From an optimization exercise on the open Yosys and OpenROAD flow, aimed at a short achievable clock period and few clock cycles; shortcuts taken in it are not production practice.
At most, simulation tests tie the RTL to the original design; equivalence was not proved.
Some runs may be left out. An edit can pass the tests and still lose a function that they never use.
Function not checked in runs 2 to 4 and 6: the RTL went through the layout flow alone.
Power and IR drop assume default switching activity.

### design.v
`timescale 1ns/1ps
module mux2 #(parameter WIDTH = 32) (
  input logic sel,
  input logic [WIDTH-1:0] in0,
  input logic [WIDTH-1:0] in1,
  output logic [WIDTH-1:0] out
);
  assign out = (sel == 1'b0) ? in0 : in1;
endmodule 
`timescale 1ns/1ps
module mux3 #(parameter WIDTH = 32) (
  input logic [1:0] sel,
  input logic [WIDTH-1:0] in0,
  input logic [WIDTH-1:0] in1,
  input logic [WIDTH-1:0] in2,
  output logic [WIDTH-1:0] out
);
  assign out = (sel == 2'b00) ? in0 :
               (sel == 2'b01) ? in1 : in2;
endmodule
`timescale 1ns/1ps
module alu (
  input  logic [3:0]  alu_op,
  input  logic [31:0] num1,
  input  logic [31:0] num2,
  input  logic        store_op,  
  output logic [31:0] result,
  output logic        zero
);
  always_comb begin
    if (store_op) begin
      result = num1 + num2;  
    end else begin
      case (alu_op)
        4'b0000: result = num1 + num2;                                           
        4'b0001: result = num1 - num2;                                           
        4'b0010: result = num1 << num2[4:0];                                     
        4'b0011: result = $signed(num1) < $signed(num2) ? 32'h1 : 32'h0;         
        4'b0100: result = num1 ^ num2;                                           
        4'b0101: result = num1 >> num2[4:0];                                     
        4'b0110: result = $signed(num1) >>> num2[4:0];                           
        4'b0111: result = num1 | num2;                                           
        4'b1000: result = num1 & num2;                                           
        4'b1001: result = (num1 < num2) ? 32'h1 : 32'h0;                         
        default: result = 32'h0;
      endcase
    end
  end
  assign zero = (result == 32'h0) ? 1'b1 : 1'b0;
endmodule
module branch_unit (  
  input  logic [31:0] val1,
  input  logic [31:0] val2,
  input  logic [2:0]  funct3,
  output logic        branch_taken
);
  always_comb begin
    case (funct3)
      3'b000: branch_taken = (val1 == val2);                    
      3'b001: branch_taken = (val1 != val2);                    
      3'b100: branch_taken = ($signed(val1) < $signed(val2));   
      3'b101: branch_taken = ($signed(val1) >= $signed(val2));  
      3'b110: branch_taken = (val1 < val2);                     
      3'b111: branch_taken = (val1 >= val2);                    
      default: branch_taken = 1'b0;
    endcase
  end
endmodule
`timescale 1ns/1ps
module controller (
  input logic [6:0] opcode,
  input logic [2:0] funct3,
  input logic [6:0] funct7,
  output logic       branch,
  output logic       mem_read,
  output logic       mem_write,
  output logic       reg_write,
  output logic [2:0] alu_src,     
  output logic [1:0] result_src,  
  output logic       jal,
  output logic       jalr,
  output logic [3:0] alu_op       
);
  always_comb begin
    case (opcode)
      7'b0110011: begin  
        branch     = 1'b0;
        mem_read   = 1'b0;
        alu_src    = 3'b000;
        mem_write  = 1'b0;
        result_src = 2'b00;
        reg_write  = 1'b1;
        jal        = 1'b0;
        jalr       = 1'b0;
      end
      7'b0010011: begin  
        branch     = 1'b0;
        mem_read   = 1'b0;
        alu_src    = 3'b001;
        mem_write  = 1'b0;
        result_src = 2'b00;
        reg_write  = 1'b1;
        jal        = 1'b0;
        jalr       = 1'b0;
      end
      7'b0000011: begin  
        branch     = 1'b0;
        mem_read   = 1'b1;
        alu_src    = 3'b001;
        mem_write  = 1'b0;
        result_src = 2'b01;
        reg_write  = 1'b1;
        jal        = 1'b0;
        jalr       = 1'b0;
      end
      7'b0100011: begin  
        branch     = 1'b0;
        mem_read   = 1'b0;
        alu_src    = 1'b1;
        mem_write  = 1'b1;
        result_src = 2'b00;
        reg_write  = 1'b0;
        jal        = 1'b0;
        jalr       = 1'b0;
      end
      7'b1100011: begin  
        branch     = 1'b1;
        mem_read   = 1'b0;
        alu_src    = 1'b0;
        mem_write  = 1'b0;
        result_src = 1'b0;
        reg_write  = 1'b0;
        jal        = 1'b0;
        jalr       = 1'b0;
      end
      7'b0110111: begin  
        branch     = 1'b0;
        mem_read   = 1'b0;
        alu_src    = 3'b101; 
        mem_write  = 1'b0;
        result_src = 2'b00; 
        reg_write  = 1'b1;
        jal        = 1'b0;
        jalr       = 1'b0;
      end
      7'b0010111: begin  
        branch     = 1'b0;
        mem_read   = 1'b0;
        alu_src    = 3'b011; 
        mem_write  = 1'b0;
        result_src = 2'b00; 
        reg_write  = 1'b1;
        jal        = 1'b0;
        jalr       = 1'b0;
      end
      7'b1101111: begin  
        branch     = 1'b0;
        mem_read   = 1'b0;
        alu_src    = 3'b000;
        mem_write  = 1'b0;
        result_src = 2'b10;
        reg_write  = 1'b1;
        jal        = 1'b1;
        jalr       = 1'b0;
      end
      7'b1100111: begin  
        branch     = 1'b0;
        mem_read   = 1'b0;
        alu_src    = 3'b001;
        mem_write  = 1'b0;
        result_src = 2'b10;
        reg_write  = 1'b1;
        jal        = 1'b0;
        jalr       = 1'b1;
      end
      default: begin
        branch     = 1'b0;
        mem_read   = 1'b0;
        alu_src    = 3'b000;
        mem_write  = 1'b0;
        result_src = 2'b00;
        reg_write  = 1'b0;
        jal        = 1'b0;
        jalr       = 1'b0;
      end
    endcase
  end
  always_comb begin
    alu_op = 4'b0000;  
    case (opcode)
      7'b0110011: begin  
        case ({funct7, funct3})
          10'b0000000_000: alu_op = 4'b0000;  
          10'b0100000_000: alu_op = 4'b0001;  
          10'b0000000_001: alu_op = 4'b0010;  
          10'b0000000_010: alu_op = 4'b0011;  
          10'b0000000_011: alu_op = 4'b1001;  
          10'b0000000_100: alu_op = 4'b0100;  
          10'b0000000_101: alu_op = 4'b0101;  
          10'b0100000_101: alu_op = 4'b0110;  
          10'b0000000_110: alu_op = 4'b0111;  
          10'b0000000_111: alu_op = 4'b1000;  
          default:         alu_op = 4'b0000;
        endcase
      end
      7'b0010011: begin  
        case (funct3)
          3'b000: alu_op = 4'b0000;                                    
          3'b010: alu_op = 4'b0011;                                    
          3'b011: alu_op = 4'b1001;                                    
          3'b100: alu_op = 4'b0100;                                    
          3'b110: alu_op = 4'b0111;                                    
          3'b111: alu_op = 4'b1000;                                    
          3'b001: alu_op = 4'b0010;                                    
          3'b101: alu_op = (funct7[5]) ? 4'b0110 : 4'b0101;            
          default: alu_op = 4'b0000;
        endcase
      end
      default: alu_op = 4'b0000;  
    endcase
  end
endmodule
`timescale 1ns/1ps
module instruction_decoder (
  input logic [31:0] instruction,
  output logic [6:0] opcode,
  output logic [4:0] rd,
  output logic [2:0] funct3,
  output logic [4:0] rs1,
  output logic [4:0] rs2,
  output logic [6:0] funct7
);
  assign opcode = instruction[6:0];
  assign rd     = instruction[11:7];
  assign funct3 = instruction[14:12];
  assign rs1    = instruction[19:15];
  assign rs2    = instruction[24:20];
  assign funct7 = instruction[31:25];
endmodule
`timescale 1ns/1ps
module program_counter (
  input  logic        clk,
  input  logic        reset,
  input  logic [31:0] pc_in,
  output logic [31:0] pc_out
);
  always_ff @(posedge clk) begin
    if (reset) pc_out <= 32'h00000000;
    else pc_out <= pc_in;
  end
endmodule
`timescale 1ns/1ps
module register_file (
  input logic         clk,
  input logic         reset,
  input logic         reg_write,
  input logic [4:0]   rs1,
  input logic [4:0]   rs2,
  input logic [4:0]   rd,
  input logic [31:0]  write_data,
  output logic [31:0] read_data1,
  output logic [31:0] read_data2
);
  logic [31:0] registers [31:0];
  assign read_data1 = registers[rs1];
  assign read_data2 = registers[rs2];
  always_ff @(posedge clk) begin
    if (reset) begin
      for (int i = 0; i < 32; i++) registers[i] <= 32'h0;
    end else if (reg_write && rd != 5'd0) begin
      registers[rd] <= write_data;
    end
  end
endmodule
`timescale 1ns/1ps
module sign_extender (
  input  logic [31:0] instruction,
  output logic [31:0] imm_ex
);
  always_comb begin
    case (instruction[6:0])
      7'b0010011,  
      7'b0000011,  
      7'b1100111:  
        imm_ex = {{20{instruction[31]}}, instruction[31:20]};
      7'b0100011:  
        imm_ex = {{20{instruction[31]}}, instruction[31:25], instruction[11:7]};
      7'b1100011:  
        imm_ex = {{19{instruction[31]}}, instruction[31], instruction[7], instruction[30:25], instruction[11:8], 1'b0};
      7'b0110111,  
      7'b0010111:  
        imm_ex = {instruction[31:12], 12'b0};
      7'b1101111:  
        imm_ex = {{11{instruction[31]}}, instruction[31], instruction[19:12], instruction[20], instruction[30:21], 1'b0};
      default:
        imm_ex = 32'h0;
    endcase
  end
endmodule
`timescale 1ns/1ps
module load_store_unit (
  input  logic        mem_write,
  input  logic        mem_read,
  input  logic [2:0]  width,
  input  logic [31:0] address,
  input  logic [31:0] write_data,
  input  logic [31:0] bus_rdata,
  output logic [31:0] bus_addr,
  output logic [31:0] bus_wdata,
  output logic [3:0]  bus_wstrb,
  output logic [31:0] read_data
);
  logic [7:0]  rd_byte;
  logic [15:0] rd_half;
  assign bus_addr = address;
  always_comb begin
    bus_wstrb = 4'b0000;
    bus_wdata = write_data;
    if (mem_write) begin
      case (width[1:0])
        2'b00: begin  
          bus_wstrb = 4'b0001 << address[1:0];
          bus_wdata = {4{write_data[7:0]}};
        end
        2'b01: begin  
          bus_wstrb = address[1] ? 4'b1100 : 4'b0011;
          bus_wdata = {2{write_data[15:0]}};
        end
        default: begin  
          bus_wstrb = 4'b1111;
          bus_wdata = write_data;
        end
      endcase
    end
  end
  always_comb begin
    case (address[1:0])
      2'b00:   rd_byte = bus_rdata[7:0];
      2'b01:   rd_byte = bus_rdata[15:8];
      2'b10:   rd_byte = bus_rdata[23:16];
      default: rd_byte = bus_rdata[31:24];
    endcase
  end
  assign rd_half = address[1] ? bus_rdata[31:16] : bus_rdata[15:0];
  always_comb begin
    if (!mem_read) read_data = 32'h00000000;
    else begin
      case (width)
        3'b000:  read_data = {{24{rd_byte[7]}}, rd_byte};   
        3'b001:  read_data = {{16{rd_half[15]}}, rd_half};  
        3'b100:  read_data = {24'h0, rd_byte};              
        3'b101:  read_data = {16'h0, rd_half};              
        default: read_data = bus_rdata;                     
      endcase
    end
  end
endmodule
`timescale 1ns/1ps
module cpu (
  input  logic        clk,
  input  logic        reset,
  output logic [31:0] imem_addr,
  input  logic [31:0] imem_rdata,
  output logic [31:0] dmem_addr,
  output logic [31:0] dmem_wdata,
  output logic [3:0]  dmem_wstrb,
  input  logic [31:0] dmem_rdata
);
  logic [31:0] instruction_a,
               instruction_out,
               read_data1,
               read_data2,
               num1,
               num2,
               data_memory_read_data,
               alu_result,
               write_data,
               imm_ex,
               pc_next,
               pc_plus4;
  logic        branch, 
               mem_read, 
               mem_write,
               reg_write,
               branch_taken,
               jal,
               jalr,
               link;
  logic [2:0]  alu_src;
  logic [1:0]  result_src;
  logic [3:0]  alu_op;
  logic [6:0]  opcode;
  logic [4:0]  rd, rs1, rs2;
  logic [2:0]  funct3;
  logic [6:0]  funct7;
  assign pc_plus4 = instruction_a + 4;
  assign pc_next  = (jal) ? (instruction_a + imm_ex) :                     
                    (jalr) ? ((read_data1 + imm_ex) & ~32'b1) :            
                    (branch && branch_taken) ? (instruction_a + imm_ex) :  
                     pc_plus4;                                             
   program_counter program_counter(
    .clk(clk),
    .reset(reset),
    .pc_in(pc_next),
    .pc_out(instruction_a)
  );
  assign imem_addr       = instruction_a;
  assign instruction_out = imem_rdata;
  instruction_decoder instruction_decoder(
    .instruction(instruction_out),
    .opcode(opcode),
    .rd(rd),
    .funct3(funct3),
    .rs1(rs1),
    .rs2(rs2),
    .funct7(funct7)
  );
  register_file register_file(
    .clk(clk),
    .reset(reset),
    .reg_write(reg_write),
    .rs1(rs1),
    .rs2(rs2),
    .rd(rd),
    .write_data(write_data),
    .read_data1(read_data1),
    .read_data2(read_data2)
  );
  controller controller(
    .opcode(opcode),
    .funct3(funct3),
    .funct7(funct7),
    .branch(branch),
    .mem_read(mem_read),
    .alu_src(alu_src),
    .mem_write(mem_write),
    .result_src(result_src),
    .jal(jal),
    .jalr(jalr),
    .reg_write(reg_write),
    .alu_op(alu_op)
  );
  alu alu(
    .alu_op(alu_op),
    .num1(num1),
    .num2(num2),
    .store_op(mem_write),
    .result(alu_result),
    .zero()
  );
  branch_unit branch_unit(
    .val1(read_data1),
    .val2(read_data2),
    .funct3(funct3),
    .branch_taken(branch_taken)
  );
  sign_extender sign_extender(
    .instruction(instruction_out),
    .imm_ex(imm_ex)
  );
  mux3 src1_mux(  
    .sel(alu_src[2:1]),
    .in0(read_data1),
    .in1(instruction_a), 
    .in2(32'b0), 
    .out(num1)
  );
  mux2 src2_mux(  
    .sel(alu_src[0]),
    .in0(read_data2),
    .in1(imm_ex),
    .out(num2)
  );
  load_store_unit load_store_unit(  
    .mem_write(mem_write),
    .mem_read(mem_read),
    .width(funct3),
    .address(alu_result),
    .write_data(read_data2),
    .bus_rdata(dmem_rdata),
    .bus_addr(dmem_addr),
    .bus_wdata(dmem_wdata),
    .bus_wstrb(dmem_wstrb),
    .read_data(data_memory_read_data)
  );
  mux3 data_mux(  
    .sel(result_src),
    .in0(alu_result),
    .in1(data_memory_read_data),
    .in2(pc_plus4),  
    .out(write_data)
  );
endmodule
### run.sh
#!/bin/bash
# synth_recipe.tcl (not shown) runs the flow's synth.tcl, then flattens the netlist and writes it again
# the make line also repeats each setting of config.mk as NAME=value (left out here)
make -C /OpenROAD-flow-scripts/flow DESIGN_CONFIG=/design/flow/config.mk WORK_HOME=/design/flow/orfs CLKGATE_MAP_FILE= SYNTH_SCRIPT=/design/flow/synth_recipe.tcl finish
### config.mk
export PLATFORM = sky130hd
export DESIGN_NAME = cpu
export DESIGN_NICKNAME = cpu
export VERILOG_FILES = /design/flow/design.v
export SDC_FILE = /design/flow/constraint.sdc
export NUM_CORES = 4
export LEC_CHECK = 0
export CAP_MARGIN = 20
export CORE_MARGIN = 2
export CORE_UTILIZATION = 40
export SETUP_SLACK_MARGIN = 0.5
export SLEW_MARGIN = 20
### constraint.sdc
create_clock -name core_clock -period 12.0 [get_ports {clk}]
set_input_delay 2.4000 -clock core_clock [delete_from_list [all_inputs] [get_ports {clk}]]
set_output_delay 2.4000 -clock core_clock [all_outputs]
set_load 0.01 [all_outputs]
==> results.cfg, run 1 <==
[detailed_routing]
wl_met1_um = 109000
wl_met2_um = 136000
vias = 59234

[grt]
use_met2_pct = 51.5

[floorplanning]
die_area_um2 = 178000
core-area_um2 = 173000

[sta]
fin_crit_ns = 11.38
hold_slack_ns = 0.591
slew_headroom_pct = 18.1
hold_violations = 0
tns_ns = 0
final_max_slew_viol_count = 0
timing.final.ws_setup_ns = 0.623

[logic_synthesis]
synth-edff-count = 1024
synth_top_family_by_area = multiplexers
synth_most_common_cell = nor2_1
synth_top_cells_by_count = 1,251 x nor2_1, 1,024 x edfxtp_1, 616 x mux2i_1
yosys_most_used_dff = edfxtp_1
ys_ff_latch = 1056
ys_top_cells_by_area = edfxtp_1 44%, mux4_2 11%, mux2i_1 8.8%
synth_xor_xnor_area_share_pct = 1.22
syn_area_um2 = 69700
async_flop_share_pct = 0

[clock_network]
holdBufCountCts = 0
cts.sinks = 1056
cts_resized = 30
cts.reportedPaths.clkPinSlew_ns = 0.05
postCtsSetupBuffers = 2

[layout]
diodes = 3
largest_cell_class = multi-input combinational cells
final_cell_count_no_fill = 8921
multi_input_area_um2 = 36200
drive_gt1_share_pct = 17.1
clock_buffers = 138
regMostFlops = register_file.registers
multi_input_comb_cells = 4638

[power_and_ir_drop]
p_seq_mw = 4.24
total_power_mw = 11.9
pwr-share-clk_pct = 28.9
p_leak_nw = 30.6
p_int_mw = 7.48

[placed_design]
place_inst = 8704
gp_congestion = 1.07

[critical_path]
reg2reg_depth = 24
r2r_slack_ns = 4.01
worstPathRequired_ns = 9.60
crit_start = imem_rdata[18]

[status]
status = no timing/DRC/antenna violations

[min_path]
worstHoldPathType = reg2reg
whs_path_depth = 2
Testbench counts for the RTL of run 1, summed over its fixed seeds: cycles 51,712.
Fig. 1: run 1, hierarchy map of the flops
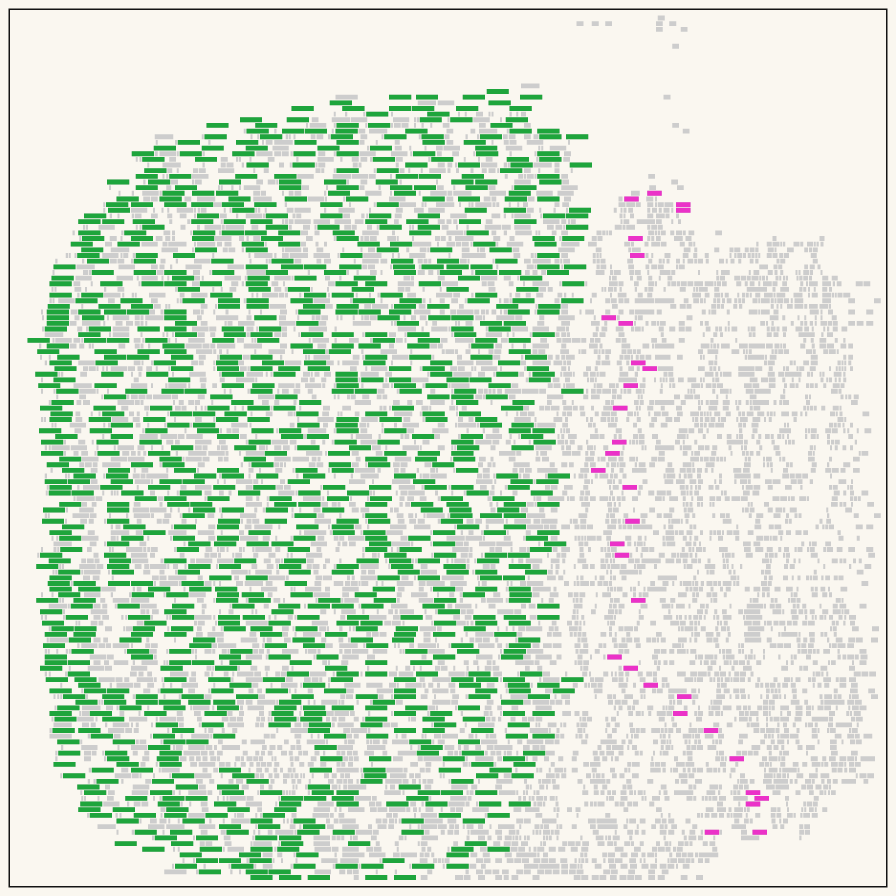
scope	color	placed flops
`register_file`	green	1,024
`program_counter`	magenta	32

Fig. 2: run 1, full-chip view from the flow's report step
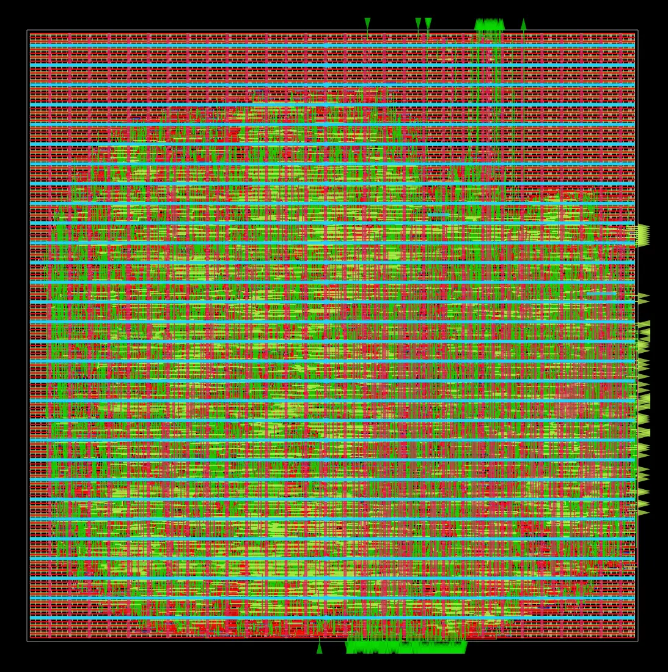
fin util: 45.8%
chip width: 421 µm
# rows: 153
Ports: 166

Fig. 3: run 1, the metal 4 layer
Bar = 100 µm.
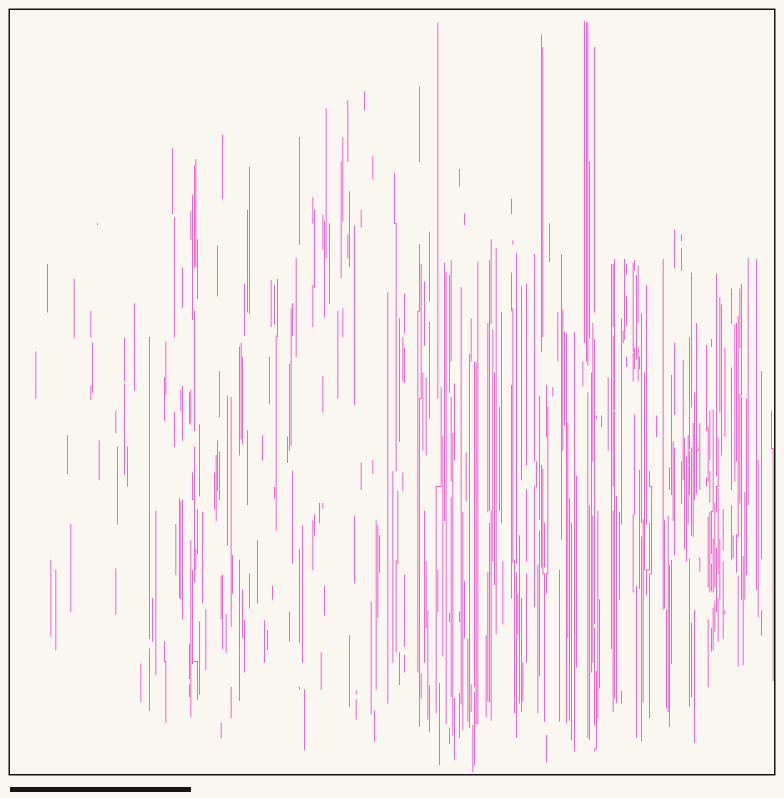
nets with wire on the layer	261
longest straight run	255 µm

Fig. 4: run 1, close-up of the layout
Bar = 20 µm. Window x 291 to 341, y 80 to 130 µm. Cells in gray, sequential cells in the stronger gray; small squares are vias.
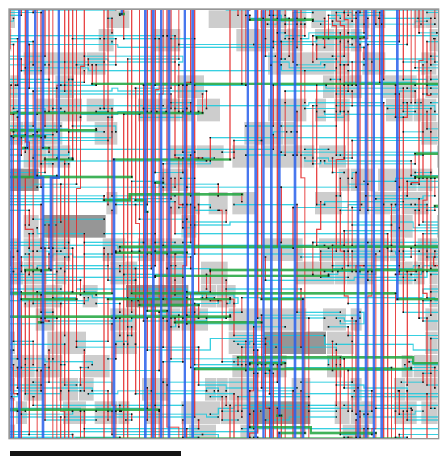

==> run 2: a larger rewrite; changed files in full <==
==> design.v <==
`timescale 1ns/1ps
module mux2 #(parameter WIDTH = 32) (
  input logic sel,
  input logic [WIDTH-1:0] in0,
  input logic [WIDTH-1:0] in1,
  output logic [WIDTH-1:0] out
);
  assign out = (sel == 1'b0) ? in0 : in1;
endmodule 
`timescale 1ns/1ps
module mux3 #(parameter WIDTH = 32) (
  input logic [1:0] sel,
  input logic [WIDTH-1:0] in0,
  input logic [WIDTH-1:0] in1,
  input logic [WIDTH-1:0] in2,
  output logic [WIDTH-1:0] out
);
  assign out = (sel == 2'b00) ? in0 :
               (sel == 2'b01) ? in1 : in2;
endmodule
`timescale 1ns/1ps
module alu (
  input  logic [3:0]  alu_op,
  input  logic [31:0] num1,
  input  logic [31:0] num2,
  input  logic        store_op,  
  output logic [31:0] result,
  output logic        zero
);
  always_comb begin
    if (store_op) begin
      result = num1 + num2;  
    end else begin
      case (alu_op)
        4'b0000: result = num1 + num2;                                           
        4'b0001: result = num1 - num2;                                           
        4'b0010: result = num1 << num2[4:0];                                     
        4'b0011: result = $signed(num1) < $signed(num2) ? 32'h1 : 32'h0;         
        4'b0100: result = num1 ^ num2;                                           
        4'b0101: result = num1 >> num2[4:0];                                     
        4'b0110: result = $signed(num1) >>> num2[4:0];                           
        4'b0111: result = num1 | num2;                                           
        4'b1000: result = num1 & num2;                                           
        4'b1001: result = (num1 < num2) ? 32'h1 : 32'h0;                         
        default: result = 32'h0;
      endcase
    end
  end
  assign zero = (result == 32'h0) ? 1'b1 : 1'b0;
endmodule
module branch_unit (  
  input  logic [31:0] val1,
  input  logic [31:0] val2,
  input  logic [2:0]  funct3,
  output logic        branch_taken
);
  always_comb begin
    case (funct3)
      3'b000: branch_taken = (val1 == val2);                    
      3'b001: branch_taken = (val1 != val2);                    
      3'b100: branch_taken = ($signed(val1) < $signed(val2));   
      3'b101: branch_taken = ($signed(val1) >= $signed(val2));  
      3'b110: branch_taken = (val1 < val2);                     
      3'b111: branch_taken = (val1 >= val2);                    
      default: branch_taken = 1'b0;
    endcase
  end
endmodule
`timescale 1ns/1ps
module controller (
  input logic [6:0] opcode,
  input logic [2:0] funct3,
  input logic [6:0] funct7,
  output logic       branch,
  output logic       mem_read,
  output logic       mem_write,
  output logic       reg_write,
  output logic [2:0] alu_src,     
  output logic [1:0] result_src,  
  output logic       jal,
  output logic       jalr,
  output logic [3:0] alu_op       
);
  always_comb begin
    case (opcode)
      7'b0110011: begin  
        branch     = 1'b0;
        mem_read   = 1'b0;
        alu_src    = 3'b000;
        mem_write  = 1'b0;
        result_src = 2'b00;
        reg_write  = 1'b1;
        jal        = 1'b0;
        jalr       = 1'b0;
      end
      7'b0010011: begin  
        branch     = 1'b0;
        mem_read   = 1'b0;
        alu_src    = 3'b001;
        mem_write  = 1'b0;
        result_src = 2'b00;
        reg_write  = 1'b1;
        jal        = 1'b0;
        jalr       = 1'b0;
      end
      7'b0000011: begin  
        branch     = 1'b0;
        mem_read   = 1'b1;
        alu_src    = 3'b001;
        mem_write  = 1'b0;
        result_src = 2'b01;
        reg_write  = 1'b1;
        jal        = 1'b0;
        jalr       = 1'b0;
      end
      7'b0100011: begin  
        branch     = 1'b0;
        mem_read   = 1'b0;
        alu_src    = 1'b1;
        mem_write  = 1'b1;
        result_src = 2'b00;
        reg_write  = 1'b0;
        jal        = 1'b0;
        jalr       = 1'b0;
      end
      7'b1100011: begin  
        branch     = 1'b1;
        mem_read   = 1'b0;
        alu_src    = 1'b0;
        mem_write  = 1'b0;
        result_src = 1'b0;
        reg_write  = 1'b0;
        jal        = 1'b0;
        jalr       = 1'b0;
      end
      7'b0110111: begin  
        branch     = 1'b0;
        mem_read   = 1'b0;
        alu_src    = 3'b101; 
        mem_write  = 1'b0;
        result_src = 2'b00; 
        reg_write  = 1'b1;
        jal        = 1'b0;
        jalr       = 1'b0;
      end
      7'b0010111: begin  
        branch     = 1'b0;
        mem_read   = 1'b0;
        alu_src    = 3'b011; 
        mem_write  = 1'b0;
        result_src = 2'b00; 
        reg_write  = 1'b1;
        jal        = 1'b0;
        jalr       = 1'b0;
      end
      7'b1101111: begin  
        branch     = 1'b0;
        mem_read   = 1'b0;
        alu_src    = 3'b000;
        mem_write  = 1'b0;
        result_src = 2'b10;
        reg_write  = 1'b1;
        jal        = 1'b1;
        jalr       = 1'b0;
      end
      7'b1100111: begin  
        branch     = 1'b0;
        mem_read   = 1'b0;
        alu_src    = 3'b001;
        mem_write  = 1'b0;
        result_src = 2'b10;
        reg_write  = 1'b1;
        jal        = 1'b0;
        jalr       = 1'b1;
      end
      default: begin
        branch     = 1'b0;
        mem_read   = 1'b0;
        alu_src    = 3'b000;
        mem_write  = 1'b0;
        result_src = 2'b00;
        reg_write  = 1'b0;
        jal        = 1'b0;
        jalr       = 1'b0;
      end
    endcase
  end
  always_comb begin
    alu_op = 4'b0000;  
    case (opcode)
      7'b0110011: begin  
        case ({funct7, funct3})
          10'b0000000_000: alu_op = 4'b0000;  
          10'b0100000_000: alu_op = 4'b0001;  
          10'b0000000_001: alu_op = 4'b0010;  
          10'b0000000_010: alu_op = 4'b0011;  
          10'b0000000_011: alu_op = 4'b1001;  
          10'b0000000_100: alu_op = 4'b0100;  
          10'b0000000_101: alu_op = 4'b0101;  
          10'b0100000_101: alu_op = 4'b0110;  
          10'b0000000_110: alu_op = 4'b0111;  
          10'b0000000_111: alu_op = 4'b1000;  
          default:         alu_op = 4'b0000;
        endcase
      end
      7'b0010011: begin  
        case (funct3)
          3'b000: alu_op = 4'b0000;                                    
          3'b010: alu_op = 4'b0011;                                    
          3'b011: alu_op = 4'b1001;                                    
          3'b100: alu_op = 4'b0100;                                    
          3'b110: alu_op = 4'b0111;                                    
          3'b111: alu_op = 4'b1000;                                    
          3'b001: alu_op = 4'b0010;                                    
          3'b101: alu_op = (funct7[5]) ? 4'b0110 : 4'b0101;            
          default: alu_op = 4'b0000;
        endcase
      end
      default: alu_op = 4'b0000;  
    endcase
  end
endmodule
`timescale 1ns/1ps
module instruction_decoder (
  input logic [31:0] instruction,
  output logic [6:0] opcode,
  output logic [4:0] rd,
  output logic [2:0] funct3,
  output logic [4:0] rs1,
  output logic [4:0] rs2,
  output logic [6:0] funct7
);
  assign opcode = instruction[6:0];
  assign rd     = instruction[11:7];
  assign funct3 = instruction[14:12];
  assign rs1    = instruction[19:15];
  assign rs2    = instruction[24:20];
  assign funct7 = instruction[31:25];
endmodule
`timescale 1ns/1ps
module program_counter (
  input  logic        clk,
  input  logic        reset,
  input  logic [31:0] pc_in,
  output logic [31:0] pc_out
);
  always_ff @(posedge clk) begin
    if (reset) pc_out <= 32'h00000000;
    else pc_out <= pc_in;
  end
endmodule
`timescale 1ns/1ps
module register_file (
  input logic         clk,
  input logic         reset,
  input logic         reg_write,
  input logic [4:0]   rs1,
  input logic [4:0]   rs2,
  input logic [4:0]   rd,
  input logic [31:0]  write_data,
  output logic [31:0] read_data1,
  output logic [31:0] read_data2
);
  logic [31:0] registers [31:0];
  assign read_data1 = registers[rs1];
  assign read_data2 = registers[rs2];
  always_ff @(posedge clk) begin
    if (reset) begin
      for (int i = 0; i < 32; i++) registers[i] <= 32'h0;
    end else if (reg_write && rd != 5'd0) begin
      registers[rd] <= write_data;
    end
  end
endmodule
`timescale 1ns/1ps
module sign_extender (
  input  logic [31:0] instruction,
  output logic [31:0] imm_ex
);
  always_comb begin
    case (instruction[6:0])
      7'b0010011,  
      7'b0000011,  
      7'b1100111:  
        imm_ex = {{20{instruction[31]}}, instruction[31:20]};
      7'b0100011:  
        imm_ex = {{20{instruction[31]}}, instruction[31:25], instruction[11:7]};
      7'b1100011:  
        imm_ex = {{19{instruction[31]}}, instruction[31], instruction[7], instruction[30:25], instruction[11:8], 1'b0};
      7'b0110111,  
      7'b0010111:  
        imm_ex = {instruction[31:12], 12'b0};
      7'b1101111:  
        imm_ex = {{11{instruction[31]}}, instruction[31], instruction[19:12], instruction[20], instruction[30:21], 1'b0};
      default:
        imm_ex = 32'h0;
    endcase
  end
endmodule
`timescale 1ns/1ps
module load_store_unit (
  input  logic        mem_write,
  input  logic        mem_read,
  input  logic [2:0]  width,
  input  logic [31:0] address,
  input  logic [31:0] write_data,
  input  logic [31:0] bus_rdata,
  output logic [31:0] bus_addr,
  output logic [31:0] bus_wdata,
  output logic [3:0]  bus_wstrb,
  output logic [31:0] read_data
);
  logic [7:0]  rd_byte;
  logic [15:0] rd_half;
  assign bus_addr = address;
  always_comb begin
    bus_wstrb = 4'b0000;
    bus_wdata = write_data;
    if (mem_write) begin
      case (width[1:0])
        2'b00: begin  
          bus_wstrb = 4'b0001 << address[1:0];
          bus_wdata = {4{write_data[7:0]}};
        end
        2'b01: begin  
          bus_wstrb = address[1] ? 4'b1100 : 4'b0011;
          bus_wdata = {2{write_data[15:0]}};
        end
        default: begin  
          bus_wstrb = 4'b1111;
          bus_wdata = write_data;
        end
      endcase
    end
  end
  always_comb begin
    case (address[1:0])
      2'b00:   rd_byte = bus_rdata[7:0];
      2'b01:   rd_byte = bus_rdata[15:8];
      2'b10:   rd_byte = bus_rdata[23:16];
      default: rd_byte = bus_rdata[31:24];
    endcase
  end
  assign rd_half = address[1] ? bus_rdata[31:16] : bus_rdata[15:0];
  always_comb begin
    if (!mem_read) read_data = 32'h00000000;
    else begin
      case (width)
        3'b000:  read_data = {{24{rd_byte[7]}}, rd_byte};   
        3'b001:  read_data = {{16{rd_half[15]}}, rd_half};  
        3'b100:  read_data = {24'h0, rd_byte};              
        3'b101:  read_data = {16'h0, rd_half};              
        default: read_data = bus_rdata;                     
      endcase
    end
  end
endmodule
`timescale 1ns/1ps
module cpu (
  input  logic        clk,
  input  logic        reset,
  output logic [31:0] imem_addr,
  input  logic [31:0] imem_rdata,
  output logic [31:0] dmem_addr,
  output logic [31:0] dmem_wdata,
  output logic [3:0]  dmem_wstrb,
  input  logic [31:0] dmem_rdata
);
  logic [31:0] pc_f;
  logic        v_d;
  logic [31:0] ir_d, pc_d;
  logic        v_e, wr_e, ld_e, st_e, br_e, jalr_e, link_e;
  logic [4:0]  rd_e;
  logic [2:0]  f3_e;
  logic [31:0] a_e, b_e, r2_e, imm_e, tgt_e, lnk_e;
  logic        op_add_e, op_sub_e, op_sll_e, op_slt_e, op_sltu_e, op_xor_e,
               op_srl_e, op_sra_e, op_or_e, op_and_e;
  logic        v_m, wr_m, ld_m;
  logic [4:0]  rd_m;
  logic [2:0]  f3_m;
  logic [31:0] res_m, addr_m, wdata_m;
  logic [3:0]  wstrb_m;
  logic        v_w, wr_w, ld_w;
  logic [4:0]  rd_w;
  logic [2:0]  f3_w;
  logic [1:0]  lo_w;
  logic [31:0] res_w, rdata_w;
  logic [31:0] rf [1:31];
  logic [7:0]  w_byte;
  logic [15:0] w_half;
  logic [31:0] ld_val_w, wb_val;
  always_comb begin
    case (lo_w)
      2'b00:   w_byte = rdata_w[7:0];
      2'b01:   w_byte = rdata_w[15:8];
      2'b10:   w_byte = rdata_w[23:16];
      default: w_byte = rdata_w[31:24];
    endcase
    w_half = lo_w[1] ? rdata_w[31:16] : rdata_w[15:0];
    case (f3_w)
      3'b000:  ld_val_w = {{24{w_byte[7]}}, w_byte};
      3'b001:  ld_val_w = {{16{w_half[15]}}, w_half};
      3'b100:  ld_val_w = {24'h0, w_byte};
      3'b101:  ld_val_w = {16'h0, w_half};
      default: ld_val_w = rdata_w;
    endcase
  end
  assign wb_val = ld_w ? ld_val_w : res_w;
  always_ff @(posedge clk) begin
    if (reset) begin
      for (int i = 1; i < 32; i++) rf[i] <= 32'h0;
    end else if (v_w && wr_w) begin
      rf[rd_w] <= wb_val;
    end
  end
  logic [31:0] bx_e, sum_e, sll_e, srl_e, sra_e, alu_e, agu_e;
  logic        c_e, slt_e, sltu_e, eq_e, lt_e, ltu_e, taken_e, redir_e;
  logic [31:0] redir_pc_e;
  assign bx_e = b_e ^ {32{op_sub_e | op_slt_e | op_sltu_e}};
  assign {c_e, sum_e} = {1'b0, a_e} + {1'b0, bx_e} + {32'h0, (op_sub_e | op_slt_e | op_sltu_e)};
  assign slt_e  = (a_e[31] ^ b_e[31]) ? a_e[31] : sum_e[31];
  assign sltu_e = ~c_e;
  assign sll_e  = a_e << b_e[4:0];
  assign srl_e  = a_e >> b_e[4:0];
  assign sra_e  = $signed(a_e) >>> b_e[4:0];
  assign alu_e = ({32{op_add_e | op_sub_e}} & sum_e)
               | ({32{op_slt_e}}  & {31'h0, slt_e})
               | ({32{op_sltu_e}} & {31'h0, sltu_e})
               | ({32{op_xor_e}}  & (a_e ^ b_e))
               | ({32{op_or_e}}   & (a_e | b_e))
               | ({32{op_and_e}}  & (a_e & b_e))
               | ({32{op_sll_e}}  & sll_e)
               | ({32{op_srl_e}}  & srl_e)
               | ({32{op_sra_e}}  & sra_e)
               | ({32{link_e}}    & lnk_e);
  assign agu_e = a_e + imm_e;
  assign eq_e  = (a_e == r2_e);
  assign lt_e  = $signed(a_e) < $signed(r2_e);
  assign ltu_e = a_e < r2_e;
  always_comb begin
    case (f3_e)
      3'b000:  taken_e = eq_e;
      3'b001:  taken_e = ~eq_e;
      3'b100:  taken_e = lt_e;
      3'b101:  taken_e = ~lt_e;
      3'b110:  taken_e = ltu_e;
      3'b111:  taken_e = ~ltu_e;
      default: taken_e = 1'b0;
    endcase
  end
  assign redir_e    = v_e & ((br_e & taken_e) | jalr_e);
  assign redir_pc_e = jalr_e ? {agu_e[31:1], 1'b0} : tgt_e;
  logic [6:0]  opc_d;
  logic [4:0]  rs1_d, rs2_d, rd_d;
  logic [2:0]  f3_d;
  logic        is_lui, is_auipc, is_jal, is_jalr, is_br, is_ld, is_st, is_opi, is_op;
  logic        use1_d, use2_d, wr_d;
  logic [31:0] imm_i, imm_s, imm_b, imm_u, imm_j;
  logic [31:0] rf1, rf2, v1_nE, v2_nE, a_nE, b_nE;
  logic        fe1, fe2, hz1, hz2, stall_d, jal_d;
  logic [31:0] jal_tgt_d;
  assign opc_d = ir_d[6:0];
  assign rd_d  = ir_d[11:7];
  assign f3_d  = ir_d[14:12];
  assign rs1_d = ir_d[19:15];
  assign rs2_d = ir_d[24:20];
  assign is_lui   = opc_d == 7'b0110111;
  assign is_auipc = opc_d == 7'b0010111;
  assign is_jal   = opc_d == 7'b1101111;
  assign is_jalr  = opc_d == 7'b1100111;
  assign is_br    = opc_d == 7'b1100011;
  assign is_ld    = opc_d == 7'b0000011;
  assign is_st    = opc_d == 7'b0100011;
  assign is_opi   = opc_d == 7'b0010011;
  assign is_op    = opc_d == 7'b0110011;
  assign use1_d = (is_jalr | is_br | is_ld | is_st | is_opi | is_op) & (rs1_d != 5'd0);
  assign use2_d = (is_br | is_st | is_op) & (rs2_d != 5'd0);
  assign wr_d   = (is_lui | is_auipc | is_jal | is_jalr | is_ld | is_opi | is_op) & (rd_d != 5'd0);
  assign imm_i = {{20{ir_d[31]}}, ir_d[31:20]};
  assign imm_s = {{20{ir_d[31]}}, ir_d[31:25], ir_d[11:7]};
  assign imm_b = {{19{ir_d[31]}}, ir_d[31], ir_d[7], ir_d[30:25], ir_d[11:8], 1'b0};
  assign imm_u = {ir_d[31:12], 12'b0};
  assign imm_j = {{11{ir_d[31]}}, ir_d[31], ir_d[19:12], ir_d[20], ir_d[30:21], 1'b0};
  assign rf1 = (rs1_d == 5'd0) ? 32'h0 : rf[rs1_d];
  assign rf2 = (rs2_d == 5'd0) ? 32'h0 : rf[rs2_d];
  always_comb begin
    if (v_m && wr_m && rd_m == rs1_d)      v1_nE = res_m;
    else if (v_w && wr_w && rd_w == rs1_d) v1_nE = wb_val;
    else                                   v1_nE = rf1;
    if (v_m && wr_m && rd_m == rs2_d)      v2_nE = res_m;
    else if (v_w && wr_w && rd_w == rs2_d) v2_nE = wb_val;
    else                                   v2_nE = rf2;
  end
  assign fe1 = v_e && wr_e && rd_e == rs1_d && use1_d;
  assign fe2 = v_e && wr_e && rd_e == rs2_d && use2_d;
  assign hz1 = use1_d && ((v_e && ld_e && wr_e && rd_e == rs1_d) || (v_m && ld_m && wr_m && rd_m == rs1_d));
  assign hz2 = use2_d && ((v_e && ld_e && wr_e && rd_e == rs2_d) || (v_m && ld_m && wr_m && rd_m == rs2_d));
  assign stall_d = v_d && (hz1 || hz2);
  assign a_nE = is_lui ? 32'h0 : is_auipc ? pc_d : v1_nE;
  assign b_nE = (is_op || is_br) ? v2_nE : (is_lui || is_auipc) ? imm_u : imm_i;
  assign jal_d     = v_d && is_jal && !redir_e;
  assign jal_tgt_d = pc_d + imm_j;
  always_ff @(posedge clk) begin
    if (reset) begin
      pc_f    <= 32'h0;
      v_d     <= 1'b0;
      v_e     <= 1'b0;
      v_m     <= 1'b0;
      v_w     <= 1'b0;
      wstrb_m <= 4'h0;
    end else begin
      if (redir_e) begin
        pc_f <= redir_pc_e;
        v_d  <= 1'b0;
      end else if (stall_d) begin
        pc_f <= pc_f;
      end else if (jal_d) begin
        pc_f <= jal_tgt_d;
        v_d  <= 1'b0;
      end else begin
        pc_f <= pc_f + 32'd4;
        v_d  <= 1'b1;
      end
      v_e <= v_d && !stall_d && !redir_e;
      v_m <= v_e;
      if (v_e && st_e) begin
        case (f3_e[1:0])
          2'b00:   wstrb_m <= 4'b0001 << agu_e[1:0];
          2'b01:   wstrb_m <= agu_e[1] ? 4'b1100 : 4'b0011;
          default: wstrb_m <= 4'b1111;
        endcase
      end else begin
        wstrb_m <= 4'h0;
      end
      v_w <= v_m;
    end
  end
  always_ff @(posedge clk) begin
    if (!stall_d || redir_e) begin
      ir_d <= imem_rdata;
      pc_d <= pc_f;
    end
    rd_e     <= rd_d;
    wr_e     <= wr_d;
    ld_e     <= is_ld;
    st_e     <= is_st;
    br_e     <= is_br;
    jalr_e   <= is_jalr;
    link_e   <= is_jal | is_jalr;
    f3_e     <= f3_d;
    a_e      <= fe1 ? alu_e : a_nE;
    b_e      <= (fe2 && (is_op || is_br)) ? alu_e : b_nE;
    r2_e     <= fe2 ? alu_e : v2_nE;
    imm_e    <= is_st ? imm_s : imm_i;
    tgt_e    <= pc_d + imm_b;
    lnk_e    <= pc_d + 32'd4;
    op_add_e  <= is_lui | is_auipc | ((is_op | is_opi) & f3_d == 3'b000 & !(is_op & ir_d[30]));
    op_sub_e  <= is_op & f3_d == 3'b000 & ir_d[30];
    op_sll_e  <= (is_op | is_opi) & f3_d == 3'b001;
    op_slt_e  <= (is_op | is_opi) & f3_d == 3'b010;
    op_sltu_e <= (is_op | is_opi) & f3_d == 3'b011;
    op_xor_e  <= (is_op | is_opi) & f3_d == 3'b100;
    op_srl_e  <= (is_op | is_opi) & f3_d == 3'b101 & !ir_d[30];
    op_sra_e  <= (is_op | is_opi) & f3_d == 3'b101 & ir_d[30];
    op_or_e   <= (is_op | is_opi) & f3_d == 3'b110;
    op_and_e  <= (is_op | is_opi) & f3_d == 3'b111;
    rd_m    <= rd_e;
    wr_m    <= wr_e;
    ld_m    <= ld_e;
    f3_m    <= f3_e;
    res_m   <= alu_e;
    addr_m  <= agu_e;
    case (f3_e[1:0])
      2'b00:   wdata_m <= {4{r2_e[7:0]}};
      2'b01:   wdata_m <= {2{r2_e[15:0]}};
      default: wdata_m <= r2_e;
    endcase
    rd_w    <= rd_m;
    wr_w    <= wr_m;
    ld_w    <= ld_m;
    f3_w    <= f3_m;
    lo_w    <= addr_m[1:0];
    res_w   <= res_m;
    rdata_w <= dmem_rdata;
  end
  assign imem_addr  = pc_f;
  assign dmem_addr  = addr_m;
  assign dmem_wdata = wdata_m;
  assign dmem_wstrb = wstrb_m;
endmodule
==> config.mk <==
export PLATFORM = sky130hd
export DESIGN_NAME = cpu
export DESIGN_NICKNAME = cpu
export VERILOG_FILES = /design/flow/design.v
export SDC_FILE = /design/flow/constraint.sdc
export NUM_CORES = 4
export LEC_CHECK = 0
export ABC_CLOCK_PERIOD_IN_PS = 2500
export CAP_MARGIN = 20
export CORE_MARGIN = 2
export CORE_UTILIZATION = 40
export SETUP_SLACK_MARGIN = 0.5
export SLEW_MARGIN = 20
Fig. 5: run 2, close-up of the layout
Bar = 20 µm. Window x 317 to 367, y 89 to 139 µm. Cells in gray, sequential cells in the stronger gray; small squares are vias.
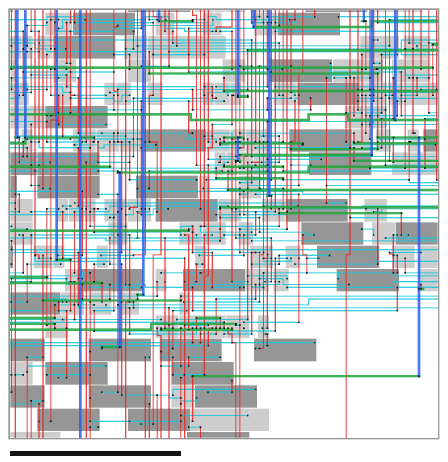
layer	color
M2	red
M4	blue
M1	cyan
M3	green
sequential cells in the window	32
netlist names of flops here include	`res_m` (7), `a_e` (6), `r2_e` (6)
cells with their middle in the window	120
most frequent	dfxtp_1 (32), o211ai_1 (13), inv_1 (10)

Fig. 6: run 2, the metal 4 layer
Bar = 100 µm.
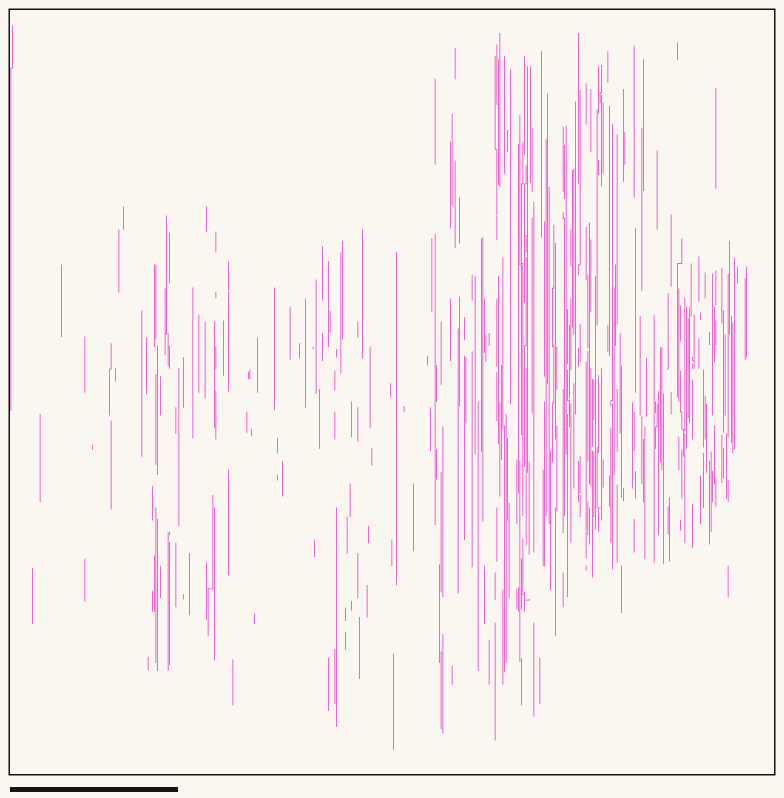
share of all routed wire	6.3%
wire length on this layer	19,200 µm

==> run 2 against run 1 <==
Net effect:
- power up 14%
- clock skew down 0.015 ns
- still clean
- wire length up 1.1%
- maximum frequency up 110%
- clock-buffer cell count up 79
- sequential share of layout area up 5.6 points
- largest cell class is now sequential cells
- sequential power up 45%
- synthesized area up 17%
- die area up 17%
- global-route usage down 4.1 points
- register-to-register slack better by 2.6 ns
==> results.cfg, run 2 <==
[floorplanning]
die_area_um2 = 208000
n_tap_cell = 2672
io_pins = 166
die_w_um = 456
row_count = 165

[sta]
hold_slack_ns = 0.327
tns_ns = 0
final_max_slew_viol_count = 0
slew_headroom_pct = 9.91
tightest_slew_ns = 1.34
fin_crit_ns = 5.41
hold_violations = 0
timing.final.ws_setup_ns = 6.59

[placed_design]
gp_congestion = 0.985
place_inst = 9009

[layout]
drive_gt1_share_pct = 19.2
final_util_pct = 45.2
regMostFlops = rf
clock_buffers = 217
multi_input_comb_cells = 4313
final_cell_count_no_fill = 9325
largest_cell_class = sequential cells
multi_input_area_um2 = 37900
diodes = 9

[flow_run]
drv_cap = 0

[status]
status = no timing/DRC/antenna violations

[min_path]
worstHoldPathType = reg2reg
whs_path_depth = 0

[power_and_ir_drop]
p_leak_nw = 32.3
p_int_mw = 9.68
pwr-share-clk_pct = 38.2
p_seq_mw = 6.14
total_power_mw = 13.5

[critical_path]
r2r_slack_ns = 6.63
reg2reg_depth = 9
crit_start = reset
worstPathRequired_ns = 12.44

[logic_synthesis]
ys_warn_count = 1
synth_most_common_cell = nor2_1
async_flop_share_pct = 0
ys_ff_latch = 1515
ys_top_cells_by_area = edfxtp_1 40%, mux4_2 19%, dfxtp_1 10%
synth_xor_xnor_area_share_pct = 2.16
synth_top_cells_by_count = 1,237 x nor2_1, 1,088 x edfxtp_1, 697 x mux4_2
yosys_most_used_dff = edfxtp_1
synth-compound-area-share_pct = 9.22
synth-edff-count = 1088

[detailed_routing]
postRouteWirelength_um = 307000
vias = 60503
wl_met1_um = 111000
wl_met2_um = 140000

[clock_network]
cts_resized = 0
postCtsSetupBuffers = 0
cts.reportedPaths.clkPinSlew_ns = 0.06
holdBufCountCts = 0
cts.sinks = 1515
Fig. 7: run 2, nets reached from selected ports
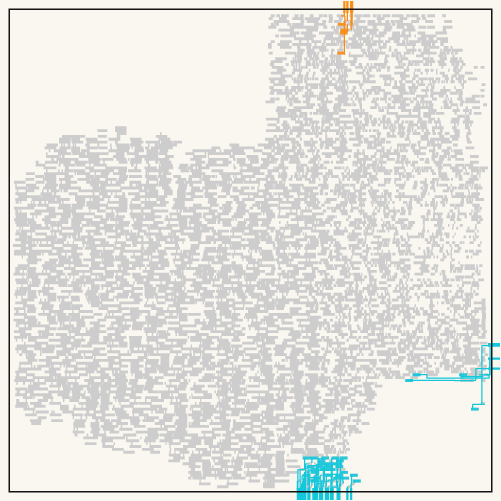

--- run 3 (diff from run 2) ---
--- a/design.v
+++ b/design.v
@@ -536,7 +536,7 @@
     end
   end
   always_ff @(posedge clk) begin
-    if (!stall_d || redir_e) begin
+    if (!stall_d) begin
       ir_d <= imem_rdata;
       pc_d <= pc_f;
     end
==> flow/run.sh (new file) <==
#!/bin/bash
# Standard layout, with timing repair aimed well below the 12 ns constraint:
# the repair steps treat any path with less than SETUP_SLACK_MARGIN ns of slack
# as failing, so they size and buffer the design for a shorter period.
set -euo pipefail
bash standard.sh SETUP_SLACK_MARGIN=8.5 finish > standard.log 2>&1
==> standard.sh (new file) <==
#!/bin/bash
# synth_recipe.tcl (not shown) runs the flow's synth.tcl, then flattens the netlist and writes it again
# the make line also repeats each setting of config.mk as NAME=value (left out here)
make -C /OpenROAD-flow-scripts/flow DESIGN_CONFIG=/design/flow/config.mk WORK_HOME=/design/flow/orfs CLKGATE_MAP_FILE= SYNTH_SCRIPT=/design/flow/synth_recipe.tcl "${@:-finish}"
--- a/config.mk
+++ b/config.mk
@@ -9,5 +9,5 @@
 export CAP_MARGIN = 20
 export CORE_MARGIN = 2
 export CORE_UTILIZATION = 40
-export SETUP_SLACK_MARGIN = 0.5
 export SLEW_MARGIN = 20
+export TNS_END_PERCENT = 5
removed: run.sh
Fig. 8: run 3, nets reached from selected ports
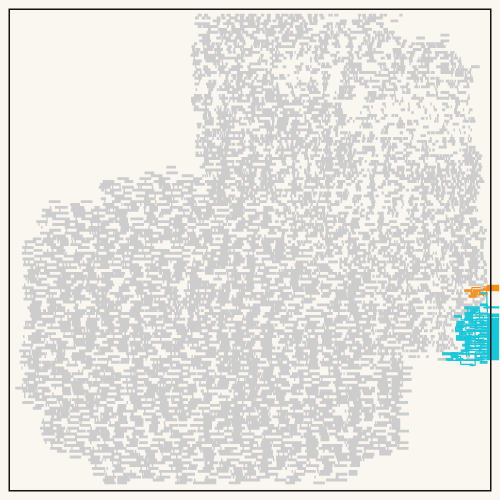
port	color	bits	direction	end cells	buffers	wire
`dmem_wstrb`	orange	4	output	4	4	56.8 µm
`dmem_rdata`	cyan	32	input	32	32	1,110 µm

==> run 3 against run 2 <==
Net effect:
- still clean
- power is 2.5% higher
- highest routed layer unchanged
- critical path type unchanged
- sequential power is 0.7% lower
- synthesized cell count is 0.44% lower
- core utilization is 1.8 points higher
- setup slack better by 1.4 ns
==> results.cfg, run 3 <==
[layout]
diodes = 10
largest_cell_class = sequential cells
multi_input_comb_cells = 4323
final_cell_count_no_fill = 9486
regMostFlops = rf
clock_buffers = 215

[critical_path]
crit_start = reset
reg2reg_depth = 15
worstPathRequired_ns = 12.50

[logic_synthesis]
synth_most_common_cell = nor2_1
async_flop_share_pct = 0
syn_area_um2 = 81400
ys_ff_latch = 1515
synth_top_cells_by_count = 1,259 x nor2_1, 1,088 x edfxtp_1, 689 x mux4_2
synth-compound-area-share_pct = 8.59

[status]
status = no timing/DRC/antenna violations

[power_and_ir_drop]
p_int_mw = 9.88
p_leak_nw = 34.3
pwr-share-clk_pct = 38.7

[sta]
tns_ns = 0
timing.final.ws_setup_ns = 8.03
final_max_slew_viol_count = 0
hold_violations = 0
hold_slack_ns = 0.299

[placed_design]
gp_congestion = 1.01

[floorplanning]
io_pins = 166
die_area_um2 = 207000
die_w_um = 455

[clock_network]
cts.sinks = 1515

[detailed_routing]
wl_met2_um = 141000

[min_path]
worstHoldPathType = reg2reg
Fig. 9: run 3, close-up of the layout
Bar = 20 µm. Window x 316 to 366, y 89 to 139 µm. Cells in gray, sequential cells in the stronger gray; small squares are vias.
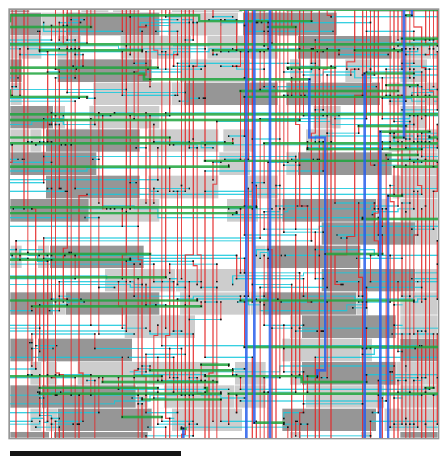
layer	color
M4	blue
M1	cyan
M2	red
M3	green
cells with their middle in the window	94
netlist names of flops here include	`rf` (24)
most frequent	mux4_2 (24), nor2_1 (24), edfxtp_1 (24)
sequential cells in the window	24

Fig. 10: run 3, the metal 4 layer
Bar = 100 µm.
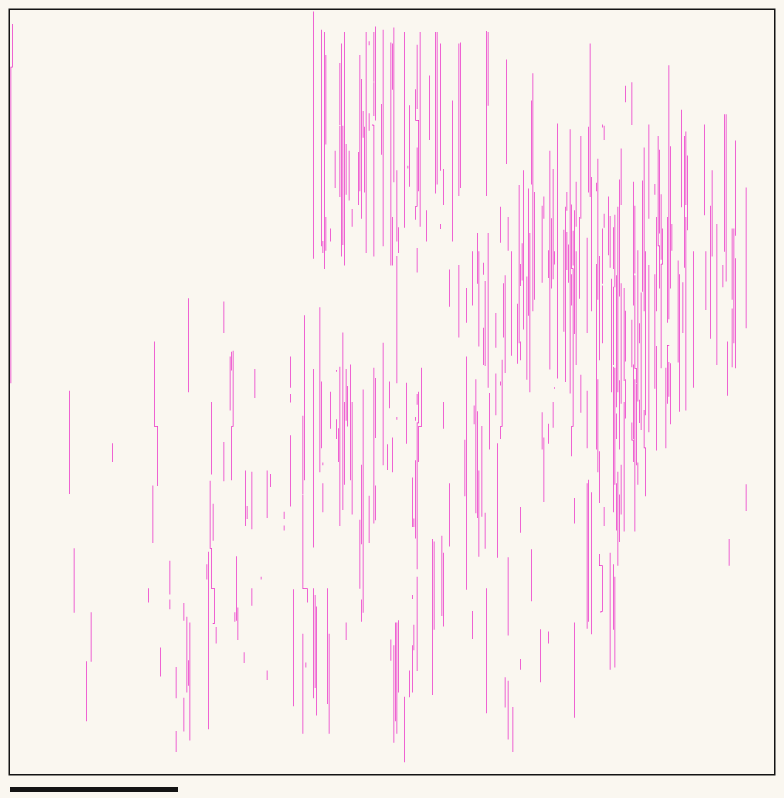

## Run 4: files that changed since run 3, shown whole
==> design.v <==
`timescale 1ns/1ps
module mux2 #(parameter WIDTH = 32) (
  input logic sel,
  input logic [WIDTH-1:0] in0,
  input logic [WIDTH-1:0] in1,
  output logic [WIDTH-1:0] out
);
  assign out = (sel == 1'b0) ? in0 : in1;
endmodule 
`timescale 1ns/1ps
module mux3 #(parameter WIDTH = 32) (
  input logic [1:0] sel,
  input logic [WIDTH-1:0] in0,
  input logic [WIDTH-1:0] in1,
  input logic [WIDTH-1:0] in2,
  output logic [WIDTH-1:0] out
);
  assign out = (sel == 2'b00) ? in0 :
               (sel == 2'b01) ? in1 : in2;
endmodule
`timescale 1ns/1ps
module ks_add #(parameter int W = 32) (
  input  logic [W-1:0] a,
  input  logic [W-1:0] b,
  input  logic         cin,
  output logic [W-1:0] s,
  output logic         cout
);
  localparam int L = $clog2(W);
  logic [W-1:0] p, g;
  logic [W-1:0] gl [0:L];
  logic [W-1:0] pl [0:L];
  always_comb begin
    p = a ^ b;
    g = a & b;
    gl[0] = g;
    pl[0] = p;
    gl[0][0] = g[0] | (p[0] & cin);
    for (int k = 0; k < L; k++) begin
      for (int i = 0; i < W; i++) begin
        if (i >= (1 << k)) begin
          gl[k+1][i] = gl[k][i] | (pl[k][i] & gl[k][i - (1 << k)]);
          pl[k+1][i] = pl[k][i] & pl[k][i - (1 << k)];
        end else begin
          gl[k+1][i] = gl[k][i];
          pl[k+1][i] = pl[k][i];
        end
      end
    end
    s[0] = p[0] ^ cin;
    for (int i = 1; i < W; i++) s[i] = p[i] ^ gl[L][i-1];
    cout = gl[L][W-1];
  end
endmodule
module branch_unit (  
  input  logic [31:0] val1,
  input  logic [31:0] val2,
  input  logic [2:0]  funct3,
  output logic        branch_taken
);
  always_comb begin
    case (funct3)
      3'b000: branch_taken = (val1 == val2);                    
      3'b001: branch_taken = (val1 != val2);                    
      3'b100: branch_taken = ($signed(val1) < $signed(val2));   
      3'b101: branch_taken = ($signed(val1) >= $signed(val2));  
      3'b110: branch_taken = (val1 < val2);                     
      3'b111: branch_taken = (val1 >= val2);                    
      default: branch_taken = 1'b0;
    endcase
  end
endmodule
`timescale 1ns/1ps
module controller (
  input logic [6:0] opcode,
  input logic [2:0] funct3,
  input logic [6:0] funct7,
  output logic       branch,
  output logic       mem_read,
  output logic       mem_write,
  output logic       reg_write,
  output logic [2:0] alu_src,     
  output logic [1:0] result_src,  
  output logic       jal,
  output logic       jalr,
  output logic [3:0] alu_op       
);
  always_comb begin
    case (opcode)
      7'b0110011: begin  
        branch     = 1'b0;
        mem_read   = 1'b0;
        alu_src    = 3'b000;
        mem_write  = 1'b0;
        result_src = 2'b00;
        reg_write  = 1'b1;
        jal        = 1'b0;
        jalr       = 1'b0;
      end
      7'b0010011: begin  
        branch     = 1'b0;
        mem_read   = 1'b0;
        alu_src    = 3'b001;
        mem_write  = 1'b0;
        result_src = 2'b00;
        reg_write  = 1'b1;
        jal        = 1'b0;
        jalr       = 1'b0;
      end
      7'b0000011: begin  
        branch     = 1'b0;
        mem_read   = 1'b1;
        alu_src    = 3'b001;
        mem_write  = 1'b0;
        result_src = 2'b01;
        reg_write  = 1'b1;
        jal        = 1'b0;
        jalr       = 1'b0;
      end
      7'b0100011: begin  
        branch     = 1'b0;
        mem_read   = 1'b0;
        alu_src    = 1'b1;
        mem_write  = 1'b1;
        result_src = 2'b00;
        reg_write  = 1'b0;
        jal        = 1'b0;
        jalr       = 1'b0;
      end
      7'b1100011: begin  
        branch     = 1'b1;
        mem_read   = 1'b0;
        alu_src    = 1'b0;
        mem_write  = 1'b0;
        result_src = 1'b0;
        reg_write  = 1'b0;
        jal        = 1'b0;
        jalr       = 1'b0;
      end
      7'b0110111: begin  
        branch     = 1'b0;
        mem_read   = 1'b0;
        alu_src    = 3'b101; 
        mem_write  = 1'b0;
        result_src = 2'b00; 
        reg_write  = 1'b1;
        jal        = 1'b0;
        jalr       = 1'b0;
      end
      7'b0010111: begin  
        branch     = 1'b0;
        mem_read   = 1'b0;
        alu_src    = 3'b011; 
        mem_write  = 1'b0;
        result_src = 2'b00; 
        reg_write  = 1'b1;
        jal        = 1'b0;
        jalr       = 1'b0;
      end
      7'b1101111: begin  
        branch     = 1'b0;
        mem_read   = 1'b0;
        alu_src    = 3'b000;
        mem_write  = 1'b0;
        result_src = 2'b10;
        reg_write  = 1'b1;
        jal        = 1'b1;
        jalr       = 1'b0;
      end
      7'b1100111: begin  
        branch     = 1'b0;
        mem_read   = 1'b0;
        alu_src    = 3'b001;
        mem_write  = 1'b0;
        result_src = 2'b10;
        reg_write  = 1'b1;
        jal        = 1'b0;
        jalr       = 1'b1;
      end
      default: begin
        branch     = 1'b0;
        mem_read   = 1'b0;
        alu_src    = 3'b000;
        mem_write  = 1'b0;
        result_src = 2'b00;
        reg_write  = 1'b0;
        jal        = 1'b0;
        jalr       = 1'b0;
      end
    endcase
  end
  always_comb begin
    alu_op = 4'b0000;  
    case (opcode)
      7'b0110011: begin  
        case ({funct7, funct3})
          10'b0000000_000: alu_op = 4'b0000;  
          10'b0100000_000: alu_op = 4'b0001;  
          10'b0000000_001: alu_op = 4'b0010;  
          10'b0000000_010: alu_op = 4'b0011;  
          10'b0000000_011: alu_op = 4'b1001;  
          10'b0000000_100: alu_op = 4'b0100;  
          10'b0000000_101: alu_op = 4'b0101;  
          10'b0100000_101: alu_op = 4'b0110;  
          10'b0000000_110: alu_op = 4'b0111;  
          10'b0000000_111: alu_op = 4'b1000;  
          default:         alu_op = 4'b0000;
        endcase
      end
      7'b0010011: begin  
        case (funct3)
          3'b000: alu_op = 4'b0000;                                    
          3'b010: alu_op = 4'b0011;                                    
          3'b011: alu_op = 4'b1001;                                    
          3'b100: alu_op = 4'b0100;                                    
          3'b110: alu_op = 4'b0111;                                    
          3'b111: alu_op = 4'b1000;                                    
          3'b001: alu_op = 4'b0010;                                    
          3'b101: alu_op = (funct7[5]) ? 4'b0110 : 4'b0101;            
          default: alu_op = 4'b0000;
        endcase
      end
      default: alu_op = 4'b0000;  
    endcase
  end
endmodule
`timescale 1ns/1ps
module instruction_decoder (
  input logic [31:0] instruction,
  output logic [6:0] opcode,
  output logic [4:0] rd,
  output logic [2:0] funct3,
  output logic [4:0] rs1,
  output logic [4:0] rs2,
  output logic [6:0] funct7
);
  assign opcode = instruction[6:0];
  assign rd     = instruction[11:7];
  assign funct3 = instruction[14:12];
  assign rs1    = instruction[19:15];
  assign rs2    = instruction[24:20];
  assign funct7 = instruction[31:25];
endmodule
`timescale 1ns/1ps
module program_counter (
  input  logic        clk,
  input  logic        reset,
  input  logic [31:0] pc_in,
  output logic [31:0] pc_out
);
  always_ff @(posedge clk) begin
    if (reset) pc_out <= 32'h00000000;
    else pc_out <= pc_in;
  end
endmodule
`timescale 1ns/1ps
module register_file (
  input logic         clk,
  input logic         reset,
  input logic         reg_write,
  input logic [4:0]   rs1,
  input logic [4:0]   rs2,
  input logic [4:0]   rd,
  input logic [31:0]  write_data,
  output logic [31:0] read_data1,
  output logic [31:0] read_data2
);
  logic [31:0] registers [31:0];
  assign read_data1 = registers[rs1];
  assign read_data2 = registers[rs2];
  always_ff @(posedge clk) begin
    if (reset) begin
      for (int i = 0; i < 32; i++) registers[i] <= 32'h0;
    end else if (reg_write && rd != 5'd0) begin
      registers[rd] <= write_data;
    end
  end
endmodule
`timescale 1ns/1ps
module sign_extender (
  input  logic [31:0] instruction,
  output logic [31:0] imm_ex
);
  always_comb begin
    case (instruction[6:0])
      7'b0010011,  
      7'b0000011,  
      7'b1100111:  
        imm_ex = {{20{instruction[31]}}, instruction[31:20]};
      7'b0100011:  
        imm_ex = {{20{instruction[31]}}, instruction[31:25], instruction[11:7]};
      7'b1100011:  
        imm_ex = {{19{instruction[31]}}, instruction[31], instruction[7], instruction[30:25], instruction[11:8], 1'b0};
      7'b0110111,  
      7'b0010111:  
        imm_ex = {instruction[31:12], 12'b0};
      7'b1101111:  
        imm_ex = {{11{instruction[31]}}, instruction[31], instruction[19:12], instruction[20], instruction[30:21], 1'b0};
      default:
        imm_ex = 32'h0;
    endcase
  end
endmodule
`timescale 1ns/1ps
module load_store_unit (
  input  logic        mem_write,
  input  logic        mem_read,
  input  logic [2:0]  width,
  input  logic [31:0] address,
  input  logic [31:0] write_data,
  input  logic [31:0] bus_rdata,
  output logic [31:0] bus_addr,
  output logic [31:0] bus_wdata,
  output logic [3:0]  bus_wstrb,
  output logic [31:0] read_data
);
  logic [7:0]  rd_byte;
  logic [15:0] rd_half;
  assign bus_addr = address;
  always_comb begin
    bus_wstrb = 4'b0000;
    bus_wdata = write_data;
    if (mem_write) begin
      case (width[1:0])
        2'b00: begin  
          bus_wstrb = 4'b0001 << address[1:0];
          bus_wdata = {4{write_data[7:0]}};
        end
        2'b01: begin  
          bus_wstrb = address[1] ? 4'b1100 : 4'b0011;
          bus_wdata = {2{write_data[15:0]}};
        end
        default: begin  
          bus_wstrb = 4'b1111;
          bus_wdata = write_data;
        end
      endcase
    end
  end
  always_comb begin
    case (address[1:0])
      2'b00:   rd_byte = bus_rdata[7:0];
      2'b01:   rd_byte = bus_rdata[15:8];
      2'b10:   rd_byte = bus_rdata[23:16];
      default: rd_byte = bus_rdata[31:24];
    endcase
  end
  assign rd_half = address[1] ? bus_rdata[31:16] : bus_rdata[15:0];
  always_comb begin
    if (!mem_read) read_data = 32'h00000000;
    else begin
      case (width)
        3'b000:  read_data = {{24{rd_byte[7]}}, rd_byte};   
        3'b001:  read_data = {{16{rd_half[15]}}, rd_half};  
        3'b100:  read_data = {24'h0, rd_byte};              
        3'b101:  read_data = {16'h0, rd_half};              
        default: read_data = bus_rdata;                     
      endcase
    end
  end
endmodule
`timescale 1ns/1ps
module cpu (
  input  logic        clk,
  input  logic        reset,
  output logic [31:0] imem_addr,
  input  logic [31:0] imem_rdata,
  output logic [31:0] dmem_addr,
  output logic [31:0] dmem_wdata,
  output logic [3:0]  dmem_wstrb,
  input  logic [31:0] dmem_rdata
);
  localparam int HI = 6;             
  localparam int HN = 1 << HI;
  logic [31:0] pc_f;
  logic        rst_r, rst_any;
  assign rst_any = reset | rst_r;
  logic        v_e, wr_e, ld_e, st_e, br_e, jalr_e, link_e, pred_e;
  logic [4:0]  rd_e;
  logic [2:0]  f3_e;
  logic [31:0] a_e, b_e, r2_e, imm_e, tgt_e, lnk_e;
  logic [HI-1:0] hidx_e;
  logic        op_add_e, op_sub_e, op_sll_e, op_slt_e, op_sltu_e, op_xor_e,
               op_srl_e, op_sra_e, op_or_e, op_and_e;
  logic        wr_m, ld_m;
  logic [4:0]  rd_m;
  logic [2:0]  f3_m;
  logic [31:0] res_m, addr_m, wdata_m;
  logic [3:0]  wstrb_m;
  logic [HN-1:0] bh_v, bh_t;
  logic          hu_v, hu_t;
  logic [HI-1:0] hu_idx;
  logic [31:0] rf [1:31];
  logic [31:1] zf;                   
  logic        ez_ok_e, jp_e, up_e;  
  logic [31:0] up_val_e;             
  logic        zres_m, zok_m;        
  logic [7:0]  m_byte;
  logic [15:0] m_half;
  logic [31:0] ld_val_m, m_val;
  always_comb begin
    case (addr_m[1:0])
      2'b00:   m_byte = dmem_rdata[7:0];
      2'b01:   m_byte = dmem_rdata[15:8];
      2'b10:   m_byte = dmem_rdata[23:16];
      default: m_byte = dmem_rdata[31:24];
    endcase
    m_half = addr_m[1] ? dmem_rdata[31:16] : dmem_rdata[15:0];
    case (f3_m)
      3'b000:  ld_val_m = {{24{m_byte[7]}}, m_byte};
      3'b001:  ld_val_m = {{16{m_half[15]}}, m_half};
      3'b100:  ld_val_m = {24'h0, m_byte};
      3'b101:  ld_val_m = {16'h0, m_half};
      default: ld_val_m = dmem_rdata;
    endcase
  end
  assign m_val = ld_m ? ld_val_m : res_m;
  logic [3:0] lz;
  logic       ld_zero_m;
  always_comb begin
    for (int k = 0; k < 4; k++) lz[k] = (dmem_rdata[8*k +: 8] == 8'h0);
    case (f3_m[1:0])
      2'b00:   ld_zero_m = lz[addr_m[1:0]];
      2'b01:   ld_zero_m = addr_m[1] ? (lz[2] & lz[3]) : (lz[0] & lz[1]);
      default: ld_zero_m = &lz;
    endcase
  end
  always_ff @(posedge clk) rst_r <= reset;
  always_ff @(posedge clk) begin
    if (rst_r) begin
      for (int i = 1; i < 32; i++) rf[i] <= 32'h0;
    end else if (wr_m) begin
      rf[rd_m] <= m_val;
    end
  end
  always_ff @(posedge clk) begin
    if (rst_r) zf <= '1;
    else if (wr_m) zf[rd_m] <= ld_m ? ld_zero_m : (res_m == 32'h0);
  end
  logic [31:0] bx_e, sum_e, sll_e, srl_e, sra_e, alu_e, agu_e;
  logic        c_e, slt_e, sltu_e, eq_e, lt_e, ltu_e, taken_e, redir_e, sub_e;
  logic [31:0] redir_pc_e;
  assign sub_e  = op_sub_e | op_slt_e | op_sltu_e;
  assign bx_e   = b_e ^ {32{sub_e}};
  ks_add #(32) u_sum (.a(a_e), .b(bx_e), .cin(sub_e), .s(sum_e), .cout(c_e));
  assign slt_e  = (a_e[31] ^ b_e[31]) ? a_e[31] : sum_e[31];
  assign sltu_e = ~c_e;
  assign sll_e  = a_e << b_e[4:0];
  assign srl_e  = a_e >> b_e[4:0];
  assign sra_e  = $signed(a_e) >>> b_e[4:0];
  assign alu_e = ({32{op_add_e | op_sub_e}} & sum_e)
               | ({32{op_slt_e}}  & {31'h0, slt_e})
               | ({32{op_sltu_e}} & {31'h0, sltu_e})
               | ({32{op_xor_e}}  & (a_e ^ b_e))
               | ({32{op_or_e}}   & (a_e | b_e))
               | ({32{op_and_e}}  & (a_e & b_e))
               | ({32{op_sll_e}}  & sll_e)
               | ({32{op_srl_e}}  & srl_e)
               | ({32{op_sra_e}}  & sra_e)
               | ({32{link_e}}    & lnk_e);
  logic agu_c;
  ks_add #(32) u_agu (.a(a_e), .b(imm_e), .cin(1'b0), .s(agu_e), .cout(agu_c));
  logic [31:0] ax_e, ao_e;
  logic        addz_e, ezero_e;
  assign ax_e   = a_e ^ bx_e;
  assign ao_e   = a_e | bx_e;
  assign addz_e = (ax_e[0] == sub_e) && (ax_e[31:1] == ao_e[30:0]);
  assign ezero_e = ((op_add_e | op_sub_e) & addz_e)
                 | (op_xor_e & (a_e == b_e))
                 | (op_or_e  & ((a_e | b_e) == 32'h0))
                 | (op_and_e & ((a_e & b_e) == 32'h0))
                 | (link_e   & (lnk_e == 32'h0));
  logic [31:0] jh_e, jc_e;
  logic        jok_e;
  always_comb begin
    jh_e = a_e ^ imm_e ^ tgt_e;
    jc_e[0] = 1'b0;
    jc_e[1] = a_e[0] & imm_e[0];
    for (int i = 2; i < 32; i++)
      jc_e[i] = (a_e[i-1] & imm_e[i-1]) | (a_e[i-1] & jh_e[i-1]) | (imm_e[i-1] & jh_e[i-1]);
  end
  assign jok_e = (jh_e[31:1] == jc_e[31:1]);
  assign eq_e  = (a_e == r2_e);
  assign lt_e  = $signed(a_e) < $signed(r2_e);
  assign ltu_e = a_e < r2_e;
  always_comb begin
    case (f3_e)
      3'b000:  taken_e = eq_e;
      3'b001:  taken_e = ~eq_e;
      3'b100:  taken_e = lt_e;
      3'b101:  taken_e = ~lt_e;
      3'b110:  taken_e = ltu_e;
      3'b111:  taken_e = ~ltu_e;
      default: taken_e = 1'b0;
    endcase
  end
  assign redir_e    = v_e & ((br_e & (taken_e ^ pred_e)) | (jalr_e & !(jp_e & jok_e)));
  assign redir_pc_e = jalr_e ? {agu_e[31:1], 1'b0} : pred_e ? lnk_e : tgt_e;
  logic [31:0] ins;
  logic [6:0]  opc;
  logic [4:0]  rs1, rs2, rd;
  logic [2:0]  f3;
  logic        is_lui, is_auipc, is_jal, is_jalr, is_br, is_ld, is_st, is_opi, is_op;
  logic        use1, use2, wr_d;
  logic [31:0] imm_i, imm_s, imm_b, imm_u, imm_j;
  logic [31:0] rf1, rf2;
  logic        fe1, fe2, stall, pred_t;
  logic [HI-1:0] hidx;
  logic [31:0] pc4, br_tgt, jal_tgt;
  assign ins = imem_rdata;
  assign opc = ins[6:0];
  assign rd  = ins[11:7];
  assign f3  = ins[14:12];
  assign rs1 = ins[19:15];
  assign rs2 = ins[24:20];
  assign is_lui   = opc == 7'b0110111;
  assign is_auipc = opc == 7'b0010111;
  assign is_jal   = opc == 7'b1101111;
  assign is_jalr  = opc == 7'b1100111;
  assign is_br    = opc == 7'b1100011;
  assign is_ld    = opc == 7'b0000011;
  assign is_st    = opc == 7'b0100011;
  assign is_opi   = opc == 7'b0010011;
  assign is_op    = opc == 7'b0110011;
  assign use1 = (is_jalr | is_br | is_ld | is_st | is_opi | is_op) & (rs1 != 5'd0);
  assign use2 = (is_br | is_st | is_op) & (rs2 != 5'd0);
  assign wr_d = (is_lui | is_auipc | is_jal | is_jalr | is_ld | is_opi | is_op) & (rd != 5'd0);
  assign imm_i = {{20{ins[31]}}, ins[31:20]};
  assign imm_s = {{20{ins[31]}}, ins[31:25], ins[11:7]};
  assign imm_b = {{19{ins[31]}}, ins[31], ins[7], ins[30:25], ins[11:8], 1'b0};
  assign imm_u = {ins[31:12], 12'b0};
  assign imm_j = {{11{ins[31]}}, ins[31], ins[19:12], ins[20], ins[30:21], 1'b0};
  assign rf1 = (rs1 == 5'd0) ? 32'h0 : rf[rs1];
  assign rf2 = (rs2 == 5'd0) ? 32'h0 : rf[rs2];
  assign fe1 = v_e && wr_e && rd_e == rs1;
  assign fe2 = v_e && wr_e && rd_e == rs2;
  logic fm1, fm2;
  assign fm1 = wr_m && rd_m == rs1;
  assign fm2 = wr_m && rd_m == rs2;
  assign stall = v_e && ld_e && wr_e &&
                 ((use1 && rd_e == rs1) || (use2 && rd_e == rs2));
  logic        sa_e, sa_m, sa_pc, sa_rf, sb_e, sb_m, sb_imm, sb_rf, s2_e, s2_m, s2_rf;
  logic [31:0] imm_b_sel, a_next, b_next, r2_next;
  assign sa_e  = fe1 && use1;
  assign sa_pc = is_auipc;
  assign sa_m  = !sa_e && !is_lui && !is_auipc && fm1;
  assign sa_rf = !sa_e && !is_lui && !is_auipc && !fm1;
  assign sb_imm = !(is_op || is_br);
  assign sb_e  = !sb_imm && fe2;
  assign sb_m  = !sb_imm && !fe2 && fm2;
  assign sb_rf = !sb_imm && !fe2 && !fm2;
  assign s2_e  = fe2;
  assign s2_m  = !fe2 && fm2;
  assign s2_rf = !fe2 && !fm2;
  assign imm_b_sel = (is_lui || is_auipc) ? imm_u : is_st ? imm_s : imm_i;
  assign a_next  = ({32{sa_e}} & alu_e) | ({32{sa_m}} & m_val) | ({32{sa_pc}} & pc_f) | ({32{sa_rf}} & rf1);
  assign b_next  = ({32{sb_e}} & alu_e) | ({32{sb_m}} & m_val) | ({32{sb_imm}} & imm_b_sel) | ({32{sb_rf}} & rf2);
  assign r2_next = ({32{s2_e}} & alu_e) | ({32{s2_m}} & m_val) | ({32{s2_rf}} & rf2);
  logic [31:0] zn, okn;
  always_comb begin
    zn  = {zf, 1'b1};
    okn = '1;
    for (int i = 1; i < 32; i++) begin
      if (v_e && wr_e && rd_e == 5'(i)) begin
        zn[i]  = ezero_e;
        okn[i] = ez_ok_e;
      end else if (wr_m && rd_m == 5'(i)) begin
        zn[i]  = zres_m;
        okn[i] = zok_m;
      end
    end
  end
  logic        z1, z2, ok1, ok2, same, early, early_t, hist_t, jfol;
  logic [31:0] jtgt;
  assign z1   = zn[rs1];
  assign z2   = zn[rs2];
  assign ok1  = okn[rs1];
  assign ok2  = okn[rs2];
  assign same = rs1 == rs2;
  assign early = is_br && f3[2:1] == 2'b00 &&
                 (same || (rs2 == 5'd0 && ok1) || (rs1 == 5'd0 && ok2));
  assign early_t = f3[0] ^ (same || (rs2 == 5'd0 ? z1 : z2));
  assign hidx    = pc_f[HI+1:2];
  assign hist_t  = bh_v[hidx] ? bh_t[hidx] : ins[31];
  assign pred_t  = early ? early_t : hist_t;
  assign jfol = is_jalr && fe1 && up_e;
  logic [13:0] bt_lo;
  logic [21:0] jt_lo;
  logic [12:0] rt_lo;
  logic [31:13] pc_hi_p, pc_hi_m;
  logic [31:21] pc_hj_p, pc_hj_m;
  logic [31:12] up_hi_p, up_hi_m;
  logic [4:0] inc_c;
  ks_add #(19) u_bp (.a(pc_f[31:13]),     .b('0), .cin(1'b1), .s(pc_hi_p), .cout(inc_c[0]));
  ks_add #(19) u_bm (.a(pc_f[31:13]),     .b('1), .cin(1'b0), .s(pc_hi_m), .cout(inc_c[1]));
  ks_add #(11) u_jp (.a(pc_f[31:21]),     .b('0), .cin(1'b1), .s(pc_hj_p), .cout(inc_c[2]));
  ks_add #(11) u_jm (.a(pc_f[31:21]),     .b('1), .cin(1'b0), .s(pc_hj_m), .cout(inc_c[3]));
  ks_add #(20) u_up (.a(up_val_e[31:12]), .b('0), .cin(1'b1), .s(up_hi_p), .cout(inc_c[4]));
  logic up_mc;
  ks_add #(20) u_um (.a(up_val_e[31:12]), .b('1), .cin(1'b0), .s(up_hi_m), .cout(up_mc));
  ks_add #(13) u_bt (.a(pc_f[12:0]), .b(imm_b[12:0]), .cin(1'b0), .s(bt_lo[12:0]), .cout(bt_lo[13]));
  ks_add #(21) u_jt (.a(pc_f[20:0]), .b(imm_j[20:0]), .cin(1'b0), .s(jt_lo[20:0]), .cout(jt_lo[21]));
  ks_add #(12) u_rt (.a(up_val_e[11:0]), .b(imm_i[11:0]), .cin(1'b0), .s(rt_lo[11:0]), .cout(rt_lo[12]));
  assign br_tgt  = {(bt_lo[13] == imm_b[12]) ? pc_f[31:13] : bt_lo[13] ? pc_hi_p : pc_hi_m, bt_lo[12:0]};
  assign jal_tgt = {(jt_lo[21] == imm_j[20]) ? pc_f[31:21] : jt_lo[21] ? pc_hj_p : pc_hj_m, jt_lo[20:0]};
  assign jtgt    = {(rt_lo[12] == imm_i[11]) ? up_val_e[31:12] : rt_lo[12] ? up_hi_p : up_hi_m, rt_lo[11:1], 1'b0};
  assign pc4     = pc_f + 32'd4;
  logic        take, n_redir, n_hold, n_tgt, n_seq;
  logic [31:0] tgt, pc_next;
  assign take    = is_jal || (is_br && pred_t) || jfol;
  assign tgt     = ins[3] ? jal_tgt : ins[2] ? jtgt : br_tgt;
  assign n_redir = redir_e;
  assign n_hold  = !redir_e && stall;
  assign n_tgt   = !redir_e && !stall && take;
  assign n_seq   = !redir_e && !stall && !take;
  assign pc_next = ({32{n_redir}} & redir_pc_e) | ({32{n_hold}} & pc_f) |
                   ({32{n_tgt}} & tgt) | ({32{n_seq}} & pc4);
  always_ff @(posedge clk) begin
    if (rst_any) pc_f <= 32'h0;
    else         pc_f <= pc_next;
    v_e <= !rst_any && !redir_e && !stall;
    if (reset) begin
      wr_m    <= 1'b0;
      wstrb_m <= 4'h0;
    end else begin
      wr_m <= v_e && wr_e;
      if (v_e && st_e) begin
        case (f3_e[1:0])
          2'b00:   wstrb_m <= 4'b0001 << agu_e[1:0];
          2'b01:   wstrb_m <= agu_e[1] ? 4'b1100 : 4'b0011;
          default: wstrb_m <= 4'b1111;
        endcase
      end else begin
        wstrb_m <= 4'h0;
      end
    end
    if (reset) hu_v <= 1'b0;
    else       hu_v <= v_e && br_e;
    if (rst_r) begin
      bh_v <= '0;
    end else if (hu_v) begin
      bh_v[hu_idx] <= 1'b1;
      bh_t[hu_idx] <= hu_t;
    end
  end
  always_ff @(posedge clk) begin
    hu_idx <= hidx_e;
    hu_t   <= taken_e;
    rd_e     <= rd;
    wr_e     <= wr_d;
    ld_e     <= is_ld;
    st_e     <= is_st;
    br_e     <= is_br;
    jalr_e   <= is_jalr;
    link_e   <= is_jal | is_jalr;
    pred_e   <= pred_t;
    hidx_e   <= hidx;
    f3_e     <= f3;
    a_e      <= a_next;
    b_e      <= b_next;
    r2_e     <= r2_next;
    imm_e    <= is_st ? imm_s : imm_i;
    tgt_e    <= is_jalr ? jtgt : br_tgt;
    jp_e     <= jfol;
    up_e     <= is_lui | is_auipc;
    up_val_e <= is_lui ? imm_u : pc_f + imm_u;
    ez_ok_e  <= is_lui | is_auipc | is_jal | is_jalr | is_ld | is_st |
                ((is_op | is_opi) & (f3 == 3'b000 | f3 == 3'b100 | f3 == 3'b110 | f3 == 3'b111));
    lnk_e    <= pc4;
    op_add_e  <= is_lui | is_auipc | is_ld | is_st | ((is_op | is_opi) & f3 == 3'b000 & !(is_op & ins[30]));
    op_sub_e  <= is_op & f3 == 3'b000 & ins[30];
    op_sll_e  <= (is_op | is_opi) & f3 == 3'b001;
    op_slt_e  <= (is_op | is_opi) & f3 == 3'b010;
    op_sltu_e <= (is_op | is_opi) & f3 == 3'b011;
    op_xor_e  <= (is_op | is_opi) & f3 == 3'b100;
    op_srl_e  <= (is_op | is_opi) & f3 == 3'b101 & !ins[30];
    op_sra_e  <= (is_op | is_opi) & f3 == 3'b101 & ins[30];
    op_or_e   <= (is_op | is_opi) & f3 == 3'b110;
    op_and_e  <= (is_op | is_opi) & f3 == 3'b111;
    rd_m    <= rd_e;
    ld_m    <= ld_e;
    f3_m    <= f3_e;
    res_m   <= alu_e;
    zres_m  <= ezero_e;
    zok_m   <= ez_ok_e && !ld_e;
    addr_m  <= agu_e;
    case (f3_e[1:0])
      2'b00:   wdata_m <= {4{r2_e[7:0]}};
      2'b01:   wdata_m <= {2{r2_e[15:0]}};
      default: wdata_m <= r2_e;
    endcase
  end
  assign imem_addr  = pc_f;
  assign dmem_addr  = addr_m;
  assign dmem_wdata = wdata_m;
  assign dmem_wstrb = wstrb_m;
endmodule
Fig. 11: run 4, the metal 4 layer
Bar = 100 µm.
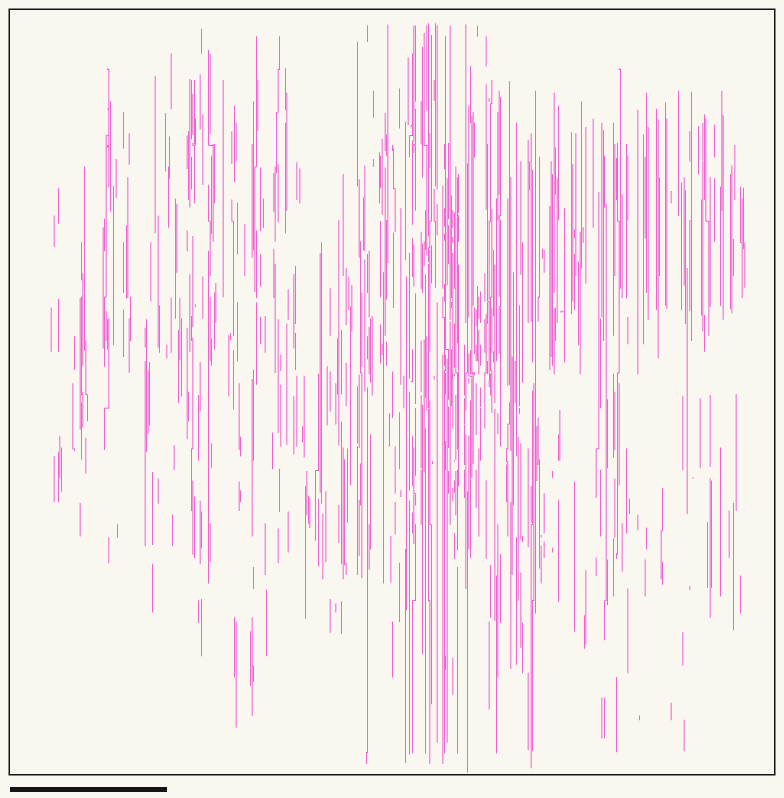
longest straight run	333 µm
nets with wire on the layer	342
main direction	vertical
wire length on this layer	33.9 mm

==> run 4 against run 3 <==
Net effect:
- largest power group unchanged
- critical path type is now reg2reg
- highest routed layer unchanged
- final area rose by 19%
- first-iteration DRC count rose by 17%
- clock skew rose by 0.0071 ns
- power rose by 8.3%
- sequential share of layout area fell by 5.9 points
- clock power rose by 3%
- sequential power rose by 2%
- synthesized area rose by 14%
- setup slack got worse by 0.99 ns
- maximum frequency fell by 20%
==> results.cfg, run 4 <==
[status]
status = no timing/DRC/antenna violations

[clock_network]
cts.sinks = 1575
cts.reportedPaths.clkPinSlew_ns = 0.06

[logic_synthesis]
synth_top_cells_by_count = 1,413 x nor2_1, 1,088 x edfxtp_1, 684 x mux4_2
ys_warn_count = 22
synth_xor_xnor_area_share_pct = 2.94
yosys_most_used_dff = edfxtp_1
synth-edff-count = 1088
ys_ff_latch = 1575
async_flop_share_pct = 0

[power_and_ir_drop]
p_leak_nw = 40.9
p_int_mw = 10.4
total_power_mw = 15.0

[layout]
drive_gt1_share_pct = 25.0
diodes = 16
regMostFlops = rf
final_cell_count_no_fill = 11866
clock_buffers = 212

[sta]
tns_ns = 0
hold_slack_ns = 0.315
fin_crit_ns = 4.96
timing.final.ws_setup_ns = 7.04
slew_headroom_pct = 16.9
final_max_slew_viol_count = 0

[floorplanning]
n_tap_cell = 3043
io_pins = 166
die_w_um = 486

[detailed_routing]
wl_met1_um = 155000
wl_met2_um = 194000
vias = 78330

[grt]
use_met2_pct = 55.1

[critical_path]
reg2reg_depth = 21

[min_path]
whs_path_depth = 0
Fig. 12: run 4, nets reached from selected ports
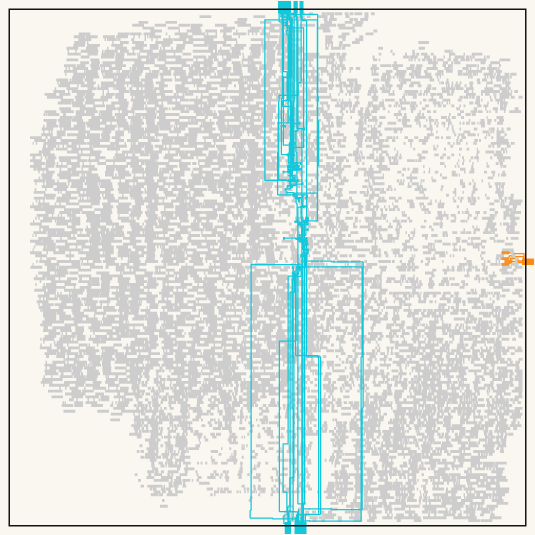
port	color	bits	direction	end cells	buffers	wire
`dmem_rdata`	cyan	32	input	66	32	7,880 µm
`dmem_wstrb`	orange	4	output	4	4	65.1 µm

--- run 5 (diff from run 4) ---
--- a/design.v
+++ b/design.v
@@ -26,7 +26,7 @@
   output logic [W-1:0] s,
   output logic         cout
 );
-  localparam int L = $clog2(W);
+  localparam int L = 5;              
   logic [W-1:0] p, g;
   logic [W-1:0] gl [0:L];
   logic [W-1:0] pl [0:L];
Fig. 13: run 5, close-up of the layout
Bar = 20 µm. Window x 340 to 390, y 97 to 147 µm. Cells in gray, sequential cells in the stronger gray; small squares are vias.
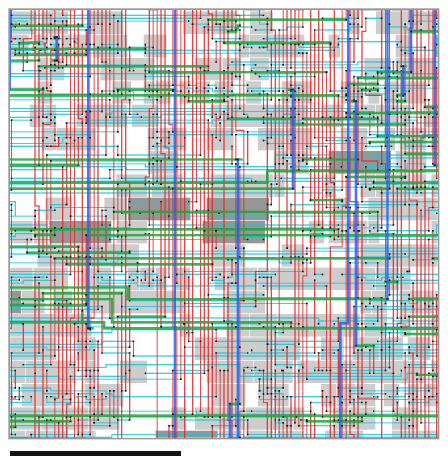
layer	color
M1	cyan
M3	green
M4	blue
M2	red
cells with their middle in the window	171
sequential cells in the window	5
most frequent	nand2_1 (17), nor2_1 (13), buf_4 (13)
netlist names of flops here include	`tgt_e` (4), `pc_f` (1)

Fig. 14: run 5, full-chip view from the flow's report step
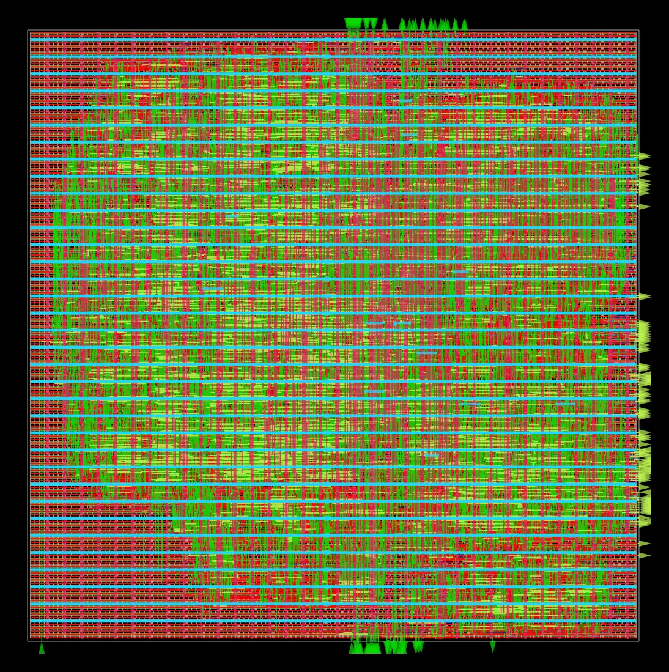
# rows: 177
fin util: 48.5%
routed wire length: 429,000 µm
Die Ht: 486 µm

==> run 5 against run 4 <==
Net effect:
- critical endpoint unchanged
- clock power hardly changed
- final cell count stayed put
- core utilization stayed put
- synthesized cell count stayed put
==> results.cfg, run 5 <==
[status]
status = no timing/DRC/antenna violations

[sta]
final_max_slew_viol_count = 0
hold_violations = 0
slew_headroom_pct = 16.9
finalSetupViolations = 0
hold_slack_ns = 0.315
fin_crit_ns = 4.96
tightest_slew_ns = 1.25
tns_ns = 0

[layout]
diodes = 16
multi_input_area_um2 = 50200
clock_buffers = 212
largest_cell_class = multi-input combinational cells
multi_input_comb_cells = 5804
clock_area_share_pct = 5.17
final_cell_count_no_fill = 11866
drive_gt1_share_pct = 25.0
regMostFlops = rf

[floorplanning]
core-area_um2 = 232000
die_w_um = 486

[min_path]
worstHoldPathType = reg2reg
whs_path_depth = 0

[critical_path]
r2r_slack_ns = 7.04
crit_start = op_slt_e
reg2reg_depth = 21
worstPathRequired_ns = 12.79

[placed_design]
placed_area_um2 = 98500
gp_congestion = 1.02
place_inst = 11199

[clock_network]
cts_resized = 640
cts.sinks = 1575
holdBufCountCts = 0
cts_tree = built
cts.reportedPaths.clkPinSlew_ns = 0.06
postCtsSetupBuffers = 166

[power_and_ir_drop]
p_leak_nw = 40.9
pwr-share-clk_pct = 36.8
p_int_mw = 10.4
p_sw_mw = 4.59
ir_worst_vdd_v = 0.000124
total_power_mw = 15.0
p_seq_mw = 6.23

[grt]
antenna_found_initial = 34
use_met2_pct = 55.1

[logic_synthesis]
ys_warn_count = 22
ys_ff_latch = 1575
yosys_most_used_dff = edfxtp_1
synth_xor_xnor_area_share_pct = 2.94
synth_top_family_by_area = multiplexers
synth_most_common_cell = nor2_1
async_flop_share_pct = 0
synth-compound-area-share_pct = 10.6
ys_top_cells_by_area = edfxtp_1 35%, mux4_2 17%, dfxtp_1 10%
synth-edff-count = 1088

[detailed_routing]
wl_met2_um = 194000
vias = 78330
Testbench counts for the RTL of run 5, summed over its fixed seeds: cycles 52,919.
Fig. 15: run 5, M3 wires
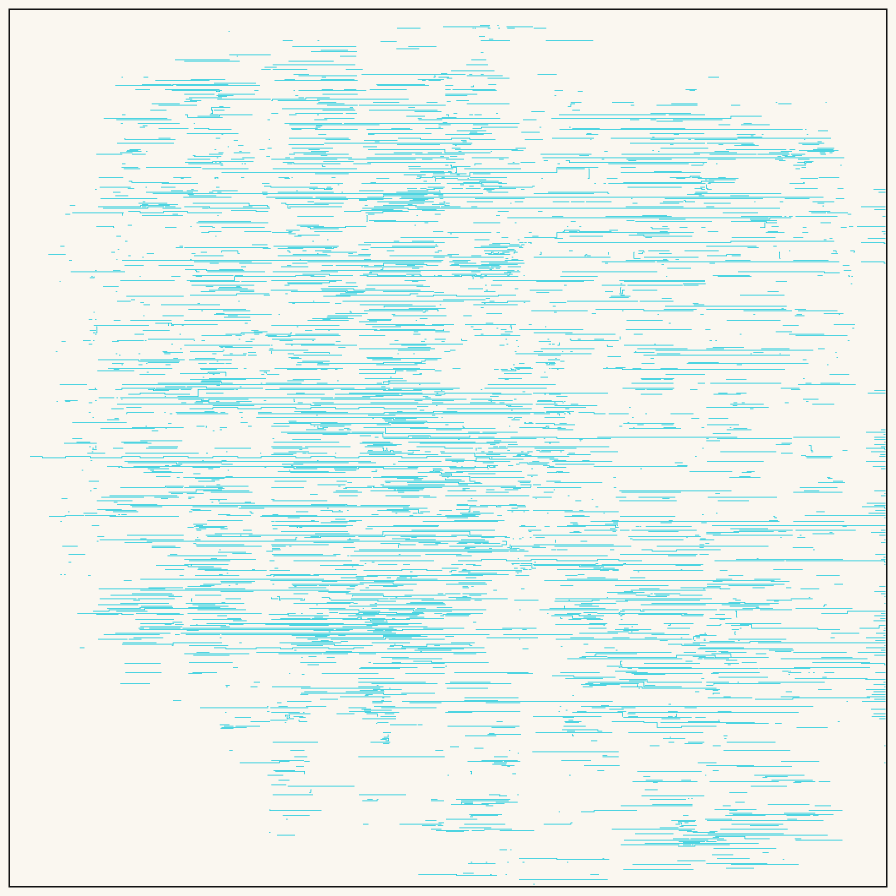

--- run 6 (diff from run 5) ---
--- a/design.v
+++ b/design.v
@@ -461,13 +461,14 @@
   logic agu_c;
   ks_add #(32) u_agu (.a(a_e), .b(imm_e), .cin(1'b0), .s(agu_e), .cout(agu_c));
   logic [31:0] ax_e, ao_e;
-  logic        addz_e, ezero_e;
-  assign ax_e   = a_e ^ bx_e;
-  assign ao_e   = a_e | bx_e;
-  assign addz_e = (ax_e[0] == sub_e) && (ax_e[31:1] == ao_e[30:0]);
-  assign ezero_e = ((op_add_e | op_sub_e) & addz_e)
-                 | (op_xor_e & (a_e == b_e))
-                 | (op_or_e  & ((a_e | b_e) == 32'h0))
+  logic        addz_e, eqz_e, ezero_e;
+  assign ax_e   = a_e ^ b_e;
+  assign ao_e   = a_e | b_e;
+  assign addz_e = !ax_e[0] && (ax_e[31:1] == ao_e[30:0]);
+  assign eqz_e  = (ax_e == 32'h0);
+  assign ezero_e = (op_add_e & addz_e)
+                 | ((op_sub_e | op_xor_e) & eqz_e)
+                 | (op_or_e  & (ao_e == 32'h0))
                  | (op_and_e & ((a_e & b_e) == 32'h0))
                  | (link_e   & (lnk_e == 32'h0));
   logic [31:0] jh_e, jc_e;
@@ -561,25 +562,24 @@
     zn  = {zf, 1'b1};
     okn = '1;
     for (int i = 1; i < 32; i++) begin
-      if (v_e && wr_e && rd_e == 5'(i)) begin
-        zn[i]  = ezero_e;
-        okn[i] = ez_ok_e;
-      end else if (wr_m && rd_m == 5'(i)) begin
+      if (wr_m && rd_m == 5'(i)) begin
         zn[i]  = zres_m;
         okn[i] = zok_m;
       end
     end
   end
-  logic        z1, z2, ok1, ok2, same, early, early_t, hist_t, jfol;
+  logic        zx, okx, same, anyz, early, early_t, hist_t, jfol;
+  logic [4:0]  rsx;
   logic [31:0] jtgt;
-  assign z1   = zn[rs1];
-  assign z2   = zn[rs2];
-  assign ok1  = okn[rs1];
-  assign ok2  = okn[rs2];
+  assign rsx  = rs1 | rs2;
+  logic fex;
+  assign fex  = v_e && wr_e && rd_e == rsx;
+  assign zx   = fex ? ezero_e : zn[rsx];
+  assign okx  = fex ? ez_ok_e : okn[rsx];
   assign same = rs1 == rs2;
-  assign early = is_br && f3[2:1] == 2'b00 &&
-                 (same || (rs2 == 5'd0 && ok1) || (rs1 == 5'd0 && ok2));
-  assign early_t = f3[0] ^ (same || (rs2 == 5'd0 ? z1 : z2));
+  assign anyz = (rs1 == 5'd0) || (rs2 == 5'd0);
+  assign early = is_br && f3[2:1] == 2'b00 && (same || (anyz && okx));
+  assign early_t = f3[0] ^ (same || zx);
   assign hidx    = pc_f[HI+1:2];
   assign hist_t  = bh_v[hidx] ? bh_t[hidx] : ins[31];
   assign pred_t  = early ? early_t : hist_t;
==> flow/run.sh (replaced) <==
#!/bin/bash
# Standard layout, with timing repair aimed well below the 12 ns constraint:
# the repair steps treat any path with less than SETUP_SLACK_MARGIN ns of slack
# as failing, so they size and buffer the design for a shorter period.
set -euo pipefail
bash standard.sh SETUP_SLACK_MARGIN=7.6 finish > standard.log 2>&1
--- a/config.mk
+++ b/config.mk
@@ -10,4 +10,4 @@
 export CORE_MARGIN = 2
 export CORE_UTILIZATION = 40
 export SLEW_MARGIN = 20
-export TNS_END_PERCENT = 5
+export TNS_END_PERCENT = 100
Fig. 16: run 6, M3 wires
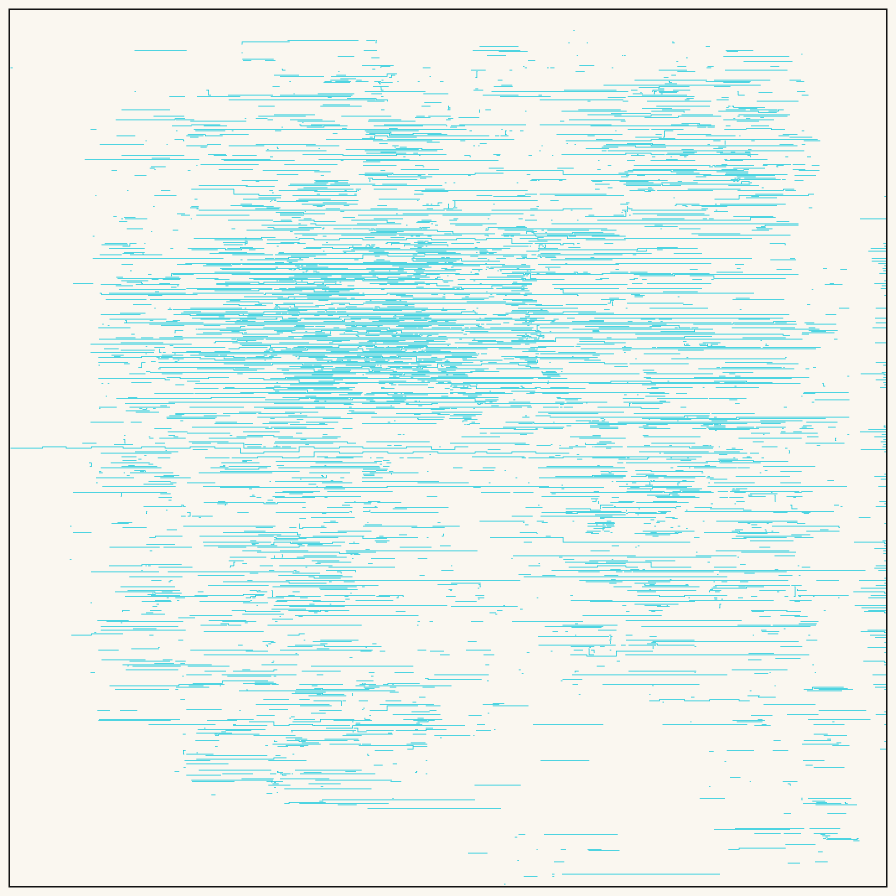
wire length on this layer	47.8 mm
share of all routed wire	12%
longest straight run	183 µm
nets with wire on the layer	1,382

==> run 6 against run 5 <==
Net effect:
- global-route usage down 0.76 points
- first-iteration DRC count rose by 3.5%
- synthesized area shrank 2.3%
- clock-buffer cell count fell by 3
- non-clock buffer count down 70
- sequential power barely moved
- combinational power shrank 9.8%
- maximum frequency down 0.41%
- flip-flop and latch count stayed put
- setup slack got worse by 0.021 ns
- largest power group unchanged
- highest routed layer unchanged
==> results.cfg, run 6 <==
[floorplanning]
die_w_um = 481
die_area_um2 = 231000
core-area_um2 = 227000

[layout]
final_cell_count_no_fill = 11465
clock_buffers = 209
diodes = 9

[power_and_ir_drop]
ir_worst_vdd_v = 0.000168
p_seq_mw = 6.22
total_power_mw = 14.6
p_int_mw = 10.2
p_sw_mw = 4.37

[logic_synthesis]
synth-compound-area-share_pct = 10.3
synth_top_family_by_area = multiplexers
syn_area_um2 = 91000
synth_most_common_cell = nor2_1
synth_top_cells_by_count = 1,401 x nor2_1, 1,088 x edfxtp_1, 705 x mux4_2
synth_xor_xnor_area_share_pct = 2.97
synth-edff-count = 1088
ys_ff_latch = 1575

[detailed_routing]
postRouteWirelength_um = 409000
wl_met1_um = 141000

[clock_network]
cts.sinks = 1575
postCtsSetupBuffers = 159
cts_tree = built
cts_resized = 578
holdBufCountCts = 0

[min_path]
whs_path_depth = 0
worstHoldPathType = reg2reg

[critical_path]
crit_start = imem_rdata[20]
worstPathRequired_ns = 12.71

[grt]
use_met2_pct = 52.7
antenna_found_initial = 28

[sta]
final_max_slew_viol_count = 0
slew_headroom_pct = 17.5
hold_violations = 0

[placed_design]
gp_congestion = 1.03
place_inst = 10865

[flow_run]
drv_cap = 0

[status]
status = no timing/DRC/antenna violations
Fig. 17: run 6, nets reached from selected ports
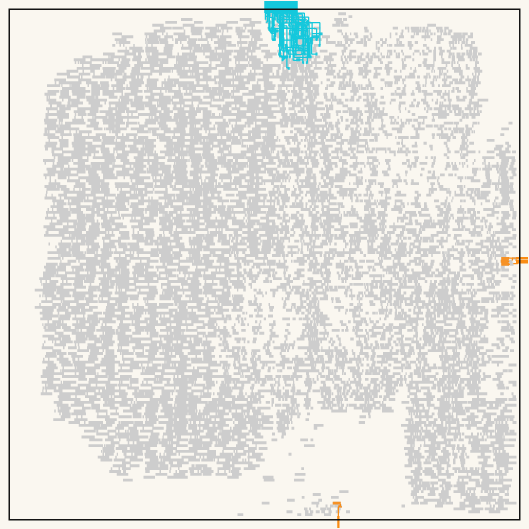
port	color	bits	direction	end cells	buffers	wire
`dmem_wstrb`	orange	4	output	4	4	43.9 µm
`dmem_rdata`	cyan	32	input	67	32	1,850 µm

-- afterwards: timing with drivers on the ports --
How much do the figures lean on ideal ports? The routed layouts below were timed once more, with nothing changed but the port constraints. Step 1 assumes that a clkbuf_16 drives the clock port and a buf_2 every other input. Step 2 moves the port delays by t, midway between the first and last clock arrival at a register: inputs arrive t later, outputs are due t later. That takes back most of the time a late clock gives input paths. Slacks: ideal ports / drivers / drivers and shift; pairs: ideal ports / drivers.
| run | shift t [ns] | setup WS [ns] | slew at the worst register clock pin (ns) |
|---|---|---|---|
| run 1 | 0.798 | 0.623 / 0.522 / 0.522 | 0.07 / 0.07 |
| run 2 | 0.910 | 6.588 / 6.635 / 5.740 | 0.07 / 0.07 |
| run 3 | 0.909 | 8.026 / 8.068 / 7.177 | 0.07 / 0.07 |
| run 4 | 0.947 | 7.038 / 6.733 / 5.786 | 0.07 / 0.07 |
| run 5 | 0.947 | 7.038 / 6.733 / 5.786 | 0.07 / 0.07 |
| run 6 | 0.955 | 7.018 / 6.957 / 6.002 | 0.08 / 0.08 |
After both steps every run listed still meets setup and hold.
